Source: an optimization exercise on an open RTL-to-GDS flow (aim: small area, a short achievable clock period and few clock cycles). Production flows keep margins and buffers that such runs may drop.
Where RTL was checked, it was by simulation tests only, not by an equivalence proof against the original.
Some runs may be left out. An edit can pass the tests and still lose a function that they never use.
The RTL of run 3 was laid out without a check of its function.
Power is estimated from default activity; no workload was simulated.

### flow/design.v
module rv32i_cpu(
    input clk,
    input reset,
    input  [31:0] program_data_bus,
    output [31:0] program_addr_bus,
    input  [31:0] mem_read_data_bus,
    output reg [31:0] mem_write_data_bus,
    output reg mem_write_signal,
    output reg [31:0] mem_addr_bus
);
    reg  [31:0] regs [31:1];
    reg  [31:0] pc;
    reg         load_wait;  
    assign program_addr_bus = pc;
    wire [31:0] instruction = program_data_bus;
    wire [6:0]  opcode = instruction[6:0];
    wire [4:0]  rd     = instruction[11:7];                            
    wire [2:0]  funct3 = instruction[14:12];                           
    wire [4:0]  rs1    = instruction[19:15];                           
    wire [4:0]  rs2    = instruction[24:20];                           
    wire [6:0]  funct7 = instruction[31:25];                           
    wire [31:0] i_imm  = $signed(instruction[31:20]);                  
    wire [31:0] u_imm  = {instruction[31:12], 12'b0};                  
    wire [31:0] j_imm  = $signed({instruction[31], instruction[19:12], instruction[20], instruction[30:21], 1'b0 });  
    wire [31:0] b_imm  = $signed({instruction[31], instruction[7],  instruction[30:25], instruction[11:8] , 1'b0 });  
    wire [31:0] s_imm  = $signed({instruction[31:25], instruction[11:7]});      
    logic [31:0] result;
    logic writeResult;
    logic [31:0] pcResult;
    wire [31:0] rs1Val = (rs1 == 5'd0) ? 32'd0 : regs[rs1];
    wire [31:0] rs2Val = (rs2 == 5'd0) ? 32'd0 : regs[rs2];
    function jumpCond();
        case (funct3)
            3'b000:  jumpCond = rs1Val == rs2Val;
            3'b001:  jumpCond = rs1Val != rs2Val;
            3'b100:  jumpCond = $signed(rs1Val) < $signed(rs2Val);
            3'b101:  jumpCond = $signed(rs1Val) >= $signed(rs2Val);
            3'b110: jumpCond = rs1Val < rs2Val;
            3'b111: jumpCond = rs1Val >= rs2Val;
            default:  jumpCond = 0;
        endcase
    endfunction
    function [31:0] immMath();
        case (funct3)
            3'b000:  immMath = rs1Val + i_imm;
            3'b010:  immMath = $signed(rs1Val) < $signed(i_imm);
            3'b011: immMath = rs1Val < i_imm;
            3'b100:  immMath = rs1Val ^ i_imm;
            3'b110:   immMath = rs1Val | i_imm;
            3'b111:  immMath = rs1Val & i_imm;
            3'b001:  immMath = rs1Val << i_imm[4:0];
            3'b101: begin
                if (i_imm[10]) immMath = $signed(rs1Val) >>> i_imm[4:0];
                else           immMath = rs1Val >> i_imm[4:0];
            end
            default: immMath = 0;
        endcase
    endfunction
    function [31:0] opMath();
        case({funct7, funct3})
            {7'b0000000, 3'b000}:  opMath = rs1Val + rs2Val;
            {7'b0000000, 3'b010}:  opMath = $signed(rs1Val) < $signed(rs2Val);
            {7'b0000000, 3'b011}: opMath = rs1Val < rs2Val;
            {7'b0000000, 3'b100}:  opMath = rs1Val ^ rs2Val;
            {7'b0000000, 3'b110}:   opMath = rs1Val | rs2Val;
            {7'b0000000, 3'b111}:  opMath = rs1Val & rs2Val;
            {7'b0000000, 3'b001}:  opMath = rs1Val << rs2Val[4:0];
            {7'b0000000, 3'b101}:  opMath = rs1Val >> rs2Val[4:0];
            {7'b0100000, 3'b000}:  opMath = $signed(rs1Val) - $signed(rs2Val);
            {7'b0100000, 3'b101}:  opMath = $signed(rs1Val) >>> rs2Val[4:0];
            default:              opMath = 0;
        endcase
    endfunction
    always @(posedge(clk)) begin
        if (reset == 0) begin
            pc <= 0;
            load_wait <= 0;
            mem_write_signal <= 0;
        end else begin
            result = 0;
            writeResult = 0;
            pcResult = pc + 4;
            mem_write_signal <= 0;
            case (opcode)
                7'b0000011: begin
                    mem_addr_bus <= rs1Val + i_imm;
                    if (load_wait) begin
                        result = funct3 == 3'b010 ? mem_read_data_bus : 0;
                        writeResult = 1;
                        load_wait <= 0;
                    end else begin
                        pcResult = pc;
                        load_wait <= 1;
                    end
                end
                7'b0100011: begin
                    mem_addr_bus <= rs1Val + $signed(s_imm);
                    mem_write_data_bus <= rs2Val;
                    if (funct3 == 3'b010) mem_write_signal <= 1;
                end
                7'b0010011: begin
                    result = immMath();
                    writeResult = 1;
                end  
                7'b0110111: begin
                    result = u_imm; 
                    writeResult = 1;
                end 
                7'b0010111: begin
                    result = u_imm + pc;
                    writeResult = 1;
                end
                7'b0110011: begin
                    result = opMath();
                    writeResult = 1;
                end
                7'b1101111: begin
                    result = pc + 4;
                    writeResult = 1;
                    pcResult = pc + j_imm;
                end
                7'b1100111: begin
                    result = pc + 4; 
                    writeResult = 1;
                    pcResult = (rs1Val + i_imm) & 32'b11111111111111111111111111111110;
                end
                7'b1100011: if(jumpCond()) pcResult = pc + b_imm;
            endcase
            pc <= pcResult;
            if (writeResult && rd != 5'd0) regs[rd] <= result; 
        end
    end
endmodule
### flow/run.sh
#!/bin/bash
# synth_recipe.tcl (not shown) runs the flow's synth.tcl, then flattens the netlist and writes it again
# the make line also repeats each setting of config.mk as NAME=value (left out here)
make -C /OpenROAD-flow-scripts/flow DESIGN_CONFIG=/design/flow/config.mk WORK_HOME=/design/flow/orfs CLKGATE_MAP_FILE= SYNTH_SCRIPT=/design/flow/synth_recipe.tcl finish
### flow/config.mk
export PLATFORM = sky130hd
export DESIGN_NAME = rv32i_cpu
export DESIGN_NICKNAME = rv32i_cpu
export VERILOG_FILES = /design/flow/design.v
export SDC_FILE = /design/flow/constraint.sdc
export NUM_CORES = 4
export LEC_CHECK = 0
export CAP_MARGIN = 20
export CORE_MARGIN = 2
export CORE_UTILIZATION = 35
export PLACE_DENSITY = 0.55
export SLEW_MARGIN = 20
### flow/constraint.sdc
create_clock -name core_clock -period 9.0 [get_ports {clk}]
set_input_delay 1.8000 -clock core_clock [delete_from_list [all_inputs] [get_ports {clk}]]
set_output_delay 1.8000 -clock core_clock [all_outputs]
set_load 0.01 [all_outputs]
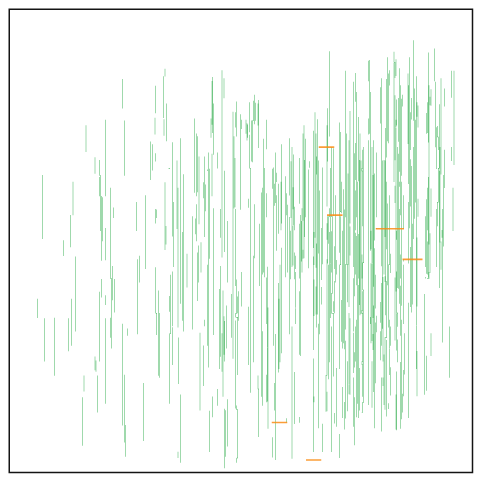
(run_1/layers.png)
Drawn at 1 px/µm. Two of the layers only.
Green is M4, wire length 28.9 mm. Orange is M5, wire length 100 µm.
Vias: 62700
WL per Instance: 38.9 µm
gr usage total: 0.333
Total Wirelength: 364000 µm

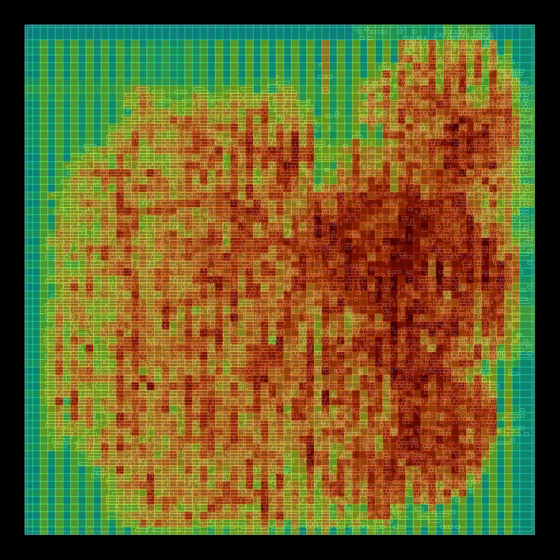
(run_1/congestion_map.png)
met3 Resource Use GR: 0.0724
Core Util, Final: 0.404

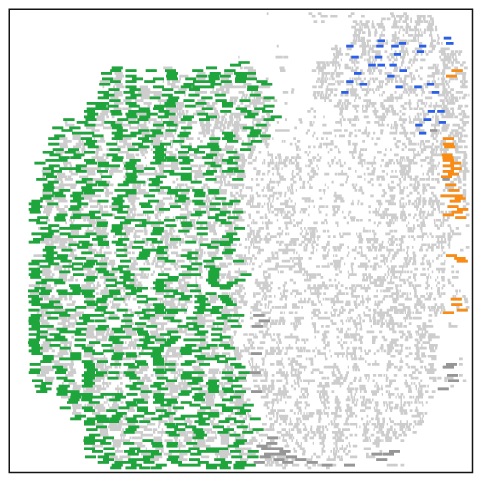
(run_1/ff_map.png)
Drawn at 1 px/µm.
Blue is pc, flops 31, where top right. Orange is mem_addr_bus, flops 32. Green is regs, flops 992.
sequential logic power: 5.54 mW
FF+latch area: 32400 µm²
Seq/total area: 0.383

==> run 1: per-layer routing <==
metal  vias up  GRT usage  share of wire
met4        12      0.217          0.079
li1      25200          -              -
met3      1014     0.0724           0.11
met1     32100      0.431           0.38
met2      4424      0.503           0.43
met5         -          0        0.00027
==> run 1: cell type report <==
cell class	count	area, µm²	share of cell area
Antenna cell	12	30.0	0.000356
Clock buffer	135	3040	0.0360
Clock inverter	85	937	0.0111
Inverter	178	683	0.00809
Multi-Input combinational cell	4438	38400	0.455
Sequential cell	1089	32400	0.383
Tap cell	2805	3510	0.0416
Timing Repair Buffer	618	5490	0.0650
==> run 1: sequential cells by signal, summed over array words and instances, names as in the netlist <==
signal / flops
regs: 992
mem_addr_bus: 32
mem_write_data_bus: 32
pc: 31
load_wait: 1
mem_write_signal: 1
==> run 1: kinds of logic (layout without fill, tap and decap cells) <==
| kind of cell | count (synthesis) | count (layout) | synth area share |
|---|---|---|---|
| compound gates | 1705 | 1705 | 0.160 |
| simple gates | 1403 | 1403 | 0.0874 |
| flops | 1089 | 1089 | 0.441 |
| mux | 911 | 911 | 0.204 |
| buf+inv | 651 | 1016 | 0.0432 |
| fa+ha+maj | 261 | 261 | 0.0452 |
| xor+xnor | 157 | 157 | 0.0187 |
| other cells | 1 | 13 | 0.0000511 |
==> run 1: per-stage QoR <==
step / hold WS (ns) / total power [mW] / instances
3_3_place_gp: 0.497 / 9.12 / 9124
4_1_cts: 0.522 / 14.1 / 9348
2_1_floorplan: 0.476 / 7.58 / 6178
5_1_grt: 0.554 / 14.5 / 9350
6_report: 0.527 / 14.2 / 9360
3_5_place_dp: 0.512 / 9.09 / 9128
==> run 1: worst max-delay path: stages <==
cell and delay (ns):
clkbuf_8 0.41, buf_4 0.49, nand3b_1 0.61, o22a_1 0.40
o2111ai_1 0.06, o21ai_0 0.32, nor2_2 0.31, ha_1 0.31
nor2b_1 0.26, or3_1 0.16, a31oi_1 0.12, or3_1 0.46
a2111oi_0 0.47, buf_4 0.20, o41ai_1 0.11, buf_4 0.18
o41ai_1 0.28, a211oi_1 0.10, xnor2_1 0.20, a211oi_2 0.70
buf_4 0.23, o211ai_1 0.25, buf_4 0.37
==> run 1: power by group <==
part | switching [mW] | internal [mW] | total [mW]
Sequential | 0.0267 | 5.52 | 5.54
Combinational | 2.43 | 1.17 | 3.59
Clock | 2.16 | 2.90 | 5.06
Total | 4.61 | 9.59 | 14.2
==> impl_metrics.yaml, run 1 <==
status:
  status: "timing/DRC/antenna clean"
power_and_ir_drop:
  power_density_nw_per_um2: 168
  p_leak_nw: 30.7
  vdd_drop_max_mv: 0.173
timing:
  min_period_ns: 8.46
  tightest_slew_ns: 1.17
  finalClockSkew_ns: 0.0517
  fmax_mhz: 118
  finalCritPeriodShare: 0.940
  rsz0062_at_grt: "false"
  setup_viol: 0
  max-slew-margin-rel: 0.216
  finalMaxSlewViolations: 0
synth:
  synth_edf_count: 1056
  synth-seq-cells: 1089
  synth_area_leaders: "edfxtp_1 43%, mux4_2 13%, ha_1 4.3%"
  netlist.area_leader.share: 0.432
  avgSynthCellArea_um2: 11.9
  ys_warn_count: 1
  ys.flop_type: "edfxtp_1"
  async_reset_ff_frac: 0
  yosysSeqAreaShare: 0.441
  synth_top_cell_by_area: "edfxtp_1"
  synth.distinct_cells: 122
layout:
  fillers: 19800
  final_cell_mix: "1056 x edfxtp_1, 470 x nand2_1, 422 x buf_4, 414 x mux4_2, 410 x a21oi_1"
  layout.nets: 6769
die:
  start_util: 0.351
  row_count: 168
  die_w_um: 462
route:
  drc: 0
  drtIter0Drc: 9691
  via_per_inst: 6.70
worst_hold_path:
  holdPathEnd: "load_wait$_SDFFE_PN0P_"
grt:
  grt_pass1_wl_um: 496000
  overflow: 0
setup_path:
  worst-path-max-fanout: 42
  critPathArrivalTime_ns: 8.95
  rr_startpoint: "regs[30][0]$_DFFE_PP_"
  r2r-end: "regs[3][26]$_DFFE_PP_"
  path_class: "primary input to flop"
clock_network:
  cts_buffer_depth: 3
  postCtsSetupRepairBufs: 0
  cts_made_buffers: 117
  cts_max_level: 3
  clock_latency_ns: 0.79
placed_design:
  gp_congestion: 1.08
  place.detailed.hpwl_um: 260000
Testbench counts for the RTL of run 1, summed over its fixed seeds: cycles 27,000.
==> run_1/class_map.png <==
Drawn at 1.5 px/µm.
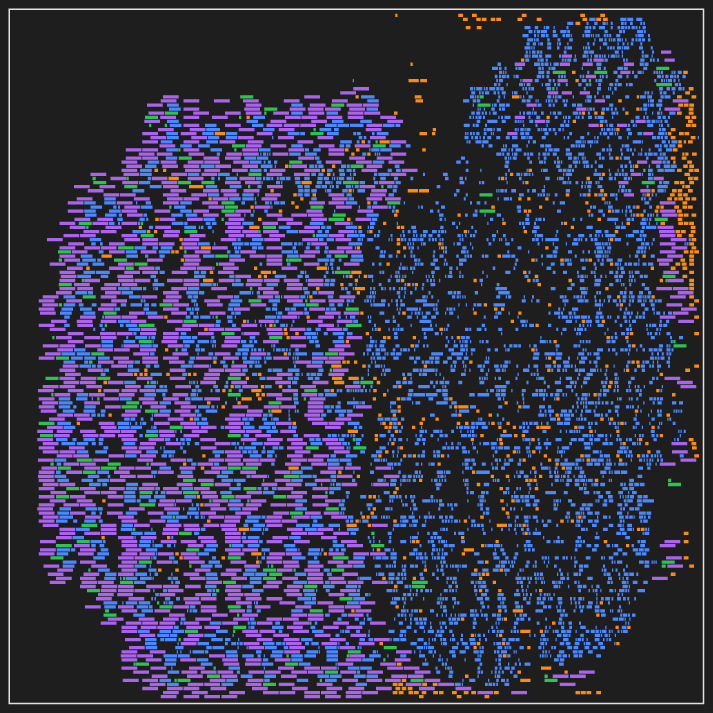

## Run 2: files that changed since run 1, shown whole
==> flow/design.v <==
module rv32i_cpu(
    input clk,
    input reset,
    input  [31:0] program_data_bus,
    output [31:0] program_addr_bus,
    input  [31:0] mem_read_data_bus,
    output reg [31:0] mem_write_data_bus,
    output reg mem_write_signal,
    output reg [31:0] mem_addr_bus
);
    localparam [6:0] OP_LOAD   = 7'b0000011,
                     OP_STORE  = 7'b0100011,
                     OP_IMM    = 7'b0010011,
                     OP_LUI    = 7'b0110111,
                     OP_AUIPC  = 7'b0010111,
                     OP_OP     = 7'b0110011,
                     OP_JAL    = 7'b1101111,
                     OP_JALR   = 7'b1100111,
                     OP_BRANCH = 7'b1100011;
    reg [31:0] regs [31:1];
    reg [31:2] pc;
    assign program_addr_bus = {pc, 2'b00};
    reg [31:0] ir;
    reg [31:2] pcD;
    reg        vD;
    reg        vE;
    reg [31:0] opA, opB, aux;
    reg [4:0]  rdE;
    reg        wE;           
    reg        ldE;          
    reg        lwE;          
    reg        stE;          
    reg        swE;          
    reg        stFwdE;       
    reg        brE;          
    reg        predE;        
    reg        jalrE;
    reg [2:0]  f3E;
    reg        subE;
    reg        sAdd, sSlt, sSltu, sXor, sOr, sAnd, sSll, sSrl, sSra, sAux;
    reg        wW;
    reg        lwW;
    reg [4:0]  rdW;
    reg [31:0] resW;
    wire [6:0] opcode = ir[6:0];
    wire [4:0] rd     = ir[11:7];
    wire [2:0] funct3 = ir[14:12];
    wire [4:0] rs1    = ir[19:15];
    wire [4:0] rs2    = ir[24:20];
    wire [6:0] funct7 = ir[31:25];
    wire [31:0] i_imm = {{20{ir[31]}}, ir[31:20]};
    wire [31:0] s_imm = {{20{ir[31]}}, ir[31:25], ir[11:7]};
    wire [31:0] u_imm = {ir[31:12], 12'b0};
    wire [31:0] b_imm = {{19{ir[31]}}, ir[31], ir[7], ir[30:25], ir[11:8], 1'b0};
    wire [31:0] j_imm = {{11{ir[31]}}, ir[31], ir[19:12], ir[20], ir[30:21], 1'b0};
    wire isLoad   = opcode == OP_LOAD;
    wire isStore  = opcode == OP_STORE;
    wire isImm    = opcode == OP_IMM;
    wire isLui    = opcode == OP_LUI;
    wire isAuipc  = opcode == OP_AUIPC;
    wire isOp     = opcode == OP_OP;
    wire isJal    = opcode == OP_JAL;
    wire isJalr   = opcode == OP_JALR;
    wire isBranch = opcode == OP_BRANCH;
    wire use1 = isOp | isBranch | isStore | isImm | isLoad | isJalr;
    wire use2 = isOp | isBranch;             
    wire writes = isLoad | isImm | isLui | isAuipc | isOp | isJal | isJalr;
    wire [31:0] exRes;
    wire [31:0] wbVal = lwW ? mem_read_data_bus : resW;
    wire fE1 = wE && rdE == rs1;
    wire fE2 = wE && rdE == rs2;
    wire fW1 = wW && rdW == rs1;
    wire fW2 = wW && rdW == rs2;
    wire [31:0] rf1 = (rs1 == 5'd0) ? 32'd0 : regs[rs1];
    wire [31:0] rf2 = (rs2 == 5'd0) ? 32'd0 : regs[rs2];
    wire [31:0] r1W = fW1 ? wbVal : rf1;
    wire [31:0] r2W = fW2 ? wbVal : rf2;
    wire [31:0] rs1Val = fE1 ? exRes : r1W;
    wire [31:0] rs2Val = fE2 ? exRes : r2W;
    wire ldHaz = vE && lwE && wE;
    wire stall = vD && ldHaz && ((use1 && fE1) || (use2 && fE2));
    wire stFwd = ldHaz && isStore && fE2;
    wire [31:2] tgt  = pcD + (isJal ? j_imm[31:2] : b_imm[31:2]);
    wire predT = isJal | (isBranch & ir[31]);
    wire exRedirect;
    wire [31:2] exTarget;
    wire idGo = vD && !stall && !exRedirect;      
    wire idRedirect = idGo && predT;
    wire [31:0] bOp  = subE ? ~opB : opB;
    wire [32:0] sum  = {1'b0, opA} + {1'b0, bOp} + {32'd0, subE};
    wire [31:0] add  = sum[31:0];
    wire ltu = ~sum[32];
    wire lt  = (opA[31] ^ opB[31]) ? opA[31] : add[31];
    wire eq  = opA == opB;
    wire [4:0]  sh = opB[4:0];
    reg  [31:0] shIn, shOut;
    integer k;
    always @* begin
        for (k = 0; k < 32; k = k + 1) shIn[k] = sSll ? opA[31 - k] : opA[k];
    end
    wire        shFill = sSra & opA[31];
    wire [63:0] shExt  = {{32{shFill}}, shIn} >> sh;
    always @* begin
        for (k = 0; k < 32; k = k + 1) shOut[k] = sSll ? shExt[31 - k] : shExt[k];
    end
    assign exRes = ({32{sAdd}} & add)
                 | {31'd0, (sSlt & lt) | (sSltu & ltu)}
                 | ({32{sXor}} & (opA ^ opB))
                 | ({32{sOr}}  & (opA | opB))
                 | ({32{sAnd}} & (opA & opB))
                 | ({32{sSll | sSrl | sSra}} & shOut)
                 | ({32{sAux}} & aux);
    reg taken;
    always @* begin
        case (f3E)
            3'b000: taken = eq;
            3'b001: taken = ~eq;
            3'b100: taken = lt;
            3'b101: taken = ~lt;
            3'b110: taken = ltu;
            3'b111: taken = ~ltu;
            default: taken = 1'b0;
        endcase
    end
    assign exRedirect = vE && (jalrE || (brE && (taken != predE)));
    assign exTarget   = jalrE ? add[31:2] : aux[31:2];
    always @(posedge clk) begin
        if (reset == 1'b0) begin
            pc <= 30'd0;
            vD <= 1'b0;
            vE <= 1'b0;
            wE <= 1'b0;
            ldE <= 1'b0;
            lwE <= 1'b0;
            stE <= 1'b0;
            swE <= 1'b0;
            brE <= 1'b0;
            jalrE <= 1'b0;
            wW <= 1'b0;
            lwW <= 1'b0;
            mem_write_signal <= 1'b0;
        end else begin
            if (exRedirect)      pc <= exTarget;
            else if (stall)      pc <= pc;
            else if (idRedirect) pc <= tgt;
            else                 pc <= pc + 30'd1;
            if (!stall || exRedirect) begin
                ir  <= program_data_bus;
                pcD <= pc;
                vD  <= !exRedirect && !idRedirect;
            end
            vE    <= idGo;
            wE    <= idGo && writes && rd != 5'd0;
            ldE   <= idGo && isLoad;
            lwE   <= idGo && isLoad && funct3 == 3'b010;
            stE   <= idGo && isStore;
            swE   <= idGo && isStore && funct3 == 3'b010;
            brE   <= idGo && isBranch;
            jalrE <= idGo && isJalr;
            predE <= predT;
            stFwdE <= stFwd;
            f3E   <= funct3;
            rdE   <= rd;
            opA <= isLui ? 32'd0 : isAuipc ? {pcD, 2'b00} : rs1Val;
            opB <= (isOp | isBranch) ? rs2Val :
                   isStore ? s_imm :
                   (isLui | isAuipc) ? u_imm : i_imm;
            aux <= isStore ? rs2Val :
                   (isBranch & ~ir[31]) ? {tgt, 2'b00} : {pc, 2'b00};
            subE <= isBranch | (isOp & funct7[5]) | ((isOp | isImm) & funct3[2:1] == 2'b01);
            sAdd <= isLui | isAuipc |
                    (isImm & funct3 == 3'b000) | (isOp & funct3 == 3'b000 & (funct7 == 7'b0000000 | funct7 == 7'b0100000));
            sSlt  <= (isImm & funct3 == 3'b010) | (isOp & funct3 == 3'b010 & funct7 == 7'b0000000);
            sSltu <= (isImm & funct3 == 3'b011) | (isOp & funct3 == 3'b011 & funct7 == 7'b0000000);
            sXor  <= (isImm & funct3 == 3'b100) | (isOp & funct3 == 3'b100 & funct7 == 7'b0000000);
            sOr   <= (isImm & funct3 == 3'b110) | (isOp & funct3 == 3'b110 & funct7 == 7'b0000000);
            sAnd  <= (isImm & funct3 == 3'b111) | (isOp & funct3 == 3'b111 & funct7 == 7'b0000000);
            sSll  <= (isImm & funct3 == 3'b001) | (isOp & funct3 == 3'b001 & funct7 == 7'b0000000);
            sSrl  <= (isImm & funct3 == 3'b101 & ~ir[30]) | (isOp & funct3 == 3'b101 & funct7 == 7'b0000000);
            sSra  <= (isImm & funct3 == 3'b101 &  ir[30]) | (isOp & funct3 == 3'b101 & funct7 == 7'b0100000);
            sAux  <= isJal | isJalr;
            if (ldE || stE) mem_addr_bus <= add;
            if (stE) mem_write_data_bus <= stFwdE ? mem_read_data_bus : aux;
            mem_write_signal <= vE && swE;
            wW   <= wE;
            lwW  <= lwE;
            rdW  <= rdE;
            resW <= exRes;
            if (wW) regs[rdW] <= wbVal;
        end
    end
endmodule
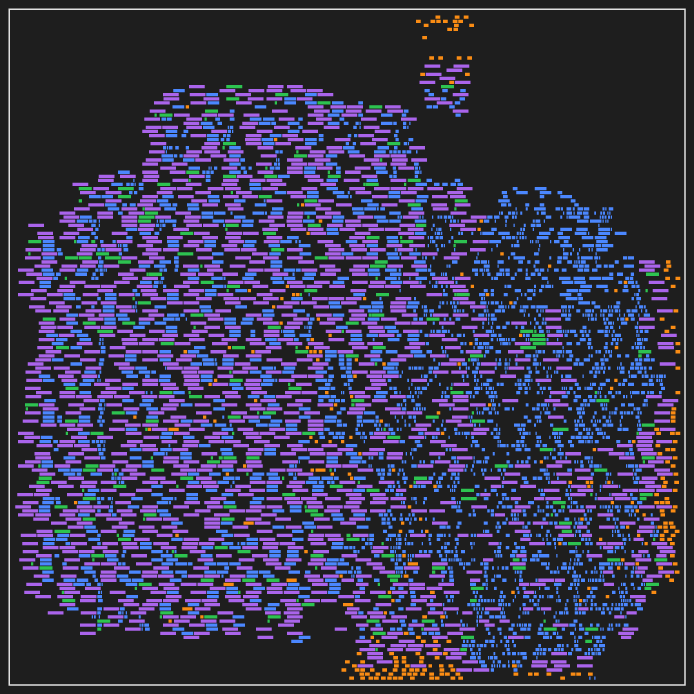
(run_2/class_map.png)
Drawn at 1.5 px/µm.
Green is clock drivers and dummy loads, cells 265. Orange is remaining buffers and delay cells, cells 285. Blue is remaining logic cells, cells 2919. Purple is registers, cells 1324.
core area: 197000 µm²
final non-filler cell area: 79100 µm²
Core Util, Final: 0.401
Cell Rows: 163

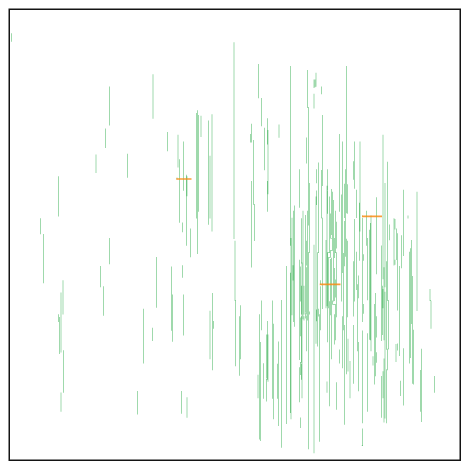
(run_2/layers.png)
Drawn at 1 px/µm. Two of the layers only.
Green is M4, wire length 13700 µm. Orange is M5, wire length 51.5 µm.

==> impl_metrics.yaml, run 2 <==
synth:
  avgSynthCellArea_um2: 15.1
  synth_edf_count: 1272
  synth.distinct_cells: 88
  ys.flop_type: "edfxtp_1"
  async_reset_ff_frac: 0
  yosysSeqAreaShare: 0.565
  synth_top_cell_by_area: "edfxtp_1"
  ys_warn_count: 1
  netlist.area_leader.share: 0.550
  synth-seq-cells: 1324
layout:
  largest_register: "regs"
  fillers: 18000
  layout.nets: 4871
  multiInputGateArea_um2: 28700
  final_cell_mix: "1272 x edfxtp_1, 575 x mux4_2, 255 x a21oi_1, 223 x nand2_1, 203 x nor2_1"
  regArea_um2: 39300
  largest_reg_flops: 992
power_and_ir_drop:
  comb_power_share: 0.180
  clkPwrFrac: 0.370
  internal_power_mw: 11.4
  power_density_nw_per_um2: 204
  vdd_drop_max_mv: 0.200
  p_leak_nw: 25.8
  power_switching_mw: 4.72
  switching_share: 0.292
  p_total_mw: 16.2
placed_design:
  place.detailed.hpwl_um: 171000
  post-place-cells: 7167
  pre_cts_ws_ns: 2.95
  gp_congestion: 1.01
setup_path:
  crit_path_end_kind: "flop"
  critPathArrivalTime_ns: 6.69
  slowest_stage: "edfxtp_1"
  worst-path-max-fanout: 25
  cp_top_family: "compound AO/OA/AOI/OAI gates"
  cpPeakStageDelay_ns: 0.76
  path_cells: "nor2b_1, nand3_1, inv_1, and2_1, mux2_2, ha_1, fa_1, a21o_1, a21oi_1, o21ai_0, a311oi_1, o21ai_0, a211oi_1, o21bai_1, mux2i_1, o21ai_0, a22oi_1"
  crit_buf_inv: 1
  path_class: "flop to flop"
timing:
  finalClockSkew_ns: 0.0421
  fmax_mhz: 162
  max-slew-margin-rel: 0.240
  setup_viol: 0
  rsz0062_at_grt: "false"
  finalMaxSlewViolations: 0
  hold_ws_ns: 0.477
  min_period_ns: 6.18
  finalCritPeriodShare: 0.686
  tightest_slew_ns: 1.14
clock_network:
  postCtsSetupRepairBufs: 0
  clock_sinks: 1324
  ctsResizeCount: 0
  cts_made_buffers: 148
  cts_buffer_depth: 3
  clock_latency_ns: 0.81
  cts_max_level: 4
flow_run:
  cap_viol_max_count: 0
route:
  drc: 0
  met1_length_um: 101000
  vias: 45900
  dr.max_layer_used: "met5"
  drtIter0Drc: 6100
  wl_met2_um: 118000
  dr_wl_met3_um: 22500
grt:
  grt_pass1_wl_um: 356000
  overflow: 0
  met1_usage: 0.327
die:
  die_w_um: 450
  start_util: 0.352
status:
  status: "timing/DRC/antenna clean"
Testbench counts for the RTL of run 2, summed over its fixed seeds: cycles 29,722.
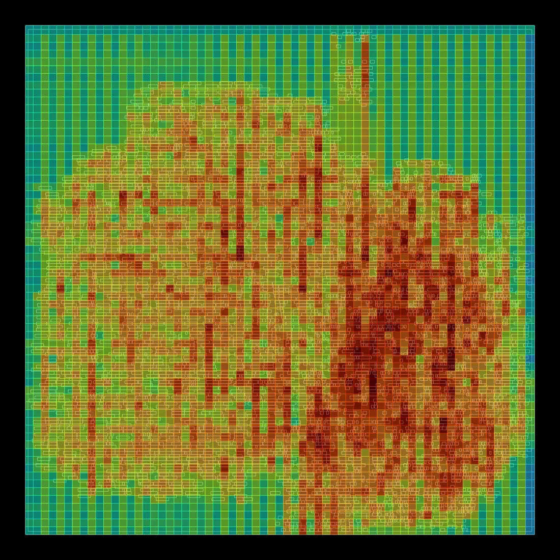
(run_2/congestion_map.png)
gr usage total: 0.248
WL per Instance: 34.3 µm
busiest grt layer: met2
met3 Resource Use GR: 0.0542
met2 usage: 0.388

## run 2: cell count changes after synthesis, moves of 79 or more
cell / before / now
a21oi_1: 411 / 256
mux2i_1: 307 / 197
nor2_1: 412 / 238
mux4_2: 414 / 575
xnor2_1: 124 / 45
nand2_1: 471 / 223
a211oi_1: 87 / 191
o21ai_0: 324 / 163
edfxtp_1: 1056 / 1272
ha_1: 254 / 125
## run 2: final cells by class
cell class                      instances  share of cell area
Sequential cell                      1324               0.497
Multi-Input combinational cell       2800               0.363
Clock buffer                          186              0.0502
Tap cell                             2640              0.0418
Timing Repair Buffer                  285              0.0334
Clock inverter                         79             0.00916
Inverter                              119             0.00565
Antenna cell                            8            0.000253
## run 2: worst reg2reg max path, stage by stage, from the launching register on
cell      delay (ns)
edfxtp_1        0.76
nor2b_1         0.36
nand3_1         0.18
inv_1           0.13
and2_1          0.59
mux2_2          0.42
ha_1            0.22
fa_1            0.44
a21o_1          0.19
a21oi_1         0.29
o21ai_0         0.24
a311oi_1        0.73
o21ai_0         0.33
a211oi_1        0.45
o21bai_1        0.15
mux2i_1         0.13
o21ai_0         0.19
a22oi_1         0.09
## run 2: power by group through the flow
| stage | registers, mW | clock network, mW | logic [mW] |
|---|---|---|---|
| global placement | 7.38 | 0 | 2.85 |
| detailed placement | 7.38 | 0 | 2.85 |
| floorplan | 7.19 | 0 | 1.78 |
| CTS | 7.25 | 6.07 | 2.86 |
| global route | 7.26 | 6.30 | 3.05 |
| finish | 7.26 | 5.98 | 2.91 |
## run 2: logic make-up after synthesis
kind of cell,after synthesis,share of synthesized area
adders and majority gates,127,0.0231
DFF,1324,0.565
buffers and inverters,468,0.0265
other,1,0.0000540
and+or+nand+nor,726,0.0489
AOI/OAI and AO/OA,961,0.0914
muxes,876,0.232
xor gates and xnor gates,108,0.0136
## run 2: final timing paths
check | from | end | slack [ns] | cells after the start
worst min-delay path | swE$_SDFF_PN0_ | mem_write_signal$_SDFF_PN0_ | 0.48 | 1
worst min register to register | swE$_SDFF_PN0_ | mem_write_signal$_SDFF_PN0_ | 0.48 | 1
worst max-delay path | ir[5]$_DFFE_PN_ | aux[22]$_DFFE_PP_ | 2.82 | 17
worst max register to register | ir[5]$_DFFE_PN_ | aux[22]$_DFFE_PP_ | 2.82 | 17
==> run_2/ff_map.png <==
Drawn at 1 px/µm.
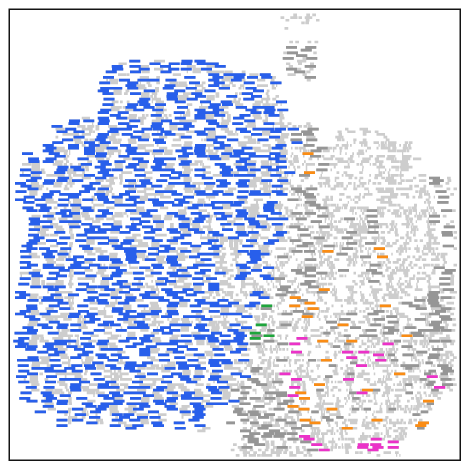

==> run 3: a larger rewrite; changed files in full <==
==> flow/design.v <==
module rv32i_cpu(
    input clk,
    input reset,
    input  [31:0] program_data_bus,
    output [31:0] program_addr_bus,
    input  [31:0] mem_read_data_bus,
    output [31:0] mem_write_data_bus,
    output reg mem_write_signal,
    output reg [31:0] mem_addr_bus
);
    localparam [6:0] OP_LOAD   = 7'b0000011,
                     OP_STORE  = 7'b0100011,
                     OP_IMM    = 7'b0010011,
                     OP_LUI    = 7'b0110111,
                     OP_AUIPC  = 7'b0010111,
                     OP_OP     = 7'b0110011,
                     OP_JAL    = 7'b1101111,
                     OP_JALR   = 7'b1100111,
                     OP_BRANCH = 7'b1100011;
    reg [31:0] regs [31:1];
    reg [31:2] pc;
    assign program_addr_bus = {pc, 2'b00};
    reg [31:0] ir;
    reg [31:2] pcD;
    reg        vD;
    reg        vE;
    reg [31:0] opA, opB, aux;
    reg [4:0]  rdE;
    reg        wE;           
    reg        ldE;          
    reg        lwE;          
    reg        stE;          
    reg        swE;          
    reg        stFwdE;       
    reg        brE;          
    reg        predE;        
    reg        jalrE;
    reg [2:0]  f3E;
    reg        subE;
    reg        sAdd, sSlt, sSltu, sXor, sOr, sAnd, sSll, sSrl, sSra, sAux;
    reg        wW;
    reg        lwW;
    reg [4:0]  rdW;
    reg [31:0] resW;
    assign mem_write_data_bus = resW;
    wire [6:0] opcode = ir[6:0];
    wire [4:0] rd     = ir[11:7];
    wire [2:0] funct3 = ir[14:12];
    wire [4:0] rs1    = ir[19:15];
    wire [4:0] rs2    = ir[24:20];
    wire [6:0] funct7 = ir[31:25];
    wire [31:0] i_imm = {{20{ir[31]}}, ir[31:20]};
    wire [31:0] s_imm = {{20{ir[31]}}, ir[31:25], ir[11:7]};
    wire [31:0] u_imm = {ir[31:12], 12'b0};
    wire [31:0] b_imm = {{19{ir[31]}}, ir[31], ir[7], ir[30:25], ir[11:8], 1'b0};
    wire [31:0] j_imm = {{11{ir[31]}}, ir[31], ir[19:12], ir[20], ir[30:21], 1'b0};
    wire isLoad   = opcode == OP_LOAD;
    wire isStore  = opcode == OP_STORE;
    wire isImm    = opcode == OP_IMM;
    wire isLui    = opcode == OP_LUI;
    wire isAuipc  = opcode == OP_AUIPC;
    wire isOp     = opcode == OP_OP;
    wire isJal    = opcode == OP_JAL;
    wire isJalr   = opcode == OP_JALR;
    wire isBranch = opcode == OP_BRANCH;
    wire use1 = isOp | isBranch | isStore | isImm | isLoad | isJalr;
    wire use2 = isOp | isBranch;             
    wire writes = isLoad | isImm | isLui | isAuipc | isOp | isJal | isJalr;
    wire [31:0] exRes;
    wire [31:0] wbVal = lwW ? mem_read_data_bus : resW;
    wire fE1 = wE && rdE == rs1;
    wire fE2 = wE && rdE == rs2;
    wire fW1 = wW && rdW == rs1;
    wire fW2 = wW && rdW == rs2;
    reg [31:0] rf1, rf2;
    integer r;
    always @* begin
        rf1 = 32'd0;
        rf2 = 32'd0;
        for (r = 1; r < 32; r = r + 1) begin
            rf1 = rf1 | ({32{rs1 == r}} & regs[r]);
            rf2 = rf2 | ({32{rs2 == r}} & regs[r]);
        end
    end
    wire [31:0] r1W = fW1 ? wbVal : rf1;
    wire [31:0] r2W = fW2 ? wbVal : rf2;
    wire ldHaz = vE && lwE && wE;
    wire stall = vD && ldHaz && ((use1 && fE1) || (use2 && fE2));
    wire stFwd = ldHaz && isStore && fE2;
    wire [31:2] tgt  = pcD + (ir[3] ? j_imm[31:2] : b_imm[31:2]);
    wire predT = isJal | (isBranch & ir[31]);
    wire exRedirect;
    wire [31:2] exTarget;
    wire idGo = vD && !stall && !exRedirect;      
    wire idRedirect = idGo && predT;
    wire [31:0] bOp  = subE ? ~opB : opB;
    wire [32:0] sum  = {1'b0, opA} + {1'b0, bOp} + {32'd0, subE};
    wire [31:0] add  = sum[31:0];
    wire ltu = ~sum[32];
    wire lt  = (opA[31] ^ opB[31]) ? opA[31] : add[31];
    wire eq  = opA == opB;
    wire [4:0]  sh = opB[4:0];
    reg  [31:0] shIn, shOut;
    integer k;
    always @* begin
        for (k = 0; k < 32; k = k + 1) shIn[k] = sSll ? opA[31 - k] : opA[k];
    end
    wire        shFill = sSra & opA[31];
    wire [63:0] shExt  = {{32{shFill}}, shIn} >> sh;
    always @* begin
        for (k = 0; k < 32; k = k + 1) shOut[k] = sSll ? shExt[31 - k] : shExt[k];
    end
    assign exRes = ({32{sAdd}} & add)
                 | {31'd0, (sSlt & lt) | (sSltu & ltu)}
                 | ({32{sXor}} & (opA ^ opB))
                 | ({32{sOr}}  & (opA | opB))
                 | ({32{sAnd}} & (opA & opB))
                 | ({32{sSll | sSrl | sSra}} & shOut)
                 | ({32{sAux}} & aux);
    reg taken;
    always @* begin
        case (f3E)
            3'b000: taken = eq;
            3'b001: taken = ~eq;
            3'b100: taken = lt;
            3'b101: taken = ~lt;
            3'b110: taken = ltu;
            3'b111: taken = ~ltu;
            default: taken = 1'b0;
        endcase
    end
    assign exRedirect = vE && (jalrE || (brE && (taken != predE)));
    assign exTarget   = jalrE ? add[31:2] : aux[31:2];
    always @(posedge clk) begin
        if (reset == 1'b0) begin
            pc <= 30'd0;
            vD <= 1'b0;
            vE <= 1'b0;
            wE <= 1'b0;
            ldE <= 1'b0;
            lwE <= 1'b0;
            stE <= 1'b0;
            swE <= 1'b0;
            brE <= 1'b0;
            jalrE <= 1'b0;
            wW <= 1'b0;
            lwW <= 1'b0;
            mem_write_signal <= 1'b0;
        end else begin
            if (exRedirect)      pc <= exTarget;
            else if (stall)      pc <= pcD;
            else if (idRedirect) pc <= tgt;
            else                 pc <= pc + 30'd1;
            vD <= !exRedirect && !idRedirect && !stall;
            vE    <= idGo;
            wE    <= idGo && writes && rd != 5'd0;
            ldE   <= idGo && isLoad;
            lwE   <= idGo && isLoad && funct3 == 3'b010;
            stE   <= idGo && isStore;
            swE   <= idGo && isStore && funct3 == 3'b010;
            brE   <= idGo && isBranch;
            jalrE <= idGo && isJalr;
            mem_write_signal <= vE && swE;
            wW   <= wE;
            lwW  <= lwE;
        end
        ir  <= program_data_bus;
        pcD <= pc;
        predE  <= predT;
        stFwdE <= stFwd;
        f3E    <= funct3;
        rdE    <= rd;
        opA <= (fE1 & ~isLui & ~isAuipc) ? exRes :
               isLui ? 32'd0 : isAuipc ? {pcD, 2'b00} : r1W;
        opB <= (fE2 & (isOp | isBranch)) ? exRes :
               (isOp | isBranch) ? r2W :
               isStore ? s_imm :
               (isLui | isAuipc) ? u_imm : i_imm;
        aux <= (fE2 & isStore) ? exRes :
               isStore ? r2W :
               (isBranch & ~ir[31]) ? {tgt, 2'b00} : {pc, 2'b00};
        subE  <= isBranch | (isOp & funct7[5]) | ((isOp | isImm) & funct3[2:1] == 2'b01);
        sAdd  <= isLui | isAuipc |
                 (isImm & funct3 == 3'b000) | (isOp & funct3 == 3'b000 & (funct7 == 7'b0000000 | funct7 == 7'b0100000));
        sSlt  <= (isImm & funct3 == 3'b010) | (isOp & funct3 == 3'b010 & funct7 == 7'b0000000);
        sSltu <= (isImm & funct3 == 3'b011) | (isOp & funct3 == 3'b011 & funct7 == 7'b0000000);
        sXor  <= (isImm & funct3 == 3'b100) | (isOp & funct3 == 3'b100 & funct7 == 7'b0000000);
        sOr   <= (isImm & funct3 == 3'b110) | (isOp & funct3 == 3'b110 & funct7 == 7'b0000000);
        sAnd  <= (isImm & funct3 == 3'b111) | (isOp & funct3 == 3'b111 & funct7 == 7'b0000000);
        sSll  <= (isImm & funct3 == 3'b001) | (isOp & funct3 == 3'b001 & funct7 == 7'b0000000);
        sSrl  <= (isImm & funct3 == 3'b101 & ~ir[30]) | (isOp & funct3 == 3'b101 & funct7 == 7'b0000000);
        sSra  <= (isImm & funct3 == 3'b101 &  ir[30]) | (isOp & funct3 == 3'b101 & funct7 == 7'b0100000);
        sAux  <= isJal | isJalr | isStore;
        mem_addr_bus       <= add;
        rdW  <= rdE;
        resW <= stFwdE ? mem_read_data_bus : exRes;
        if (wW) regs[rdW] <= wbVal;
    end
endmodule
==> flow/config.mk <==
export PLATFORM = sky130hd
export DESIGN_NAME = rv32i_cpu
export DESIGN_NICKNAME = rv32i_cpu
export VERILOG_FILES = /design/flow/design.v
export SDC_FILE = /design/flow/constraint.sdc
export NUM_CORES = 4
export LEC_CHECK = 0
export CAP_MARGIN = 20
export CORE_MARGIN = 2
export CORE_UTILIZATION = 35
export PLACE_DENSITY = 0.55
export SETUP_SLACK_MARGIN = 5
export SLEW_MARGIN = 20
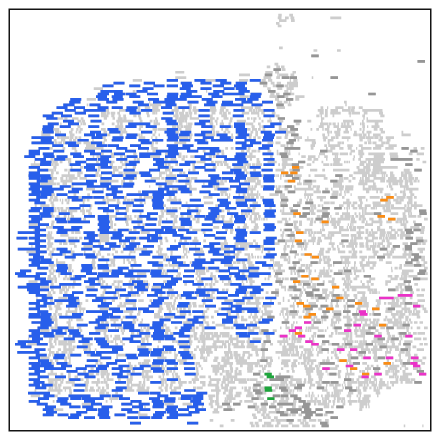
(run_3/ff_map.png)
Drawn at 1 px/µm.
Green is rdW, flops 5, where bottom middle. Orange is aux, flops 32. Magenta is pcD, flops 30, where bottom right. Blue is regs, flops 992.
Another 221 sequential cells are not colored.

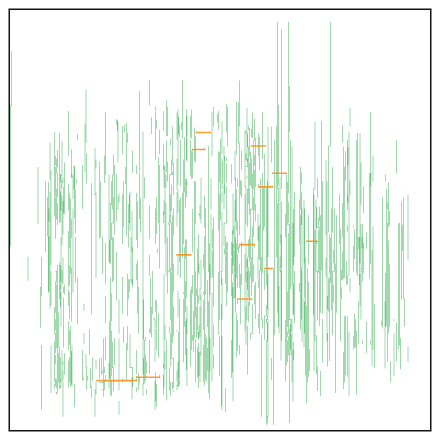
(run_3/layers.png)
Drawn at 1 px/µm. Two of the layers only.
Orange is M5, wire length 191 µm. Green is M4, wire length 30.6 mm.

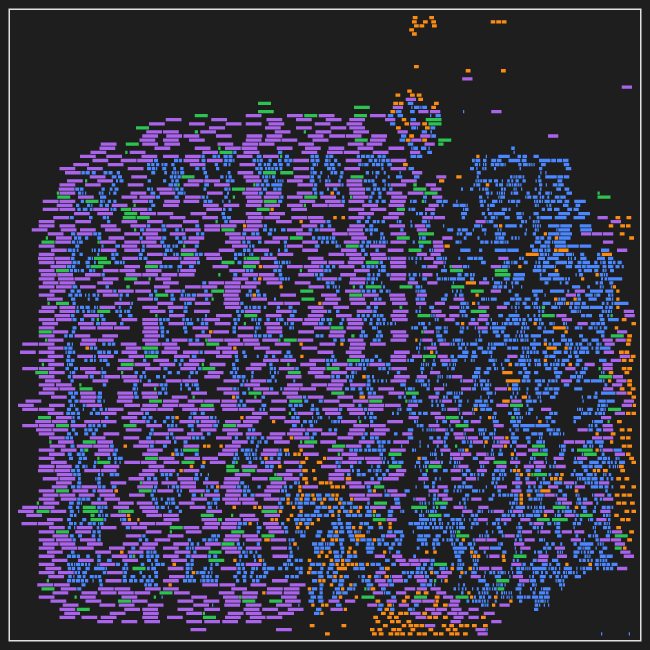
(run_3/class_map.png)
Drawn at 1.5 px/µm.
Blue is remaining logic cells, cells 3338. Purple is registers, cells 1280. Green is clock drivers and dummy loads, cells 250. Orange is remaining buffers and delay cells, cells 414.
final non-filler cell area: 71900 µm²
Seq/total area: 0.495

==> impl_metrics.yaml, run 3 <==
status:
  status: "timing/DRC/antenna clean"
timing:
  rsz0062_at_grt: "true"
  setup_viol: 0
  max-slew-margin-rel: 0.129
  hold_ws_ns: 0.389
  finalCritPeriodShare: 0.464
  min_period_ns: 4.17
  fmax_mhz: 240
  finalMaxSlewViolations: 0
  tightest_slew_ns: 1.30
  finalClockSkew_ns: 0.0523
setup_path:
  crit_path_end_kind: "flop"
  cpPeakStageDelay_ns: 0.59
  cp.depth: 13
  cp_top_family: "compound AO/OA/AOI/OAI gates"
  worst-path-max-fanout: 18
  slowest_stage: "dfxtp_2"
  ff2ff_path_depth: 13
  path_class: "flop to flop"
  critPathArrivalTime_ns: 4.66
  path_cells: "nor2_1, nand2_1, nor2_4, buf_4, buf_4, a22o_1, a221oi_1, nand4_1, nor3_1, a221oi_1, buf_2, a21oi_1, o21ai_0"
placed_design:
  gp_congestion: 0.998
  place.detailed.hpwl_um: 198000
clock_network:
  cts_max_level: 4
  clock_latency_ns: 0.84
  cts_made_buffers: 138
  cts_buffer_depth: 3
  postCtsSetupRepairBufs: 41
  clock_sinks: 1280
  ctsResizeCount: 101
flow_run:
  cap_viol_max_count: 0
synth:
  synth-seq-cells: 1280
  netlist.area_leader.share: 0.492
  async_reset_ff_frac: 0
  synth_top_cell_by_area: "edfxtp_1"
  yosysSeqAreaShare: 0.587
  synth_edf_count: 992
  ys_warn_count: 1
  synth.distinct_cells: 107
  ys.flop_type: "edfxtp_1"
  synth_area_leaders: "edfxtp_1 49%, dfxtp_1 9.5%, a22oi_1 7.4%"
layout:
  largest_reg_flops: 992
  largest_register: "regs"
  drive_gt1_frac: 0.162
  fin_util: 0.419
  final_cell_mix: "992 x edfxtp_1, 598 x a22oi_1, 313 x nand2_1, 264 x dfxtp_1, 226 x buf_4"
route:
  drtIter0Drc: 12500
  routed_wl_um: 328000
  ant_nets: 0
  via_per_inst: 7.13
  vias: 54200
  routedWlPerCell_um: 43.1
  drc: 0
power_and_ir_drop:
  maxPowerGroup: "sequential cells"
  vdd_drop_max_mv: 0.197
  power_switching_mw: 3.94
  comb_power_share: 0.128
  power_frac_seq: 0.464
  clkPwrFrac: 0.408
  p_leak_nw: 24.5
  internal_power_mw: 10.3
  p_total_mw: 14.2
  powerClk_mw: 5.81
  comb-power_mw: 1.82
  p_seq_mw: 6.61
  power_density_nw_per_um2: 198
  switching_share: 0.277
grt:
  met2_usage: 0.520
  grtUsageTotal: 0.360
  met1_usage: 0.432
  overflow: 0
  grt_busiest_layer: "met2"
  met3_usage: 0.145
worst_hold_path:
  hold_path_depth: 0
die:
  row_count: 152
  die_w_um: 420
  start_util: 0.353
  die_area_um2: 176000
  core_um2: 172000
-- run 3: cell count changes in the layout (fill, tap and decap cells not counted), moves of 65 or more --
cell	change
mux4_2	-542
a22o_1	+156
a22oi_1	+578
a222oi_1	+65
a211oi_1	-143
edfxtp_1	-280
a21oi_1	-121
nand2_1	+90
dfxtp_1	+223
nand4_1	+85
mux2i_1	-112
a221oi_1	+172
buf_4	+109
nand3_1	+87
-- run 3: kinds of logic (layout without fill, tap and decap cells) --
group | Yosys count | after routing | synth area share
AO/OA/AOI/OAI | 1648 | 1651 | 0.207
flip-flops | 1280 | 1280 | 0.587
AND/OR/NAND/NOR | 1106 | 1106 | 0.0867
buffers and inverters | 486 | 786 | 0.0317
multiplexers | 194 | 194 | 0.0406
XOR/XNOR | 136 | 136 | 0.0200
adder cells (fa/ha/maj) | 127 | 127 | 0.0265
other | 1 | 16 | 0.0000619
-- run 3: metal layers --
metal,vias up,share of wire
met5,-,0.00058
met1,26500,0.34
met4,25,0.093
met3,1582,0.16
met2,5665,0.41
li1,20400,-
-- run 3: worst register-to-register path, stage by stage (launching register included) --
cell and delay [ns]:
dfxtp_2 0.59, nor2_1 0.10, nand2_1 0.31, nor2_4 0.05, buf_4 0.34, buf_4 0.41
a22o_1 0.26, a221oi_1 0.24, nand4_1 0.17, nor3_1 0.26, a221oi_1 0.11, buf_2 0.25
a21oi_1 0.31, o21ai_0 0.46
-- run 3: metrics by stage --
step / cell area [µm²] / cells / setup WS [ns]
2_1_floorplan: 60600 / 4979 / 5.05
3_3_place_gp: 65700 / 7261 / 3.71
3_5_place_dp: 65700 / 7263 / 3.72
4_1_cts: 71100 / 7557 / 4.97
5_1_grt: 71800 / 7592 / 4.85
6_report: 71900 / 7606 / 4.83
-- run 3: final cells by class --
type	count	area, µm²
multi-input combinational	3216	24600
timing repair buffer	414	3720
clock buffer	166	3640
clock inverter	84	877
antenna	14	35.0
tap	2310	2890
inverter	121	467
sequential	1280	35600
fill	15900	99900
timing repair inverter	1	5.00
-- run 3: path summary, 6_finish.rpt --
path / slack (ns) / end / from
worst max-delay path: 4.83 / opA[4]$_DFF_P_ / ir[17]$_DFF_P_
worst min-delay path: 0.39 / rdE[1]$_DFF_P_ / ir[8]$_DFF_P_
worst max register to register: 4.83 / opA[4]$_DFF_P_ / ir[17]$_DFF_P_
worst min register to register: 0.39 / rdE[1]$_DFF_P_ / ir[8]$_DFF_P_
==> run_3/port_trees.png <==
Drawn at 1 px/µm.
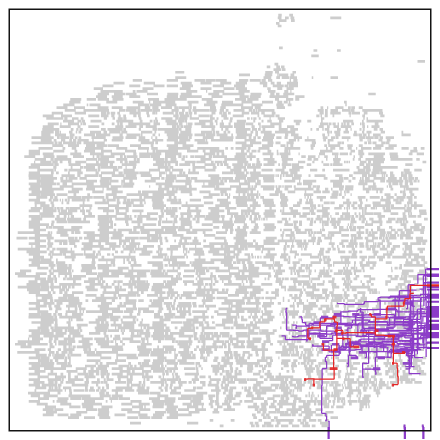

## Run 4: files that changed since run 3, shown whole
==> flow/design.v <==
module rv32i_cpu(
    input clk,
    input reset,
    input  [31:0] program_data_bus,
    output [31:0] program_addr_bus,
    input  [31:0] mem_read_data_bus,
    output [31:0] mem_write_data_bus,
    output reg mem_write_signal,
    output reg [31:0] mem_addr_bus
);
    localparam [6:0] OP_LOAD   = 7'b0000011,
                     OP_STORE  = 7'b0100011,
                     OP_IMM    = 7'b0010011,
                     OP_LUI    = 7'b0110111,
                     OP_AUIPC  = 7'b0010111,
                     OP_OP     = 7'b0110011,
                     OP_JAL    = 7'b1101111,
                     OP_JALR   = 7'b1100111,
                     OP_BRANCH = 7'b1100011;
    reg [31:0] regs [31:1];
    reg [31:2] pc;           
    assign program_addr_bus = {pc, 2'b00};
    reg        vE;
    reg [31:0] opA, opB, aux;
    reg [4:0]  rdE;
    reg        wE;           
    reg        lwE;          
    reg        swE;          
    reg        stFwdE;       
    reg        brE;          
    reg        predE;        
    reg        jalrE;
    reg [2:0]  f3E;
    reg        subE;
    reg        sAdd, sSlt, sSltu, sXor, sOr, sAnd, sSll, sSrl, sSra, sAux;
    reg        wW;
    reg        lwW;
    reg [4:0]  rdW;
    reg [31:0] resW;         
    assign mem_write_data_bus = resW;
    wire [31:0] ir = program_data_bus;
    wire [6:0] opcode = ir[6:0];
    wire [4:0] rd     = ir[11:7];
    wire [2:0] funct3 = ir[14:12];
    wire [4:0] rs1    = ir[19:15];
    wire [4:0] rs2    = ir[24:20];
    wire [6:0] funct7 = ir[31:25];
    wire [31:0] i_imm = {{20{ir[31]}}, ir[31:20]};
    wire [31:0] s_imm = {{20{ir[31]}}, ir[31:25], ir[11:7]};
    wire [31:0] u_imm = {ir[31:12], 12'b0};
    wire [31:0] b_imm = {{19{ir[31]}}, ir[31], ir[7], ir[30:25], ir[11:8], 1'b0};
    wire [31:0] j_imm = {{11{ir[31]}}, ir[31], ir[19:12], ir[20], ir[30:21], 1'b0};
    wire isLoad   = opcode == OP_LOAD;
    wire isStore  = opcode == OP_STORE;
    wire isImm    = opcode == OP_IMM;
    wire isLui    = opcode == OP_LUI;
    wire isAuipc  = opcode == OP_AUIPC;
    wire isOp     = opcode == OP_OP;
    wire isJal    = opcode == OP_JAL;
    wire isJalr   = opcode == OP_JALR;
    wire isBranch = opcode == OP_BRANCH;
    wire use1 = isOp | isBranch | isStore | isImm | isLoad | isJalr;
    wire use2 = isOp | isBranch;             
    wire writes = isLoad | isImm | isLui | isAuipc | isOp | isJal | isJalr;
    wire [31:0] exRes;
    wire [31:0] wbVal = lwW ? mem_read_data_bus : resW;
    wire fE1 = wE && rdE == rs1;
    wire fE2 = wE && rdE == rs2;
    wire fW1 = wW && rdW == rs1;
    wire fW2 = wW && rdW == rs2;
    wire [31:0] rf1, rf2;
    wire [32*32-1:0] rfAll;
    genvar gr;
    assign rfAll[31:0] = 32'd0;
    generate
        for (gr = 1; gr < 32; gr = gr + 1) begin : g_rf
            assign rfAll[gr*32 +: 32] = regs[gr];
        end
    endgenerate
    rv_rfread u_rf1 (.sel(rs1), .regs(rfAll), .q(rf1));
    rv_rfread u_rf2 (.sel(rs2), .regs(rfAll), .q(rf2));
    wire [31:0] r1W = fW1 ? wbVal : rf1;
    wire [31:0] r2W = fW2 ? wbVal : rf2;
    wire ldHaz = vE && lwE && wE;
    wire stall = ldHaz && ((use1 && fE1) || (use2 && fE2));
    wire stFwd = ldHaz && isStore && fE2;
    wire [31:2] tgt;
    rv_target u_tgt (.pc(pc), .ir(ir), .tgt(tgt));
    wire [31:2] pc1 = pc + 30'd1;
    wire predT = isJal | (isBranch & ir[31]);
    wire exRedirect;
    wire [31:2] exTarget;
    wire fGo = !stall && !exRedirect;        
    wire [31:0] bOp  = subE ? ~opB : opB;
    wire [32:0] sum;
    rv_add32 u_add (.a(opA), .b(bOp), .ci(subE), .s(sum[31:0]), .co(sum[32]));
    wire [31:0] add  = sum[31:0];
    wire ltu = ~sum[32];
    wire lt  = (opA[31] ^ opB[31]) ? opA[31] : add[31];
    wire eq  = opA == opB;
    wire [4:0]  sh = opB[4:0];
    reg  [31:0] shIn, shOut;
    integer k;
    always @* begin
        for (k = 0; k < 32; k = k + 1) shIn[k] = sSll ? opA[31 - k] : opA[k];
    end
    wire        shFill = sSra & opA[31];
    wire [63:0] shExt  = {{32{shFill}}, shIn} >> sh;
    always @* begin
        for (k = 0; k < 32; k = k + 1) shOut[k] = sSll ? shExt[31 - k] : shExt[k];
    end
    assign exRes = ({32{sAdd}} & add)
                 | {31'd0, (sSlt & lt) | (sSltu & ltu)}
                 | ({32{sXor}} & (opA ^ opB))
                 | ({32{sOr}}  & (opA | opB))
                 | ({32{sAnd}} & (opA & opB))
                 | ({32{sSll | sSrl | sSra}} & shOut)
                 | ({32{sAux}} & aux);
    reg taken;
    always @* begin
        case (f3E)
            3'b000: taken = eq;
            3'b001: taken = ~eq;
            3'b100: taken = lt;
            3'b101: taken = ~lt;
            3'b110: taken = ltu;
            3'b111: taken = ~ltu;
            default: taken = 1'b0;
        endcase
    end
    assign exRedirect = vE && (jalrE || (brE && (taken != predE)));
    assign exTarget   = jalrE ? add[31:2] : aux[31:2];
    always @(posedge clk) begin
        if (reset == 1'b0) begin
            pc <= 30'd0;
            vE <= 1'b0;
            wE <= 1'b0;
            lwE <= 1'b0;
            swE <= 1'b0;
            brE <= 1'b0;
            jalrE <= 1'b0;
            wW <= 1'b0;
            lwW <= 1'b0;
            mem_write_signal <= 1'b0;
        end else begin
            if (exRedirect)  pc <= exTarget;
            else if (stall)  pc <= pc;
            else if (predT)  pc <= tgt;
            else             pc <= pc1;
            vE    <= fGo;
            wE    <= fGo && writes && rd != 5'd0;
            lwE   <= fGo && isLoad && funct3 == 3'b010;
            swE   <= fGo && isStore && funct3 == 3'b010;
            brE   <= fGo && isBranch;
            jalrE <= fGo && isJalr;
            mem_write_signal <= vE && swE;
            wW   <= wE;
            lwW  <= lwE;
        end
        predE  <= predT;
        stFwdE <= stFwd;
        f3E    <= funct3;
        rdE    <= rd;
        opA <= (fE1 & ~isLui & ~isAuipc) ? exRes :
               isLui ? 32'd0 : isAuipc ? {pc, 2'b00} : r1W;
        opB <= (fE2 & (isOp | isBranch)) ? exRes :
               (isOp | isBranch) ? r2W :
               isStore ? s_imm :
               (isLui | isAuipc) ? u_imm : i_imm;
        aux <= (fE2 & isStore) ? exRes :
               isStore ? r2W :
               (isBranch & ~ir[31]) ? {tgt, 2'b00} : {pc1, 2'b00};
        subE  <= isBranch | (isOp & funct7[5]) | ((isOp | isImm) & funct3[2:1] == 2'b01);
        sAdd  <= isLui | isAuipc |
                 (isImm & funct3 == 3'b000) | (isOp & funct3 == 3'b000 & (funct7 == 7'b0000000 | funct7 == 7'b0100000));
        sSlt  <= (isImm & funct3 == 3'b010) | (isOp & funct3 == 3'b010 & funct7 == 7'b0000000);
        sSltu <= (isImm & funct3 == 3'b011) | (isOp & funct3 == 3'b011 & funct7 == 7'b0000000);
        sXor  <= (isImm & funct3 == 3'b100) | (isOp & funct3 == 3'b100 & funct7 == 7'b0000000);
        sOr   <= (isImm & funct3 == 3'b110) | (isOp & funct3 == 3'b110 & funct7 == 7'b0000000);
        sAnd  <= (isImm & funct3 == 3'b111) | (isOp & funct3 == 3'b111 & funct7 == 7'b0000000);
        sSll  <= (isImm & funct3 == 3'b001) | (isOp & funct3 == 3'b001 & funct7 == 7'b0000000);
        sSrl  <= (isImm & funct3 == 3'b101 & ~ir[30]) | (isOp & funct3 == 3'b101 & funct7 == 7'b0000000);
        sSra  <= (isImm & funct3 == 3'b101 &  ir[30]) | (isOp & funct3 == 3'b101 & funct7 == 7'b0100000);
        sAux  <= isJal | isJalr | isStore;
        mem_addr_bus <= add;
        rdW  <= rdE;
        resW <= stFwdE ? mem_read_data_bus : exRes;
        if (wW) regs[rdW] <= wbVal;
    end
endmodule
module rv_add32(
    input  [31:0] a,
    input  [31:0] b,
    input         ci,
    output [31:0] s,
    output        co
);
    reg [31:0] g, p, G, P;
    integer l, i, j;
    always @* begin
        g = a & b;
        p = a ^ b;
        G = g;
        P = p;
        G[0] = g[0] | (p[0] & ci);
        for (l = 0; l < 5; l = l + 1)
            for (i = 0; i < 32; i = i + 1)
                if (((i >> l) & 1) == 1) begin
                    j = ((i >> (l + 1)) << (l + 1)) + (1 << l) - 1;
                    G[i] = G[i] | (P[i] & G[j]);
                    P[i] = P[i] & P[j];
                end
    end
    assign s  = p ^ {G[30:0], ci};
    assign co = G[31];
endmodule
module rv_target(
    input  [31:2] pc,
    input  [31:0] ir,
    output [31:2] tgt
);
    wire [20:2] jOff = {ir[31], ir[19:12], ir[20], ir[30:22]};
    wire [20:2] bOff = {{8{ir[31]}}, ir[31], ir[7], ir[30:25], ir[11:9]};
    wire [20:2] offLo = ir[3] ? jOff : bOff;
    wire [31:0] sLo;
    wire        cLo;
    rv_add32 u_lo (.a({13'd0, pc[20:2]}), .b({13'd0, offLo}), .ci(1'b0), .s(sLo), .co(cLo));
    wire c = sLo[19];
    wire [31:21] pcHi1 = pc[31:21] + 11'd1;
    wire [31:21] pcHiM = pc[31:21] - 11'd1;
    wire hiSame = ir[31] == c;
    wire hiInc  = c & ~ir[31];
    wire hiDec  = ir[31] & ~c;
    assign tgt = {({11{hiSame}} & pc[31:21]) | ({11{hiInc}} & pcHi1) | ({11{hiDec}} & pcHiM),
                  sLo[18:0]};
endmodule
module rv_rfread(
    input  [4:0]       sel,
    input  [32*32-1:0] regs,
    output reg [31:0]  q
);
    integer r;
    always @* begin
        q = 32'd0;
        for (r = 1; r < 32; r = r + 1)
            q = q | ({32{sel == r}} & regs[r*32 +: 32]);
    end
endmodule
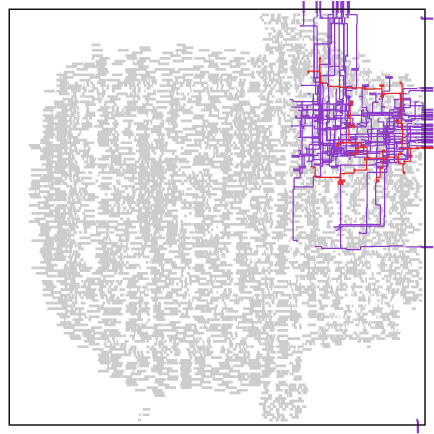
(run_4/port_trees.png)
Drawn at 1 px/µm.
Red is reset, bits 1, direction input, end cells 30, wire 574 µm. Purple is program_addr_bus, bits 32, direction output, end cells 32, wire 6300 µm.
IO Port Bufs: 160
Top Ports: 163

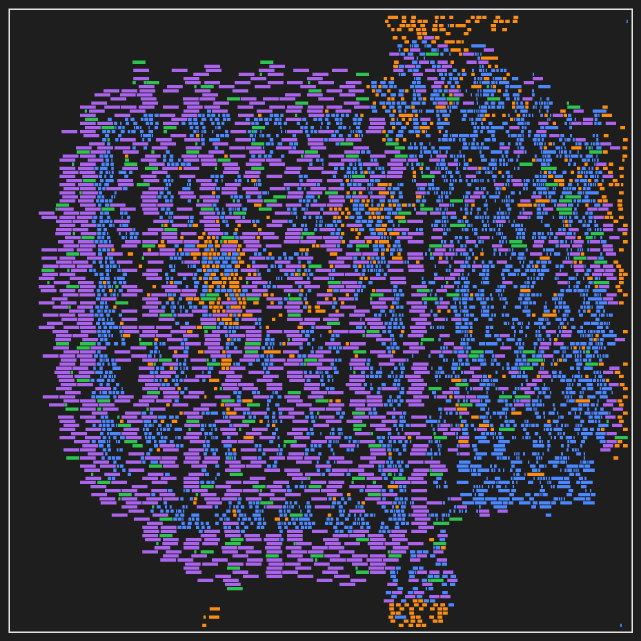
(run_4/class_map.png)
Drawn at 1.5 px/µm.
Orange is remaining buffers and delay cells, cells 584. Purple is registers, cells 1217. Blue is remaining logic cells, cells 3329. Green is clock drivers and dummy loads, cells 249.
core area: 167000 µm²
final non-filler cell area: 72600 µm²
Cell Rows: 150
Core Util, Final: 0.434
Seq/total area: 0.473

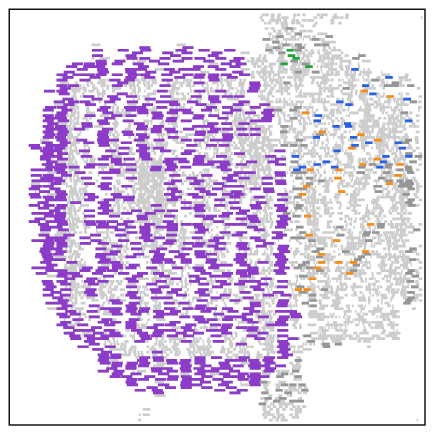
(run_4/ff_map.png)
Drawn at 1 px/µm.
Green is rdW, flops 5. Blue is pc, flops 30. Orange is aux, flops 32. Purple is regs, flops 992.
FF+latch area: 34300 µm²
sequential logic power: 6.29 mW

==> impl_metrics.yaml, run 4 <==
clock_network:
  cts_buffer_depth: 3
  cts_tree: "yes"
  clock_latency_ns: 0.82
  clkTransAtPathRegs_ns: 0.06
  clock_sinks: 1217
  cts_hold_buffers: 0
  clockRootBuffer: "clkbuf_16"
  cts_max_level: 4
  cts_made_buffers: 135
timing:
  min_period_ns: 4.58
  finalClockSkew_ns: 0.0480
  rsz0062_at_grt: "true"
  finalHoldViolCount: 0
  finalSetupTns_ns: 0
  finalMaxSlewViolations: 0
  tightest_slew_ns: 1.22
  finalCritPeriodShare: 0.509
  fmax_mhz: 218
  setup_viol: 0
  max-slew-margin-rel: 0.168
grt:
  grt_max_degree: 66
  grt_pass1_wl_um: 435000
  overflow: 0
  grtUsageTotal: 0.368
  antenna_found_initial: 26
  first_global_vias: 50900
placed_design:
  gp_congestion: 0.977
  place.detailed.hpwl_um: 190000
synth:
  avgSynthCellArea_um2: 12.0
  synth-seq-cells: 1217
  synth_area_leaders: "edfxtp_1 51%, a22oi_1 8.0%, dfxtp_1 7.6%"
  synth.distinct_cells: 80
  ys_warn_count: 3
  ys.flop_type: "edfxtp_1"
  async_reset_ff_frac: 0
  synth.most_common_cell: "edfxtp_1"
  yosysSeqAreaShare: 0.582
  yosys-top-cells-count: "992 x edfxtp_1, 629 x a22oi_1, 352 x nand2_1"
  synth_edf_count: 992
  netlist.area_leader.share: 0.506
  synth_top_cell_by_area: "edfxtp_1"
  syn-cell-area_um2: 58900
  synthCells: 4919
power_and_ir_drop:
  vdd_drop_max_mv: 0.169
  comb-power_mw: 1.81
  clkPwrFrac: 0.413
  power_frac_seq: 0.455
  internal_power_mw: 10.1
  power_switching_mw: 3.75
  power_density_nw_per_um2: 190
  switching_share: 0.271
  p_leak_nw: 25.4
  powerClk_mw: 5.71
  comb_power_share: 0.131
  maxPowerGroup: "sequential cells"
setup_path:
  cpMostUsedCell: "o21ai_1"
  cp-start-kind: "primary input"
  worst-path-max-fanout: 7
  ff2ff_path_depth: 13
  path_cells: "buf_12, buf_4, mux2_2, ha_1, nand2_1, o21ai_1, a21oi_1, o21ai_2, a31o_2, nand2_2, a21oi_4, a21o_1, buf_4, ha_4, clkinv_4, o22ai_2, o21ai_1, o21ai_1, o22a_1, o22ai_1, nor3_1, a31o_2"
  required_ns: 9.67
  slowest_stage: "ha_1"
  path_class: "primary input to flop"
  r2r_slack_ns: 4.83
  cpPeakStageDelay_ns: 0.36
  crit_path_end_kind: "flop"
  critPathArrivalTime_ns: 5.25
layout:
  final_cell_mix: "992 x edfxtp_1, 627 x a22oi_1, 345 x nand2_1, 323 x buf_4, 196 x dfxtp_1"
  largest_register: "regs"
  area_growth_pct: 23.3
  final_common_cell: "edfxtp_1"
  drive_gt1_frac: 0.206
  layout.nets: 5460
  largest_reg_flops: 992
  fillers: 15200
die:
  die_area_um2: 172000
  die_w_um: 414
  start_util: 0.352
  die_y_um: 414
route:
  ant_nets: 0
  first_pass_iters: 11
  routed_wl_um: 330000
  vias: 55100
  routedWlPerCell_um: 43.5
  drtIter0Drc: 13200
  via_per_inst: 7.25
  drc: 0
worst_hold_path:
  hold_path_depth: 0
  hold_class: "flop to flop"
flow_run:
  cap_viol_max_count: 0
status:
  status: "timing/DRC/antenna clean"
Testbench counts for the RTL of run 4, summed over its fixed seeds: cycles 26,504.
-- run 4: final timing paths --
kind,startpoint,end
max,program_data_bus[3],pc[23]$_SDFFE_PN0P_
min,rdE[0]$_DFF_P_,rdW[0]$_DFF_P_
max reg2reg,opB[0]$_DFF_P_,aux[12]$_DFF_P_
min reg2reg,rdE[0]$_DFF_P_,rdW[0]$_DFF_P_
-- run 4: stage by stage --
stage	cells	hold slack (ns)	power, mW	cell area, µm²	setup slack, ns
3_3_place_gp	7087	0.390	7.91	64000	2.28
4_1_cts	7537	0.396	13.6	71600	4.55
6_report	7601	0.395	13.8	72600	4.42
2_1_floorplan	4920	0.373	7.12	59100	3.79
5_1_grt	7586	0.407	14.0	72600	4.29
3_5_place_dp	7088	0.387	7.91	64000	2.30
-- run 4: cell type report --
cell class / count / area [µm²] / area share
antenna: 18 / 45.0 / 0.000620
timing repair buffer: 584 / 5680 / 0.0782
tap: 2204 / 2760 / 0.0380
clock buffer: 175 / 3620 / 0.0499
timing repair inverter: 3 / 17.5 / 0.000241
multi-input combinational: 3191 / 24800 / 0.341
clock inverter: 74 / 850 / 0.0117
sequential: 1217 / 34300 / 0.473
inverter: 135 / 559 / 0.00770
-- run 4: worst max-delay path, delay by kind of cell --
| kind | cells | cell delay (ns) |
|---|---|---|
| AOI/OAI and AO/OA | 12 | 1.81 |
| adders and majority gates | 2 | 0.54 |
| buffers and inverters | 4 | 0.47 |
| muxes | 1 | 0.35 |
| and+or+nand+nor | 3 | 0.27 |
-- run 4: kinds of logic (layout without fill, tap and decap cells) --
kind of cell,Yosys count,count (layout),synth area share
other cells,1,20,0.0000637
xor+xnor,119,119,0.0177
compound gates,1624,1626,0.205
buf+inv,516,971,0.0337
flops,1217,1217,0.582
mux,192,192,0.0441
simple gates,1123,1125,0.0892
fa+ha+maj,127,127,0.0282
-- run 4: timing repair --
item	4_1_cts	5_1_grt
resized for setup	363	151
endpoints found under the setup margin	163	121
setup buffers	190	42
pin swaps	116	77
cloned	10	3
-- run 4: metal layers --
layer / up-vias / global-route usage / routed length [µm]
met2: 6103 / 0.523 / 133000
met5: - / 0.00667 / 340
met3: 1936 / 0.165 / 54200
met1: 26600 / 0.429 / 108000
li1: 20500 / - / -
met4: 34 / 0.290 / 34600
==> run_4/congestion_map.png <==
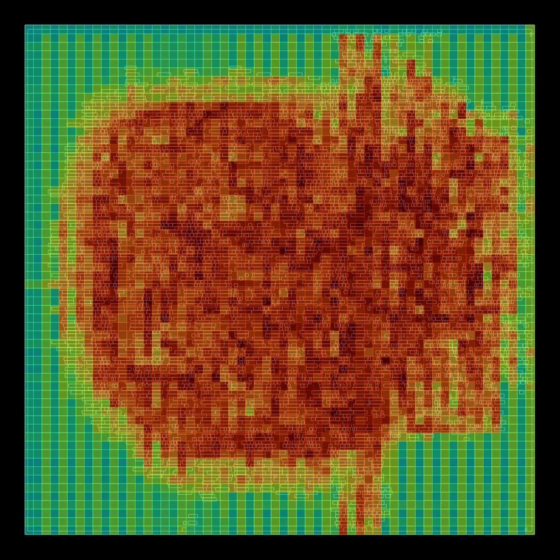

==> run 5: changes to the inputs <==
--- a/flow/config.mk
+++ b/flow/config.mk
@@ -11,3 +11,4 @@
 export PLACE_DENSITY = 0.55
 export SETUP_SLACK_MARGIN = 5
 export SLEW_MARGIN = 20
+export TNS_END_PERCENT = 0
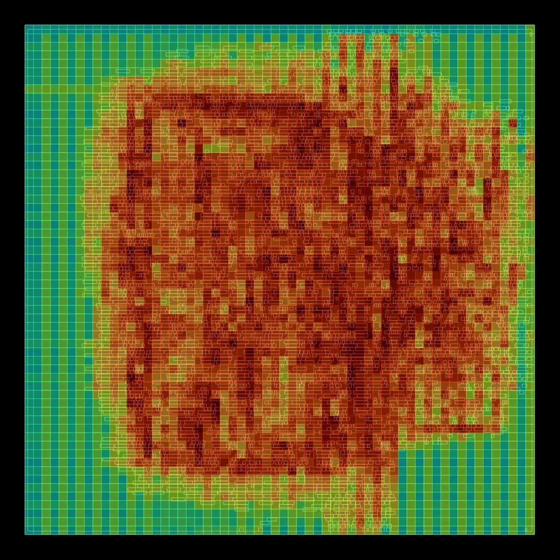
(run_5/congestion_map.png)
met3 Resource Use GR: 0.145
M1 GR Usage: 0.413
Core Util, Final: 0.417
WL per Instance: 42.8 µm
met2 usage: 0.523

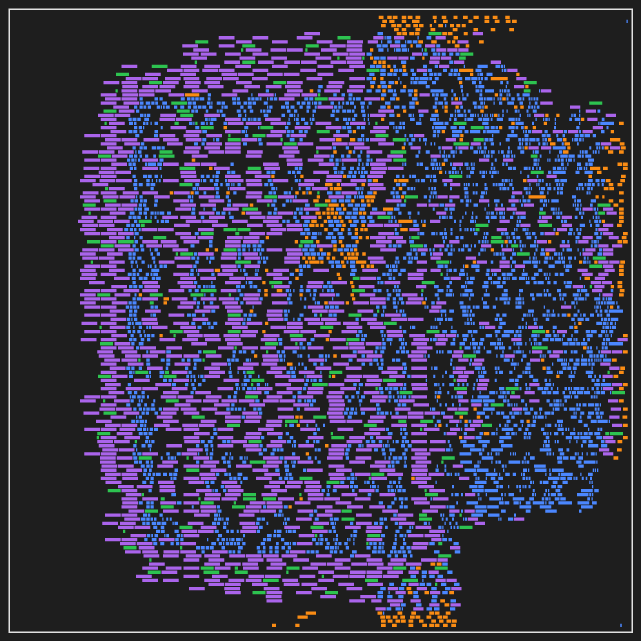
(run_5/class_map.png)
Drawn at 1.5 px/µm.
Purple is registers, cells 1217. Orange is remaining buffers and delay cells, cells 418. Blue is remaining logic cells, cells 3323. Green is clock drivers and dummy loads, cells 244.
final non-filler cell area: 69800 µm²
Seq/total area: 0.492

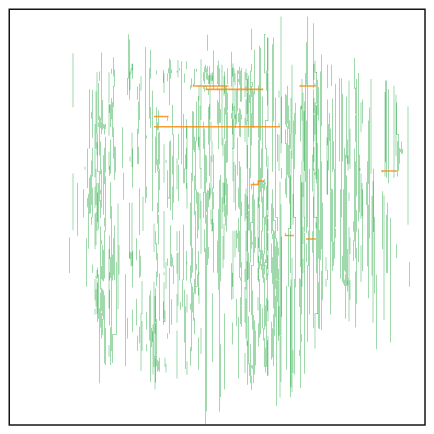
(run_5/layers.png)
Drawn at 1 px/µm. Two of the layers only.
Orange is M5, wire length 287 µm. Green is M4, wire length 29.7 mm.
Vias: 53200
Total Wirelength: 317000 µm
gr usage total: 0.355

==> impl_metrics.yaml, run 5 <==
timing:
  min_period_ns: 4.66
  rsz0062_at_grt: "true"
  finalCritPeriodShare: 0.518
  finalClockSkew_ns: 0.0314
  fmax_mhz: 214
  hold_ws_ns: 0.381
  finalSetupTns_ns: 0
  finalMaxSlewViolations: 0
  setup_viol: 0
clock_network:
  clock_latency_ns: 0.82
  cts_buffer_depth: 3
  clkTransAtPathRegs_ns: 0.06
  clockRootBuffer: "clkbuf_16"
  cts_max_level: 4
  clock_sinks: 1217
  cts_hold_buffers: 0
  cts_tree: "yes"
  cts_made_buffers: 134
setup_path:
  worst-path-max-fanout: 13
  path_class: "primary input to flop"
  critPathArrivalTime_ns: 5.32
  required_ns: 9.66
route:
  drc: 0
  via_per_inst: 7.17
  met1_length_um: 105000
  drtIter0Drc: 11500
  first_pass_iters: 12
  ant_nets: 0
  dr_wl_met3_um: 48000
  dr.max_layer_used: "met5"
  wl_met2_um: 134000
layout:
  largest_cell_class: "registers"
  area_growth_pct: 18.5
  stdcell_count: 7415
  diodes: 9
  inverters: 136
  drive_gt1_frac: 0.154
  multi_input_area_share: 0.341
  final_cell_mix: "992 x edfxtp_1, 629 x a22oi_1, 349 x nand2_1, 223 x buf_4, 218 x dfxtp_1"
  clk_share: 0.0645
  final_common_cell: "edfxtp_1"
  layout.nets: 5287
  layout.nonclk_buf_frac: 0.0550
  largest_register: "regs"
  clock_buffers: 168
  num-multi-input-gates: 3187
  seq_cell_count: 1217
  multiInputGateArea_um2: 23800
  nNonClkBuffers: 418
  fillers: 15400
  regArea_um2: 34300
synth:
  synth_xor_area_frac: 0.0177
  synth_compound_area_frac: 0.205
  synth_top_cell_by_area: "edfxtp_1"
  synth_adder_area_share: 0.0282
  avgSynthCellArea_um2: 12.0
  ys.flop_type: "edfxtp_1"
  synth.most_common_cell: "edfxtp_1"
  yosysSeqAreaShare: 0.582
  yosys-top-cells-count: "992 x edfxtp_1, 629 x a22oi_1, 352 x nand2_1"
  async_reset_ff_frac: 0
  ys_warn_count: 3
  synth-simple-area-share: 0.0892
  synth_top_family_by_area: "compound AO/OA/AOI/OAI gates"
  synth.distinct_cells: 80
  synthCells: 4919
  synth-seq-cells: 1217
  synth_area_leaders: "edfxtp_1 51%, a22oi_1 8.0%, dfxtp_1 7.6%"
  synth_edf_count: 992
  synthMuxAreaShare: 0.0441
placed_design:
  place.detailed.hpwl_um: 188000
  post-place-cells: 7088
  gp_congestion: 0.983
  placed_area_um2: 64000
power_and_ir_drop:
  internal_power_mw: 10.0
  clkPwrFrac: 0.419
  switching_share: 0.267
  comb_power_share: 0.121
  vdd_drop_max_mv: 0.206
  p_leak_nw: 24.2
  power_switching_mw: 3.66
  power_density_nw_per_um2: 196
  power_frac_seq: 0.459
grt:
  grt_pass1_wl_um: 421000
  antenna_found_initial: 18
  grt_busiest_layer: "met2"
  overflow: 0
  grt_max_degree: 66
  first_global_vias: 49200
die:
  row_count: 150
  io_pins: 163
  die_w_um: 414
  core_um2: 167000
  tap_cells: 2204
  die_area_um2: 172000
  die_y_um: 414
flow_run:
  cap_viol_max_count: 0
status:
  status: "timing/DRC/antenna clean"
run 5: changes by cell type in the layout (fill, tap and decap cells not counted), moves of 15 or more:
cell / before / now
buf_4: 323 / 223
buf_12: 44 / 11
o21ai_0: 133 / 166
buf_6: 47 / 17
o21ai_1: 32 / 9
dfxtp_1: 196 / 218
dfxtp_2: 25 / 6
a21oi_1: 129 / 146
a21oi_2: 20 / 5
run 5: metrics by stage:
| stage | power [mW] | worst slack [ns] | utilization |
|---|---|---|---|
| 2_1_floorplan | 7.12 | 3.79 | - |
| 3_3_place_gp | 7.91 | 2.05 | 0.383 |
| 5_1_grt | 13.9 | 4.23 | 0.417 |
| 6_report | 13.7 | 4.34 | 0.417 |
| 4_1_cts | 13.6 | 4.60 | 0.417 |
| 3_5_place_dp | 7.92 | 2.13 | 0.383 |
run 5: cells by family (layout without fill, tap and decap cells):
group	after synthesis	count (layout)
xor gates and xnor gates	119	119
other	1	11
AOI/OAI and AO/OA	1624	1624
buffers and inverters	516	798
DFF	1217	1217
adders and majority gates	127	127
and+or+nand+nor	1123	1123
muxes	192	192
run 5: worst paths after layout:
path,from,to,slack (ns),cells after the start
setup / recovery,program_data_bus[15],opA[11]$_DFF_P_,4.34,13
hold / removal,rdE[4]$_DFF_P_,rdW[4]$_DFF_P_,0.38,0
setup reg to reg,subE$_DFF_P_,opB[29]$_DFF_P_,4.45,13
hold reg to reg,rdE[4]$_DFF_P_,rdW[4]$_DFF_P_,0.38,0
run 5: what timing repair did:
item                       4_1_cts  5_1_grt
setup buffers                   68        0
gates resized for setup        189        1
cloned                           3        0
pin swaps                       43        5
setup endpoints to repair      170      153
run 5: worst max-delay path: stages:
cell	delay [ns]
dlygate4sd2_1	0.25
buf_12	0.18
buf_4	0.23
nand3b_1	0.38
nor2_4	0.24
buf_4	0.32
a22o_1	0.26
a221oi_1	0.30
nand4_1	0.20
nor3_4	0.39
a21oi_1	0.15
a22oi_1	0.43
o21ai_0	0.15
run 5: power groups by stage:
| stage | clock [mW] | sequential (mW) | combinational [mW] |
|---|---|---|---|
| 2_1_floorplan | 0 | 6.35 | 0.761 |
| 3_3_place_gp | 0 | 6.40 | 1.51 |
| 3_5_place_dp | 0 | 6.40 | 1.52 |
| 4_1_cts | 5.74 | 6.28 | 1.58 |
| 5_1_grt | 5.95 | 6.29 | 1.70 |
| 6_report | 5.74 | 6.29 | 1.66 |
==> run_5/port_trees.png <==
Drawn at 1 px/µm.
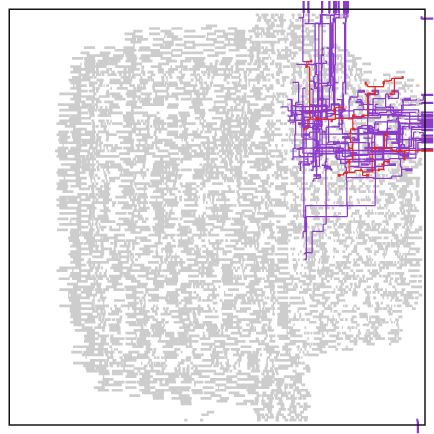

==> run 6: changes to the inputs <==
--- a/flow/design.v
+++ b/flow/design.v
@@ -21,6 +21,7 @@
     reg [31:2] pc;           
     assign program_addr_bus = {pc, 2'b00};
     reg        vE;
+    reg        killE;        
     reg [31:0] opA, opB, aux;
     reg [4:0]  rdE;
     reg        wE;           
@@ -31,7 +32,7 @@
     reg        predE;        
     reg        jalrE;
     reg [2:0]  f3E;
-    reg        subE;
+    reg        subE;         
     reg        sAdd, sSlt, sSltu, sXor, sOr, sAnd, sSll, sSrl, sSra, sAux;
     reg        wW;
     reg        lwW;
@@ -61,11 +62,14 @@
     wire isBranch = opcode == OP_BRANCH;
     wire use1 = isOp | isBranch | isStore | isImm | isLoad | isJalr;
     wire use2 = isOp | isBranch;             
+    wire subD = isBranch | (isOp & funct7[5] & funct3 == 3'b000) |
+                ((isOp | isImm) & funct3[2:1] == 2'b01);
     wire writes = isLoad | isImm | isLui | isAuipc | isOp | isJal | isJalr;
     wire [31:0] exRes;
     wire [31:0] wbVal = lwW ? mem_read_data_bus : resW;
-    wire fE1 = wE && rdE == rs1;
-    wire fE2 = wE && rdE == rs2;
+    wire wX  = wE && !killE;
+    wire fE1 = wX && rdE == rs1;
+    wire fE2 = wX && rdE == rs2;
     wire fW1 = wW && rdW == rs1;
     wire fW2 = wW && rdW == rs2;
     wire [31:0] rf1, rf2;
@@ -81,7 +85,7 @@
     rv_rfread u_rf2 (.sel(rs2), .regs(rfAll), .q(rf2));
     wire [31:0] r1W = fW1 ? wbVal : rf1;
     wire [31:0] r2W = fW2 ? wbVal : rf2;
-    wire ldHaz = vE && lwE && wE;
+    wire ldHaz = lwE && wE && !killE;
     wire stall = ldHaz && ((use1 && fE1) || (use2 && fE2));
     wire stFwd = ldHaz && isStore && fE2;
     wire [31:2] tgt;
@@ -90,14 +94,13 @@
     wire predT = isJal | (isBranch & ir[31]);
     wire exRedirect;
     wire [31:2] exTarget;
-    wire fGo = !stall && !exRedirect;        
-    wire [31:0] bOp  = subE ? ~opB : opB;
+    wire fGo = !stall;
     wire [32:0] sum;
-    rv_add32 u_add (.a(opA), .b(bOp), .ci(subE), .s(sum[31:0]), .co(sum[32]));
+    rv_add32 u_add (.a(opA), .b(opB), .ci(subE), .s(sum[31:0]), .co(sum[32]));
     wire [31:0] add  = sum[31:0];
     wire ltu = ~sum[32];
-    wire lt  = (opA[31] ^ opB[31]) ? opA[31] : add[31];
-    wire eq  = opA == opB;
+    wire lt  = (opA[31] == opB[31]) ? opA[31] : add[31];
+    wire eq  = &(opA ^ opB);
     wire [4:0]  sh = opB[4:0];
     reg  [31:0] shIn, shOut;
     integer k;
@@ -128,12 +131,13 @@
             default: taken = 1'b0;
         endcase
     end
-    assign exRedirect = vE && (jalrE || (brE && (taken != predE)));
+    assign exRedirect = vE && !killE && (jalrE || (brE && (taken != predE)));
     assign exTarget   = jalrE ? add[31:2] : aux[31:2];
     always @(posedge clk) begin
         if (reset == 1'b0) begin
             pc <= 30'd0;
             vE <= 1'b0;
+            killE <= 1'b0;
             wE <= 1'b0;
             lwE <= 1'b0;
             swE <= 1'b0;
@@ -148,14 +152,15 @@
             else if (predT)  pc <= tgt;
             else             pc <= pc1;
             vE    <= fGo;
+            killE <= exRedirect;
             wE    <= fGo && writes && rd != 5'd0;
             lwE   <= fGo && isLoad && funct3 == 3'b010;
             swE   <= fGo && isStore && funct3 == 3'b010;
             brE   <= fGo && isBranch;
             jalrE <= fGo && isJalr;
-            mem_write_signal <= vE && swE;
-            wW   <= wE;
-            lwW  <= lwE;
+            mem_write_signal <= swE && !killE;
+            wW   <= wX;
+            lwW  <= lwE && !killE;
         end
         predE  <= predT;
         stFwdE <= stFwd;
@@ -163,14 +168,14 @@
         rdE    <= rd;
         opA <= (fE1 & ~isLui & ~isAuipc) ? exRes :
                isLui ? 32'd0 : isAuipc ? {pc, 2'b00} : r1W;
-        opB <= (fE2 & (isOp | isBranch)) ? exRes :
+        opB <= {32{subD}} ^ ((fE2 & (isOp | isBranch)) ? exRes :
                (isOp | isBranch) ? r2W :
                isStore ? s_imm :
-               (isLui | isAuipc) ? u_imm : i_imm;
+               (isLui | isAuipc) ? u_imm : i_imm);
         aux <= (fE2 & isStore) ? exRes :
                isStore ? r2W :
                (isBranch & ~ir[31]) ? {tgt, 2'b00} : {pc1, 2'b00};
-        subE  <= isBranch | (isOp & funct7[5]) | ((isOp | isImm) & funct3[2:1] == 2'b01);
+        subE  <= subD;
         sAdd  <= isLui | isAuipc |
                  (isImm & funct3 == 3'b000) | (isOp & funct3 == 3'b000 & (funct7 == 7'b0000000 | funct7 == 7'b0100000));
         sSlt  <= (isImm & funct3 == 3'b010) | (isOp & funct3 == 3'b010 & funct7 == 7'b0000000);
--- a/flow/config.mk
+++ b/flow/config.mk
@@ -6,9 +6,10 @@
 export NUM_CORES = 4
 export LEC_CHECK = 0
 export CAP_MARGIN = 20
+export CELL_PAD_IN_SITES_DETAIL_PLACEMENT = 1
+export CELL_PAD_IN_SITES_GLOBAL_PLACEMENT = 1
 export CORE_MARGIN = 2
-export CORE_UTILIZATION = 35
+export CORE_UTILIZATION = 30
 export PLACE_DENSITY = 0.55
 export SETUP_SLACK_MARGIN = 5
 export SLEW_MARGIN = 20
-export TNS_END_PERCENT = 0
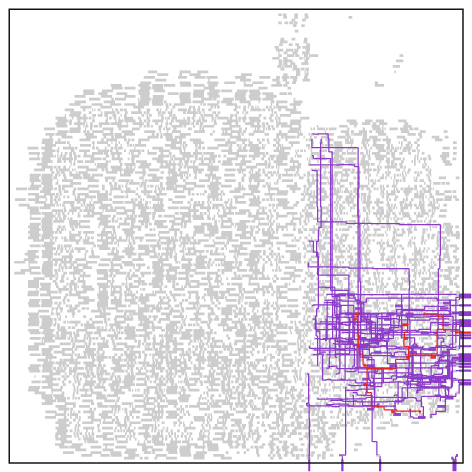
(run_6/port_trees.png)
Drawn at 1 px/µm.
Red is reset, bits 1, direction input, end cells 15, wire 398 µm. Purple is program_addr_bus, bits 32, direction output, end cells 32, wire 8590 µm.

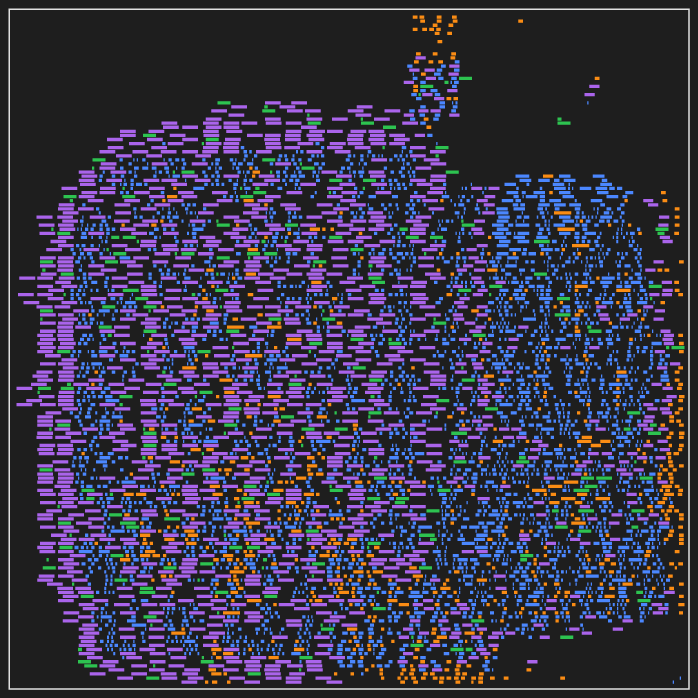
(run_6/class_map.png)
Drawn at 1.5 px/µm.
Blue is remaining logic cells, cells 3596. Green is clock drivers and dummy loads, cells 262. Purple is registers, cells 1218. Orange is remaining buffers and delay cells, cells 657.

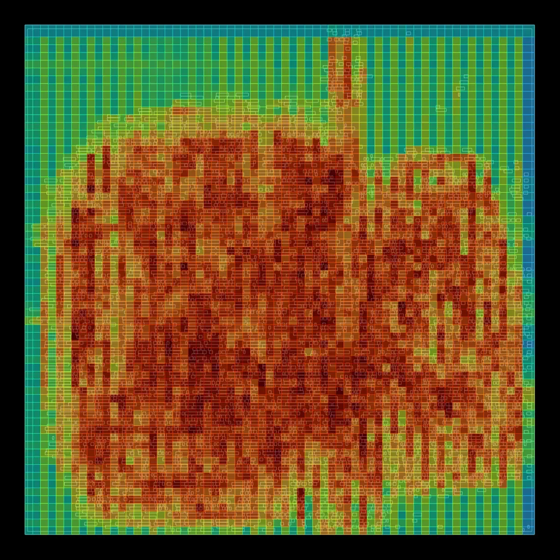
(run_6/congestion_map.png)
gr usage total: 0.357
M1 GR Usage: 0.428
Core Util, Final: 0.385

==> impl_metrics.yaml, run 6 <==
status:
  status: "timing/DRC/antenna clean"
layout:
  fin_area_um2: 76900
  fillers: 21200
  regArea_um2: 34400
  final_common_cell: "edfxtp_1"
  multiInputGateArea_um2: 26900
  largest_reg_flops: 992
  largest_register: "regs"
  drive_gt1_frac: 0.243
  area_growth_pct: 27.6
  stdcell_count: 8402
  layout.nets: 5781
  final_cell_mix: "992 x edfxtp_1, 749 x a22oi_1, 401 x nand2_1, 328 x buf_4, 236 x nand3_1"
timing:
  finalCritPeriodShare: 0.538
  finalHoldViolCount: 0
  finalSetupTns_ns: 0
  tightest_slew_ns: 1.24
  worst_slack_ns: 4.16
  finalClockSkew_ns: 0.0469
  hold_ws_ns: 0.414
  setup_viol: 0
  fmax_mhz: 207
  rsz0062_at_grt: "true"
  finalMaxSlewViolations: 0
  min_period_ns: 4.84
  max-slew-margin-rel: 0.148
synth:
  syn-cell-area_um2: 60300
  synth_top_cell_by_area: "edfxtp_1"
  netlist.area_leader.share: 0.494
  synth_edf_count: 992
  synth.distinct_cells: 90
  ys_warn_count: 3
  avgSynthCellArea_um2: 11.5
  async_reset_ff_frac: 0
  synth_area_leaders: "edfxtp_1 49%, a22oi_1 9.6%, dfxtp_1 7.5%"
  synth.most_common_cell: "edfxtp_1"
  yosysSeqAreaShare: 0.569
  ys.flop_type: "edfxtp_1"
  synthCells: 5222
  synth-seq-cells: 1218
  yosys-top-cells-count: "992 x edfxtp_1, 768 x a22oi_1, 408 x nand2_1"
placed_design:
  placed_area_um2: 66000
  post-place-cells: 7842
  place.detailed.hpwl_um: 229000
  port_buffers: 160
  pre_cts_ws_ns: 1.99
  gp_congestion: 0.955
die:
  core_um2: 200000
  io_pins: 163
  die_w_um: 452
  die_area_um2: 204000
  row_count: 164
  start_util: 0.302
  die_y_um: 452
grt:
  grt_pass1_wl_um: 500000
  first_global_vias: 55500
  overflow: 0
  grt_max_degree: 56
  antenna_found_initial: 24
route:
  ant_nets: 0
  routed_wl_um: 380000
  first_pass_iters: 9
  routedWlPerCell_um: 45.2
  via_per_inst: 6.88
  drc: 0
  vias: 57800
  drtIter0Drc: 10800
clock_network:
  cts_made_buffers: 143
  clkTransAtPathRegs_ns: 0.06
  cts_tree: "yes"
  clock_sinks: 1218
  cts_max_level: 4
  clockRootBuffer: "clkbuf_16"
  cts_buffer_depth: 3
  clock_latency_ns: 0.84
setup_path:
  critPathArrivalTime_ns: 5.49
  ff2ff_path_depth: 22
  worst-path-max-fanout: 4
  cp-start-kind: "primary input"
  required_ns: 9.65
  slowest_stage: "a211oi_4"
  r2r-end: "pc[15]$_SDFFE_PN0P_"
  path_class: "primary input to flop"
  cp_top_family: "compound AO/OA/AOI/OAI gates"
  cpPeakStageDelay_ns: 0.52
  rr_startpoint: "opB[4]$_DFF_P_"
  path_cells: "buf_8, buf_12, mux2_4, ha_4, inv_2, fa_2, nor2b_2, o31ai_4, a21oi_2, a221o_1, a221oi_2, buf_4, buf_4, buf_4, buf_4, inv_1, fa_2, xor2_4, a211oi_4, a31oi_1"
  r2r_slack_ns: 4.66
  crit_buf_inv: 8
  cpMostUsedCell: "buf_4"
  crit_path_end_kind: "flop"
power_and_ir_drop:
  power_density_nw_per_um2: 185
  p_total_mw: 14.2
  p_leak_nw: 27.5
  vdd_drop_max_mv: 0.215
worst_hold_path:
  holdCritStartpoint: "rdE[2]$_DFF_P_"
  hold_path_depth: 0
  hold_class: "flop to flop"
  holdPathEnd: "rdW[2]$_DFF_P_"
flow_run:
  cap_viol_max_count: 0
Testbench counts for the RTL of run 6, summed over its fixed seeds: cycles 26,504.
run 6: cell count changes in the layout (fill, tap and decap cells not counted), moves of 76 or more:
cell / before / now
a221oi_1: 155 / 37
a22o_1: 153 / 52
a22oi_1: 629 / 749
and3_1: 23 / 99
buf_4: 223 / 328
nand3_1: 126 / 236
run 6: worst max path at each step:
stage	startpoint	endpoint	slack, ns	cells after the start
after floorplan	program_data_bus[3]	pc[25]$_SDFFE_PN0P_	3.69	21
after global placement	program_data_bus[3]	aux[26]$_DFF_P_	2.07	18
after detailed placement	program_data_bus[3]	aux[26]$_DFF_P_	1.99	18
after CTS	program_data_bus[22]	aux[26]$_DFF_P_	4.35	19
after global routing	program_data_bus[22]	pc[24]$_SDFFE_PN0P_	4.08	24
final	program_data_bus[22]	aux[19]$_DFF_P_	4.16	20
run 6: final cells by class:
cell class,count,share of cell area
flip-flops and latches,1218,0.448
diodes,13,0.000423
inverters,134,0.00715
clock inverters,88,0.0104
repair inverters,3,0.000195
clock buffers,174,0.0496
repair buffers,657,0.0912
multi-input cells,3459,0.350
well taps,2656,0.0432
run 6: power by group:
group | leakage, nW | switching, mW | internal [mW] | total [mW]
Sequential | 11.3 | 0.139 | 6.15 | 6.29
Combinational | 14.0 | 1.28 | 0.772 | 2.06
Clock | 2.22 | 2.64 | 3.23 | 5.87
run 6: metal layers:
layer | track usage | routed length [µm] | vias to the layer above
met5 | 0 | 127 | -
met4 | 0.265 | 34600 | 16
met3 | 0.122 | 50900 | 1577
met2 | 0.531 | 162000 | 5363
met1 | 0.428 | 132000 | 29400
li1 | - | - | 21500
run 6: timing repair:
| item | CTS | global route |
|---|---|---|
| hold buffers | 0 | 0 |
| setup endpoints to repair | 171 | 146 |
| buffers inserted | 186 | 70 |
| gates cloned | 22 | 6 |
| pin swaps | 130 | 130 |
| hold endpoints to repair | 0 | 0 |
| resized for setup | 605 | 264 |
run 6: cell families after synthesis:
family          Yosys count  share of synthesized area
fa+ha+maj                99                     0.0221
compound gates         1589                      0.192
mux                     205                     0.0463
other cells               1                  0.0000622
buf+inv                 551                     0.0359
xor+xnor                106                     0.0154
simple gates           1453                      0.119
flops                  1218                      0.569
==> run_6/layers.png <==
Drawn at 1 px/µm. Two of the layers only.
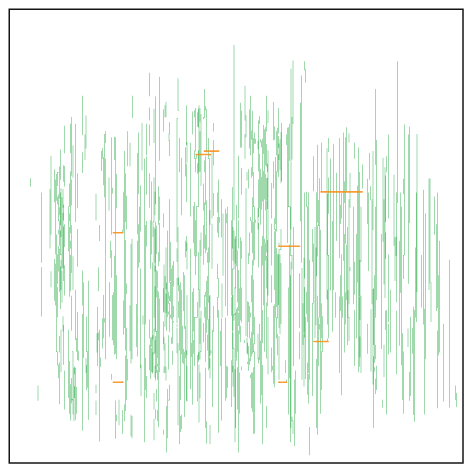

--- run 7 (changed files replaced; the others as in run 6) ---
==> flow/design.v <==
module rv32i_cpu(
    input clk,
    input reset,
    input  [31:0] program_data_bus,
    output [31:0] program_addr_bus,
    input  [31:0] mem_read_data_bus,
    output [31:0] mem_write_data_bus,
    output reg mem_write_signal,
    output reg [31:0] mem_addr_bus
);
    localparam [6:0] OP_LOAD   = 7'b0000011,
                     OP_STORE  = 7'b0100011,
                     OP_IMM    = 7'b0010011,
                     OP_LUI    = 7'b0110111,
                     OP_AUIPC  = 7'b0010111,
                     OP_OP     = 7'b0110011,
                     OP_JAL    = 7'b1101111,
                     OP_JALR   = 7'b1100111,
                     OP_BRANCH = 7'b1100011;
    reg [31:0] regs [31:1];
    reg [31:2] pc;           
    assign program_addr_bus = {pc, 2'b00};
    reg        vE;
    reg        killE;        
    reg [31:0] opA, opB, aux;
    reg [4:0]  rdE;
    reg        wE;           
    reg        lwE;          
    reg        swE;          
    reg        stFwdE;       
    reg        brE;          
    reg        predE;        
    reg        jalrE;
    reg        jalE;
    reg [20:2] offE;         
    reg [2:0]  f3E;
    reg        subE;         
    reg        sAdd, sSlt, sSltu, sXor, sOr, sAnd, sSll, sSrl, sSra, sAux, sLink;
    reg        wW;
    reg        lwW;
    reg [4:0]  rdW;
    reg [31:0] resW;         
    assign mem_write_data_bus = resW;
    wire [31:0] ir = program_data_bus;
    wire [6:0] opcode = ir[6:0];
    wire [4:0] rd     = ir[11:7];
    wire [2:0] funct3 = ir[14:12];
    wire [4:0] rs1    = ir[19:15];
    wire [4:0] rs2    = ir[24:20];
    wire [6:0] funct7 = ir[31:25];
    wire [31:0] i_imm = {{20{ir[31]}}, ir[31:20]};
    wire [31:0] s_imm = {{20{ir[31]}}, ir[31:25], ir[11:7]};
    wire [31:0] u_imm = {ir[31:12], 12'b0};
    wire [31:0] b_imm = {{19{ir[31]}}, ir[31], ir[7], ir[30:25], ir[11:8], 1'b0};
    wire [31:0] j_imm = {{11{ir[31]}}, ir[31], ir[19:12], ir[20], ir[30:21], 1'b0};
    wire isLoad   = opcode == OP_LOAD;
    wire isStore  = opcode == OP_STORE;
    wire isImm    = opcode == OP_IMM;
    wire isLui    = opcode == OP_LUI;
    wire isAuipc  = opcode == OP_AUIPC;
    wire isOp     = opcode == OP_OP;
    wire isJal    = opcode == OP_JAL;
    wire isJalr   = opcode == OP_JALR;
    wire isBranch = opcode == OP_BRANCH;
    wire use1 = isOp | isBranch | isStore | isImm | isLoad | isJalr;
    wire use2 = isOp | isBranch;             
    wire subD = isBranch | (isOp & funct7[5] & funct3 == 3'b000) |
                ((isOp | isImm) & funct3[2:1] == 2'b01);
    wire writes = isLoad | isImm | isLui | isAuipc | isOp | isJal | isJalr;
    wire [31:0] exRes;
    wire [31:0] wbVal = lwW ? mem_read_data_bus : resW;
    wire wX  = wE && !killE;
    wire fE1 = wX && rdE == rs1;
    wire fE2 = wX && rdE == rs2;
    wire fW1 = wW && rdW == rs1;
    wire fW2 = wW && rdW == rs2;
    reg [31:0] rf1, rf2;
    integer r;
    always @* begin
        rf1 = 32'd0;
        rf2 = 32'd0;
        for (r = 1; r < 32; r = r + 1) begin
            rf1 = rf1 | ({32{rs1 == r}} & regs[r]);
            rf2 = rf2 | ({32{rs2 == r}} & regs[r]);
        end
    end
    wire [31:0] r1W = fW1 ? wbVal : rf1;
    wire [31:0] r2W = fW2 ? wbVal : rf2;
    wire ldHaz = lwE && wE && !killE;
    wire stall = ldHaz && ((use1 && fE1) || (use2 && fE2));
    wire stFwd = ldHaz && isStore && fE2;
    wire [12:2]  bOffLo = {ir[31], ir[7], ir[30:25], ir[11:9]};
    wire [11:0]  sLo    = {1'b0, pc[12:2]} + {1'b0, bOffLo};
    wire [31:13] pcHiM  = pc[31:13] - 19'd1;
    wire [31:2]  tgt    = {({19{sLo[11]}} & pc[31:13]) | ({19{~sLo[11]}} & pcHiM), sLo[10:0]};
    wire [31:2]  pc1    = pc + 30'd1;
    wire predT = isBranch & ir[31];
    wire [20:2]  jOff   = {ir[31], ir[19:12], ir[20], ir[30:22]};
    wire [20:2]  bOff   = {{8{ir[31]}}, ir[31], ir[7], ir[30:25], ir[11:9]};
    wire exRedirect;
    wire [31:2] exTarget;
    wire fGo = !stall;
    wire [32:0] sum;
    rv_add32 u_add (.a(opA), .b(opB), .ci(subE), .s(sum[31:0]), .co(sum[32]));
    wire [31:0] add  = sum[31:0];
    wire ltu = ~sum[32];
    wire lt  = (opA[31] == opB[31]) ? opA[31] : add[31];
    wire eq  = &(opA ^ opB);
    wire [4:0]  sh = opB[4:0];
    reg  [31:0] shIn, shOut;
    integer k;
    always @* begin
        for (k = 0; k < 32; k = k + 1) shIn[k] = sSll ? opA[31 - k] : opA[k];
    end
    wire        shFill = sSra & opA[31];
    wire [63:0] shExt  = {{32{shFill}}, shIn} >> sh;
    always @* begin
        for (k = 0; k < 32; k = k + 1) shOut[k] = sSll ? shExt[31 - k] : shExt[k];
    end
    assign exRes = ({32{sAdd}} & add)
                 | {31'd0, (sSlt & lt) | (sSltu & ltu)}
                 | ({32{sXor}} & (opA ^ opB))
                 | ({32{sOr}}  & (opA | opB))
                 | ({32{sAnd}} & (opA & opB))
                 | ({32{sSll | sSrl | sSra}} & shOut)
                 | ({32{sAux}} & aux)
                 | ({32{sLink}} & {tgtE, 2'b00});
    reg taken;
    always @* begin
        case (f3E)
            3'b000: taken = eq;
            3'b001: taken = ~eq;
            3'b100: taken = lt;
            3'b101: taken = ~lt;
            3'b110: taken = ltu;
            3'b111: taken = ~ltu;
            default: taken = 1'b0;
        endcase
    end
    wire [31:2] tgtE = aux[31:2] + {{11{offE[20]}}, offE};
    assign exRedirect = vE && !killE && (jalrE || jalE || (brE && (taken != predE)));
    assign exTarget   = jalrE ? add[31:2] : tgtE;
    always @(posedge clk) begin
        if (reset == 1'b0) begin
            pc <= 30'd0;
            vE <= 1'b0;
            killE <= 1'b0;
            wE <= 1'b0;
            lwE <= 1'b0;
            swE <= 1'b0;
            brE <= 1'b0;
            jalrE <= 1'b0;
            jalE <= 1'b0;
            wW <= 1'b0;
            lwW <= 1'b0;
            mem_write_signal <= 1'b0;
        end else begin
            if (exRedirect)  pc <= exTarget;
            else if (stall)  pc <= pc;
            else if (predT)  pc <= tgt;
            else             pc <= pc1;
            vE    <= fGo;
            killE <= exRedirect;
            wE    <= fGo && writes && rd != 5'd0;
            lwE   <= fGo && isLoad && funct3 == 3'b010;
            swE   <= fGo && isStore && funct3 == 3'b010;
            brE   <= fGo && isBranch;
            jalrE <= fGo && isJalr;
            jalE  <= fGo && isJal;
            mem_write_signal <= swE && !killE;
            wW   <= wX;
            lwW  <= lwE && !killE;
        end
        predE  <= predT;
        stFwdE <= stFwd;
        f3E    <= funct3;
        rdE    <= rd;
        opA <= (fE1 & ~isLui & ~isAuipc & ~isJal) ? exRes :
               isLui ? 32'd0 : (isAuipc | isJal) ? {pc, 2'b00} : r1W;
        opB <= {32{subD}} ^ ((fE2 & (isOp | isBranch)) ? exRes :
               (isOp | isBranch) ? r2W :
               isStore ? s_imm :
               (isLui | isAuipc) ? u_imm : isJal ? 32'd4 : i_imm);
        aux <= (fE2 & isStore) ? exRes :
               isStore ? r2W : {pc, 2'b00};
        offE <= isJal ? jOff : (isBranch & ~ir[31]) ? bOff : 19'd1;
        subE  <= subD;
        sAdd  <= isLui | isAuipc | isJal |
                 (isImm & funct3 == 3'b000) | (isOp & funct3 == 3'b000 & (funct7 == 7'b0000000 | funct7 == 7'b0100000));
        sSlt  <= (isImm & funct3 == 3'b010) | (isOp & funct3 == 3'b010 & funct7 == 7'b0000000);
        sSltu <= (isImm & funct3 == 3'b011) | (isOp & funct3 == 3'b011 & funct7 == 7'b0000000);
        sXor  <= (isImm & funct3 == 3'b100) | (isOp & funct3 == 3'b100 & funct7 == 7'b0000000);
        sOr   <= (isImm & funct3 == 3'b110) | (isOp & funct3 == 3'b110 & funct7 == 7'b0000000);
        sAnd  <= (isImm & funct3 == 3'b111) | (isOp & funct3 == 3'b111 & funct7 == 7'b0000000);
        sSll  <= (isImm & funct3 == 3'b001) | (isOp & funct3 == 3'b001 & funct7 == 7'b0000000);
        sSrl  <= (isImm & funct3 == 3'b101 & ~ir[30]) | (isOp & funct3 == 3'b101 & funct7 == 7'b0000000);
        sSra  <= (isImm & funct3 == 3'b101 &  ir[30]) | (isOp & funct3 == 3'b101 & funct7 == 7'b0100000);
        sAux  <= isStore;
        sLink <= isJalr;
        mem_addr_bus <= add;
        rdW  <= rdE;
        resW <= stFwdE ? mem_read_data_bus : exRes;
        if (wW) regs[rdW] <= wbVal;
    end
endmodule
module rv_add32(
    input  [31:0] a,
    input  [31:0] b,
    input         ci,
    output [31:0] s,
    output        co
);
    reg [31:0] g, p, G, P;
    integer l, i, j;
    always @* begin
        g = a & b;
        p = a ^ b;
        G = g;
        P = p;
        G[0] = g[0] | (p[0] & ci);
        for (l = 0; l < 5; l = l + 1)
            for (i = 0; i < 32; i = i + 1)
                if (((i >> l) & 1) == 1) begin
                    j = ((i >> (l + 1)) << (l + 1)) + (1 << l) - 1;
                    G[i] = G[i] | (P[i] & G[j]);
                    P[i] = P[i] & P[j];
                end
    end
    assign s  = p ^ {G[30:0], ci};
    assign co = G[31];
endmodule
==> flow/config.mk <==
export PLATFORM = sky130hd
export DESIGN_NAME = rv32i_cpu
export DESIGN_NICKNAME = rv32i_cpu
export VERILOG_FILES = /design/flow/design.v
export SDC_FILE = /design/flow/constraint.sdc
export NUM_CORES = 4
export LEC_CHECK = 0
export CAP_MARGIN = 20
export CORE_MARGIN = 2
export CORE_UTILIZATION = 35
export PLACE_DENSITY = 0.55
export SETUP_SLACK_MARGIN = 5
export SLEW_MARGIN = 20
export TNS_END_PERCENT = 0
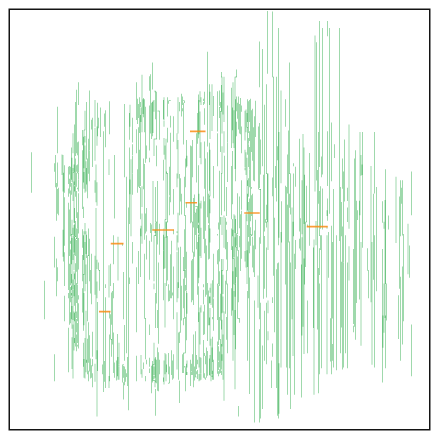
(run_7/layers.png)
Drawn at 1 px/µm. Two of the layers only.
Green is M4, wire length 32.4 mm. Orange is M5, wire length 98.4 µm.
Vias: 55100
gr usage total: 0.359

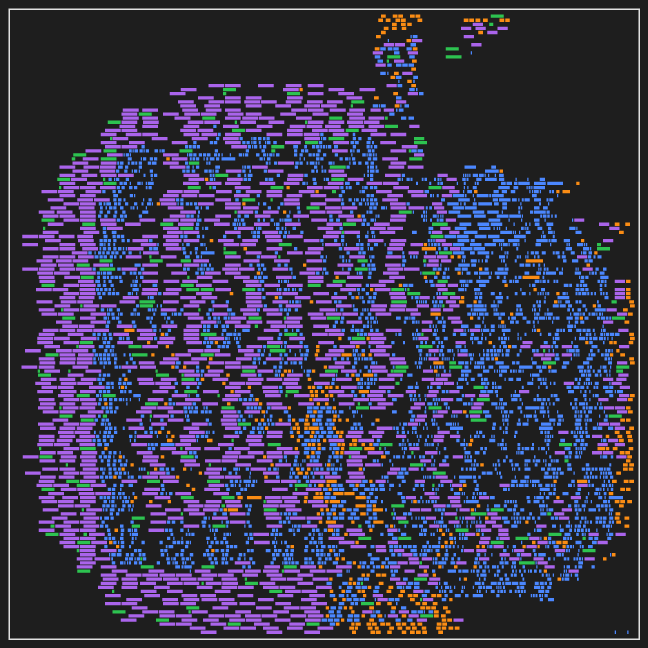
(run_7/class_map.png)
Drawn at 1.5 px/µm.
Blue is remaining logic cells, cells 3574. Orange is remaining buffers and delay cells, cells 479. Purple is registers, cells 1239. Green is clock drivers and dummy loads, cells 244.
final non-filler cell area: 71900 µm²
core area: 171000 µm²
Core Util, Final: 0.420
Cell Rows: 152
Seq/total area: 0.484

==> impl_metrics.yaml, run 7 <==
layout:
  largest_reg_flops: 992
  inverters: 136
  multiInputGateArea_um2: 24800
  largest_cell_class: "registers"
  regArea_um2: 34800
  area_growth_pct: 19.4
  multi_input_area_share: 0.344
  stdcell_count: 7861
  largest_register: "regs"
  final_common_cell: "edfxtp_1"
  diodes: 15
  clk_share: 0.0623
  drive_gt1_frac: 0.157
  layout.nets: 5613
  final_cell_mix: "992 x edfxtp_1, 902 x a22oi_1, 451 x nand2_1, 279 x buf_4, 220 x nor2_1"
  seq_cell_count: 1239
  layout.nonclk_buf_frac: 0.0610
  nNonClkBuffers: 479
timing:
  hold_ws_ns: 0.391
  finalClockSkew_ns: 0.0535
  finalMaxSlewViolations: 0
  rsz0062_at_grt: "true"
  finalSetupTns_ns: 0
  fmax_mhz: 205
  finalHoldViolCount: 0
  setup_viol: 0
  max-slew-margin-rel: 0.226
  tightest_slew_ns: 1.16
  min_period_ns: 4.89
synth:
  yosysSeqAreaShare: 0.576
  ys.flop_type: "edfxtp_1"
  synth_edf_count: 992
  async_reset_ff_frac: 0
  synth_area_leaders: "edfxtp_1 49%, a22oi_1 11%, dfxtp_1 8.2%"
  netlist.area_leader.share: 0.494
  synth_top_cell_by_area: "edfxtp_1"
  synth-seq-cells: 1239
  ys_warn_count: 2
  yosys-top-cells-count: "992 x edfxtp_1, 902 x a22oi_1, 455 x nand2_1"
  avgSynthCellArea_um2: 11.6
  synth.distinct_cells: 94
  synthCells: 5191
  syn-cell-area_um2: 60300
worst_hold_path:
  hold_path_depth: 0
  hold_class: "flop to flop"
  holdPathEnd: "rdW[0]$_DFF_P_"
  holdCritStartpoint: "rdE[0]$_DFF_P_"
clock_network:
  cts_buffer_depth: 3
  clock_latency_ns: 0.84
  cts_made_buffers: 137
  cts_max_level: 4
  clockRootBuffer: "clkbuf_16"
  clkTransAtPathRegs_ns: 0.07
  clock_sinks: 1239
  cts_tree: "yes"
  cts_hold_buffers: 0
power_and_ir_drop:
  p_leak_nw: 25.1
  internal_power_mw: 10.1
  switching_share: 0.273
  maxPowerGroup: "sequential cells"
  power_density_nw_per_um2: 193
  clkPwrFrac: 0.412
  comb_power_share: 0.127
  vdd_drop_max_mv: 0.177
  power_switching_mw: 3.79
  p_seq_mw: 6.39
  powerClk_mw: 5.71
  power_frac_seq: 0.461
  comb-power_mw: 1.76
die:
  io_pins: 163
  die_w_um: 419
  tap_cells: 2310
  die_area_um2: 175000
placed_design:
  post-place-cells: 7482
  port_buffers: 160
  placed_area_um2: 65700
  place.detailed.hpwl_um: 203000
  gp_congestion: 1.02
route:
  routed_wl_um: 325000
  via_per_inst: 7.01
  ant_nets: 0
  first_pass_iters: 17
  drc: 0
setup_path:
  r2r-end: "opB[29]$_DFF_P_"
  ff2ff_path_depth: 12
  rr_startpoint: "sSll$_DFF_P_"
  required_ns: 9.68
  path_class: "primary input to flop"
  worst-path-max-fanout: 24
  r2r_slack_ns: 4.35
  critPathArrivalTime_ns: 5.57
  crit_path_end_kind: "flop"
  cp-start-kind: "primary input"
grt:
  overflow: 0
  antenna_found_initial: 21
  first_global_vias: 51600
  grt_pass1_wl_um: 433000
  grt_max_degree: 45
status:
  status: "timing/DRC/antenna clean"
flow_run:
  cap_viol_max_count: 0
Testbench counts for the RTL of run 7, summed over its fixed seeds: cycles 26,881.
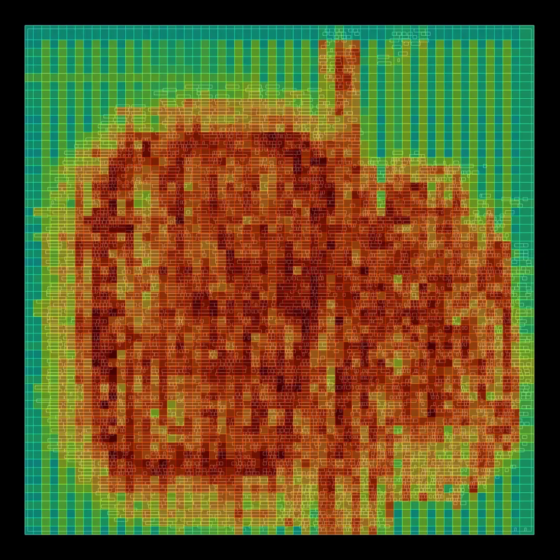
(run_7/congestion_map.png)
M1 GR Usage: 0.424
met2 usage: 0.517
WL per Instance: 41.3 µm
met3 Resource Use GR: 0.142

-- run 7: cell count changes after synthesis, sizes merged, moves of 44 or more --
cell and change:
nand3 -111, nor2 +60, and3 -84, a22o -44, a22oi +134, nand2 +47
-- run 7: critical path, cell delays in order --
cell,delay [ns]
dlygate4sd2_1,0.66
or3b_2,0.64
nor2_4,0.46
buf_6,0.48
a22oi_1,0.16
nand3_1,0.12
nor3_1,0.05
nand3_1,0.26
o211ai_1,0.44
a31oi_1,0.33
xor2_1,0.08
-- run 7: routing by layer --
metal  GRT usage  wire, µm  part of all wire  vias up
met5     0.00194        98           0.00030        -
met4       0.285     32400              0.10       14
met1       0.424    110000              0.34    26700
li1            -         -                 -    21100
met3       0.142     48100              0.15     1736
met2       0.517    134000              0.41     5655
-- run 7: cells by family after synthesis --
family | Yosys count | share of synthesized area
other | 1 | 0.0000622
adder cells (fa/ha/maj) | 116 | 0.0252
AND/OR/NAND/NOR | 1349 | 0.105
XOR/XNOR | 116 | 0.0169
buffers and inverters | 516 | 0.0333
AO/OA/AOI/OAI | 1667 | 0.201
flip-flops | 1239 | 0.576
multiplexers | 187 | 0.0425
-- run 7: stage by stage --
| stage | util | power [mW] | worst slack [ns] |
|---|---|---|---|
| after global placement | 0.383 | 8.08 | 2.22 |
| after floorplan | - | 7.28 | 4.88 |
| after CTS | 0.419 | 13.8 | 4.42 |
| final | 0.420 | 13.9 | 4.11 |
| after detailed placement | 0.383 | 8.09 | 2.16 |
| after global routing | 0.420 | 14.2 | 4.16 |
-- run 7: repair_timing --
| action | in CTS | in global routing |
|---|---|---|
| hold endpoints to repair | 0 | 0 |
| endpoints found under the setup margin | 180 | 177 |
| setup buffers | 109 | 5 |
| gates cloned | 5 | 1 |
| gates resized for setup | 146 | 16 |
| pin swaps | 61 | 5 |
-- run 7: worst max path at each step --
stage / endpoint / from / slack, ns
after floorplan: flop / opB[1]$_DFF_P_ / 4.88
final: opB[15]$_DFF_P_ / program_data_bus[21] / 4.11
after CTS: flop / opB[0]$_DFF_P_ / 4.42
after detailed placement: opA[30]$_DFF_P_ / program_data_bus[5] / 2.16
after global placement: opA[30]$_DFF_P_ / program_data_bus[5] / 2.22
after global routing: flop / opA[18]$_DFF_P_ / 4.16

[port drivers added, routing unchanged]
Ports are ideal in the flow. The routed layouts listed here were re-timed in OpenROAD.
Step 1 (the two cells are an assumption about what drives the block):
set clk [get_ports {clk}]
set_driving_cell -lib_cell sky130_fd_sc_hd__clkbuf_16 $clk
set_driving_cell -lib_cell sky130_fd_sc_hd__buf_2 [delete_from_list [all_inputs] $clk]
Step 2 times the ports against the registers' clock, not the clock port: input delays grow and output delays shrink by t, the midpoint of the rising clock arrivals with the driver on.
Three values: no drivers, after step 1, after step 2; two values: the first two.
run | t, ns | setup slack, ns | worst setup path after step 2 | clock arrival spread, ns | worst register clock-pin slew, ns
run 1 | 0.859 | 0.537 / 0.564 / -0.295 | input to register | 0.052 / 0.051 | 0.07 / 0.07
run 2 | 0.874 | 2.823 / 2.823 / 2.823 | register to register | 0.046 / 0.046 | 0.06 / 0.06
run 3 | 0.893 | 4.826 / 4.826 / 4.198 | input to register | 0.054 / 0.054 | 0.07 / 0.07
run 4 | 0.887 | 4.417 / 4.406 / 3.520 | input to register | 0.048 / 0.049 | 0.07 / 0.07
run 5 | 0.891 | 4.335 / 4.219 / 3.328 | input to register | 0.035 / 0.034 | 0.07 / 0.07
run 6 | 0.907 | 4.158 / 4.200 / 3.292 | input to register | 0.050 / 0.049 | 0.07 / 0.07
run 7 | 0.888 | 4.113 / 3.971 / 3.083 | input to register | 0.060 / 0.060 | 0.07 / 0.07
Met with ideal ports but missed after step 2: setup timing in run 1. For run 7, which loses most, drivers alone change the setup slack by -0.142 ns; drivers and shift together by -1.030 ns.
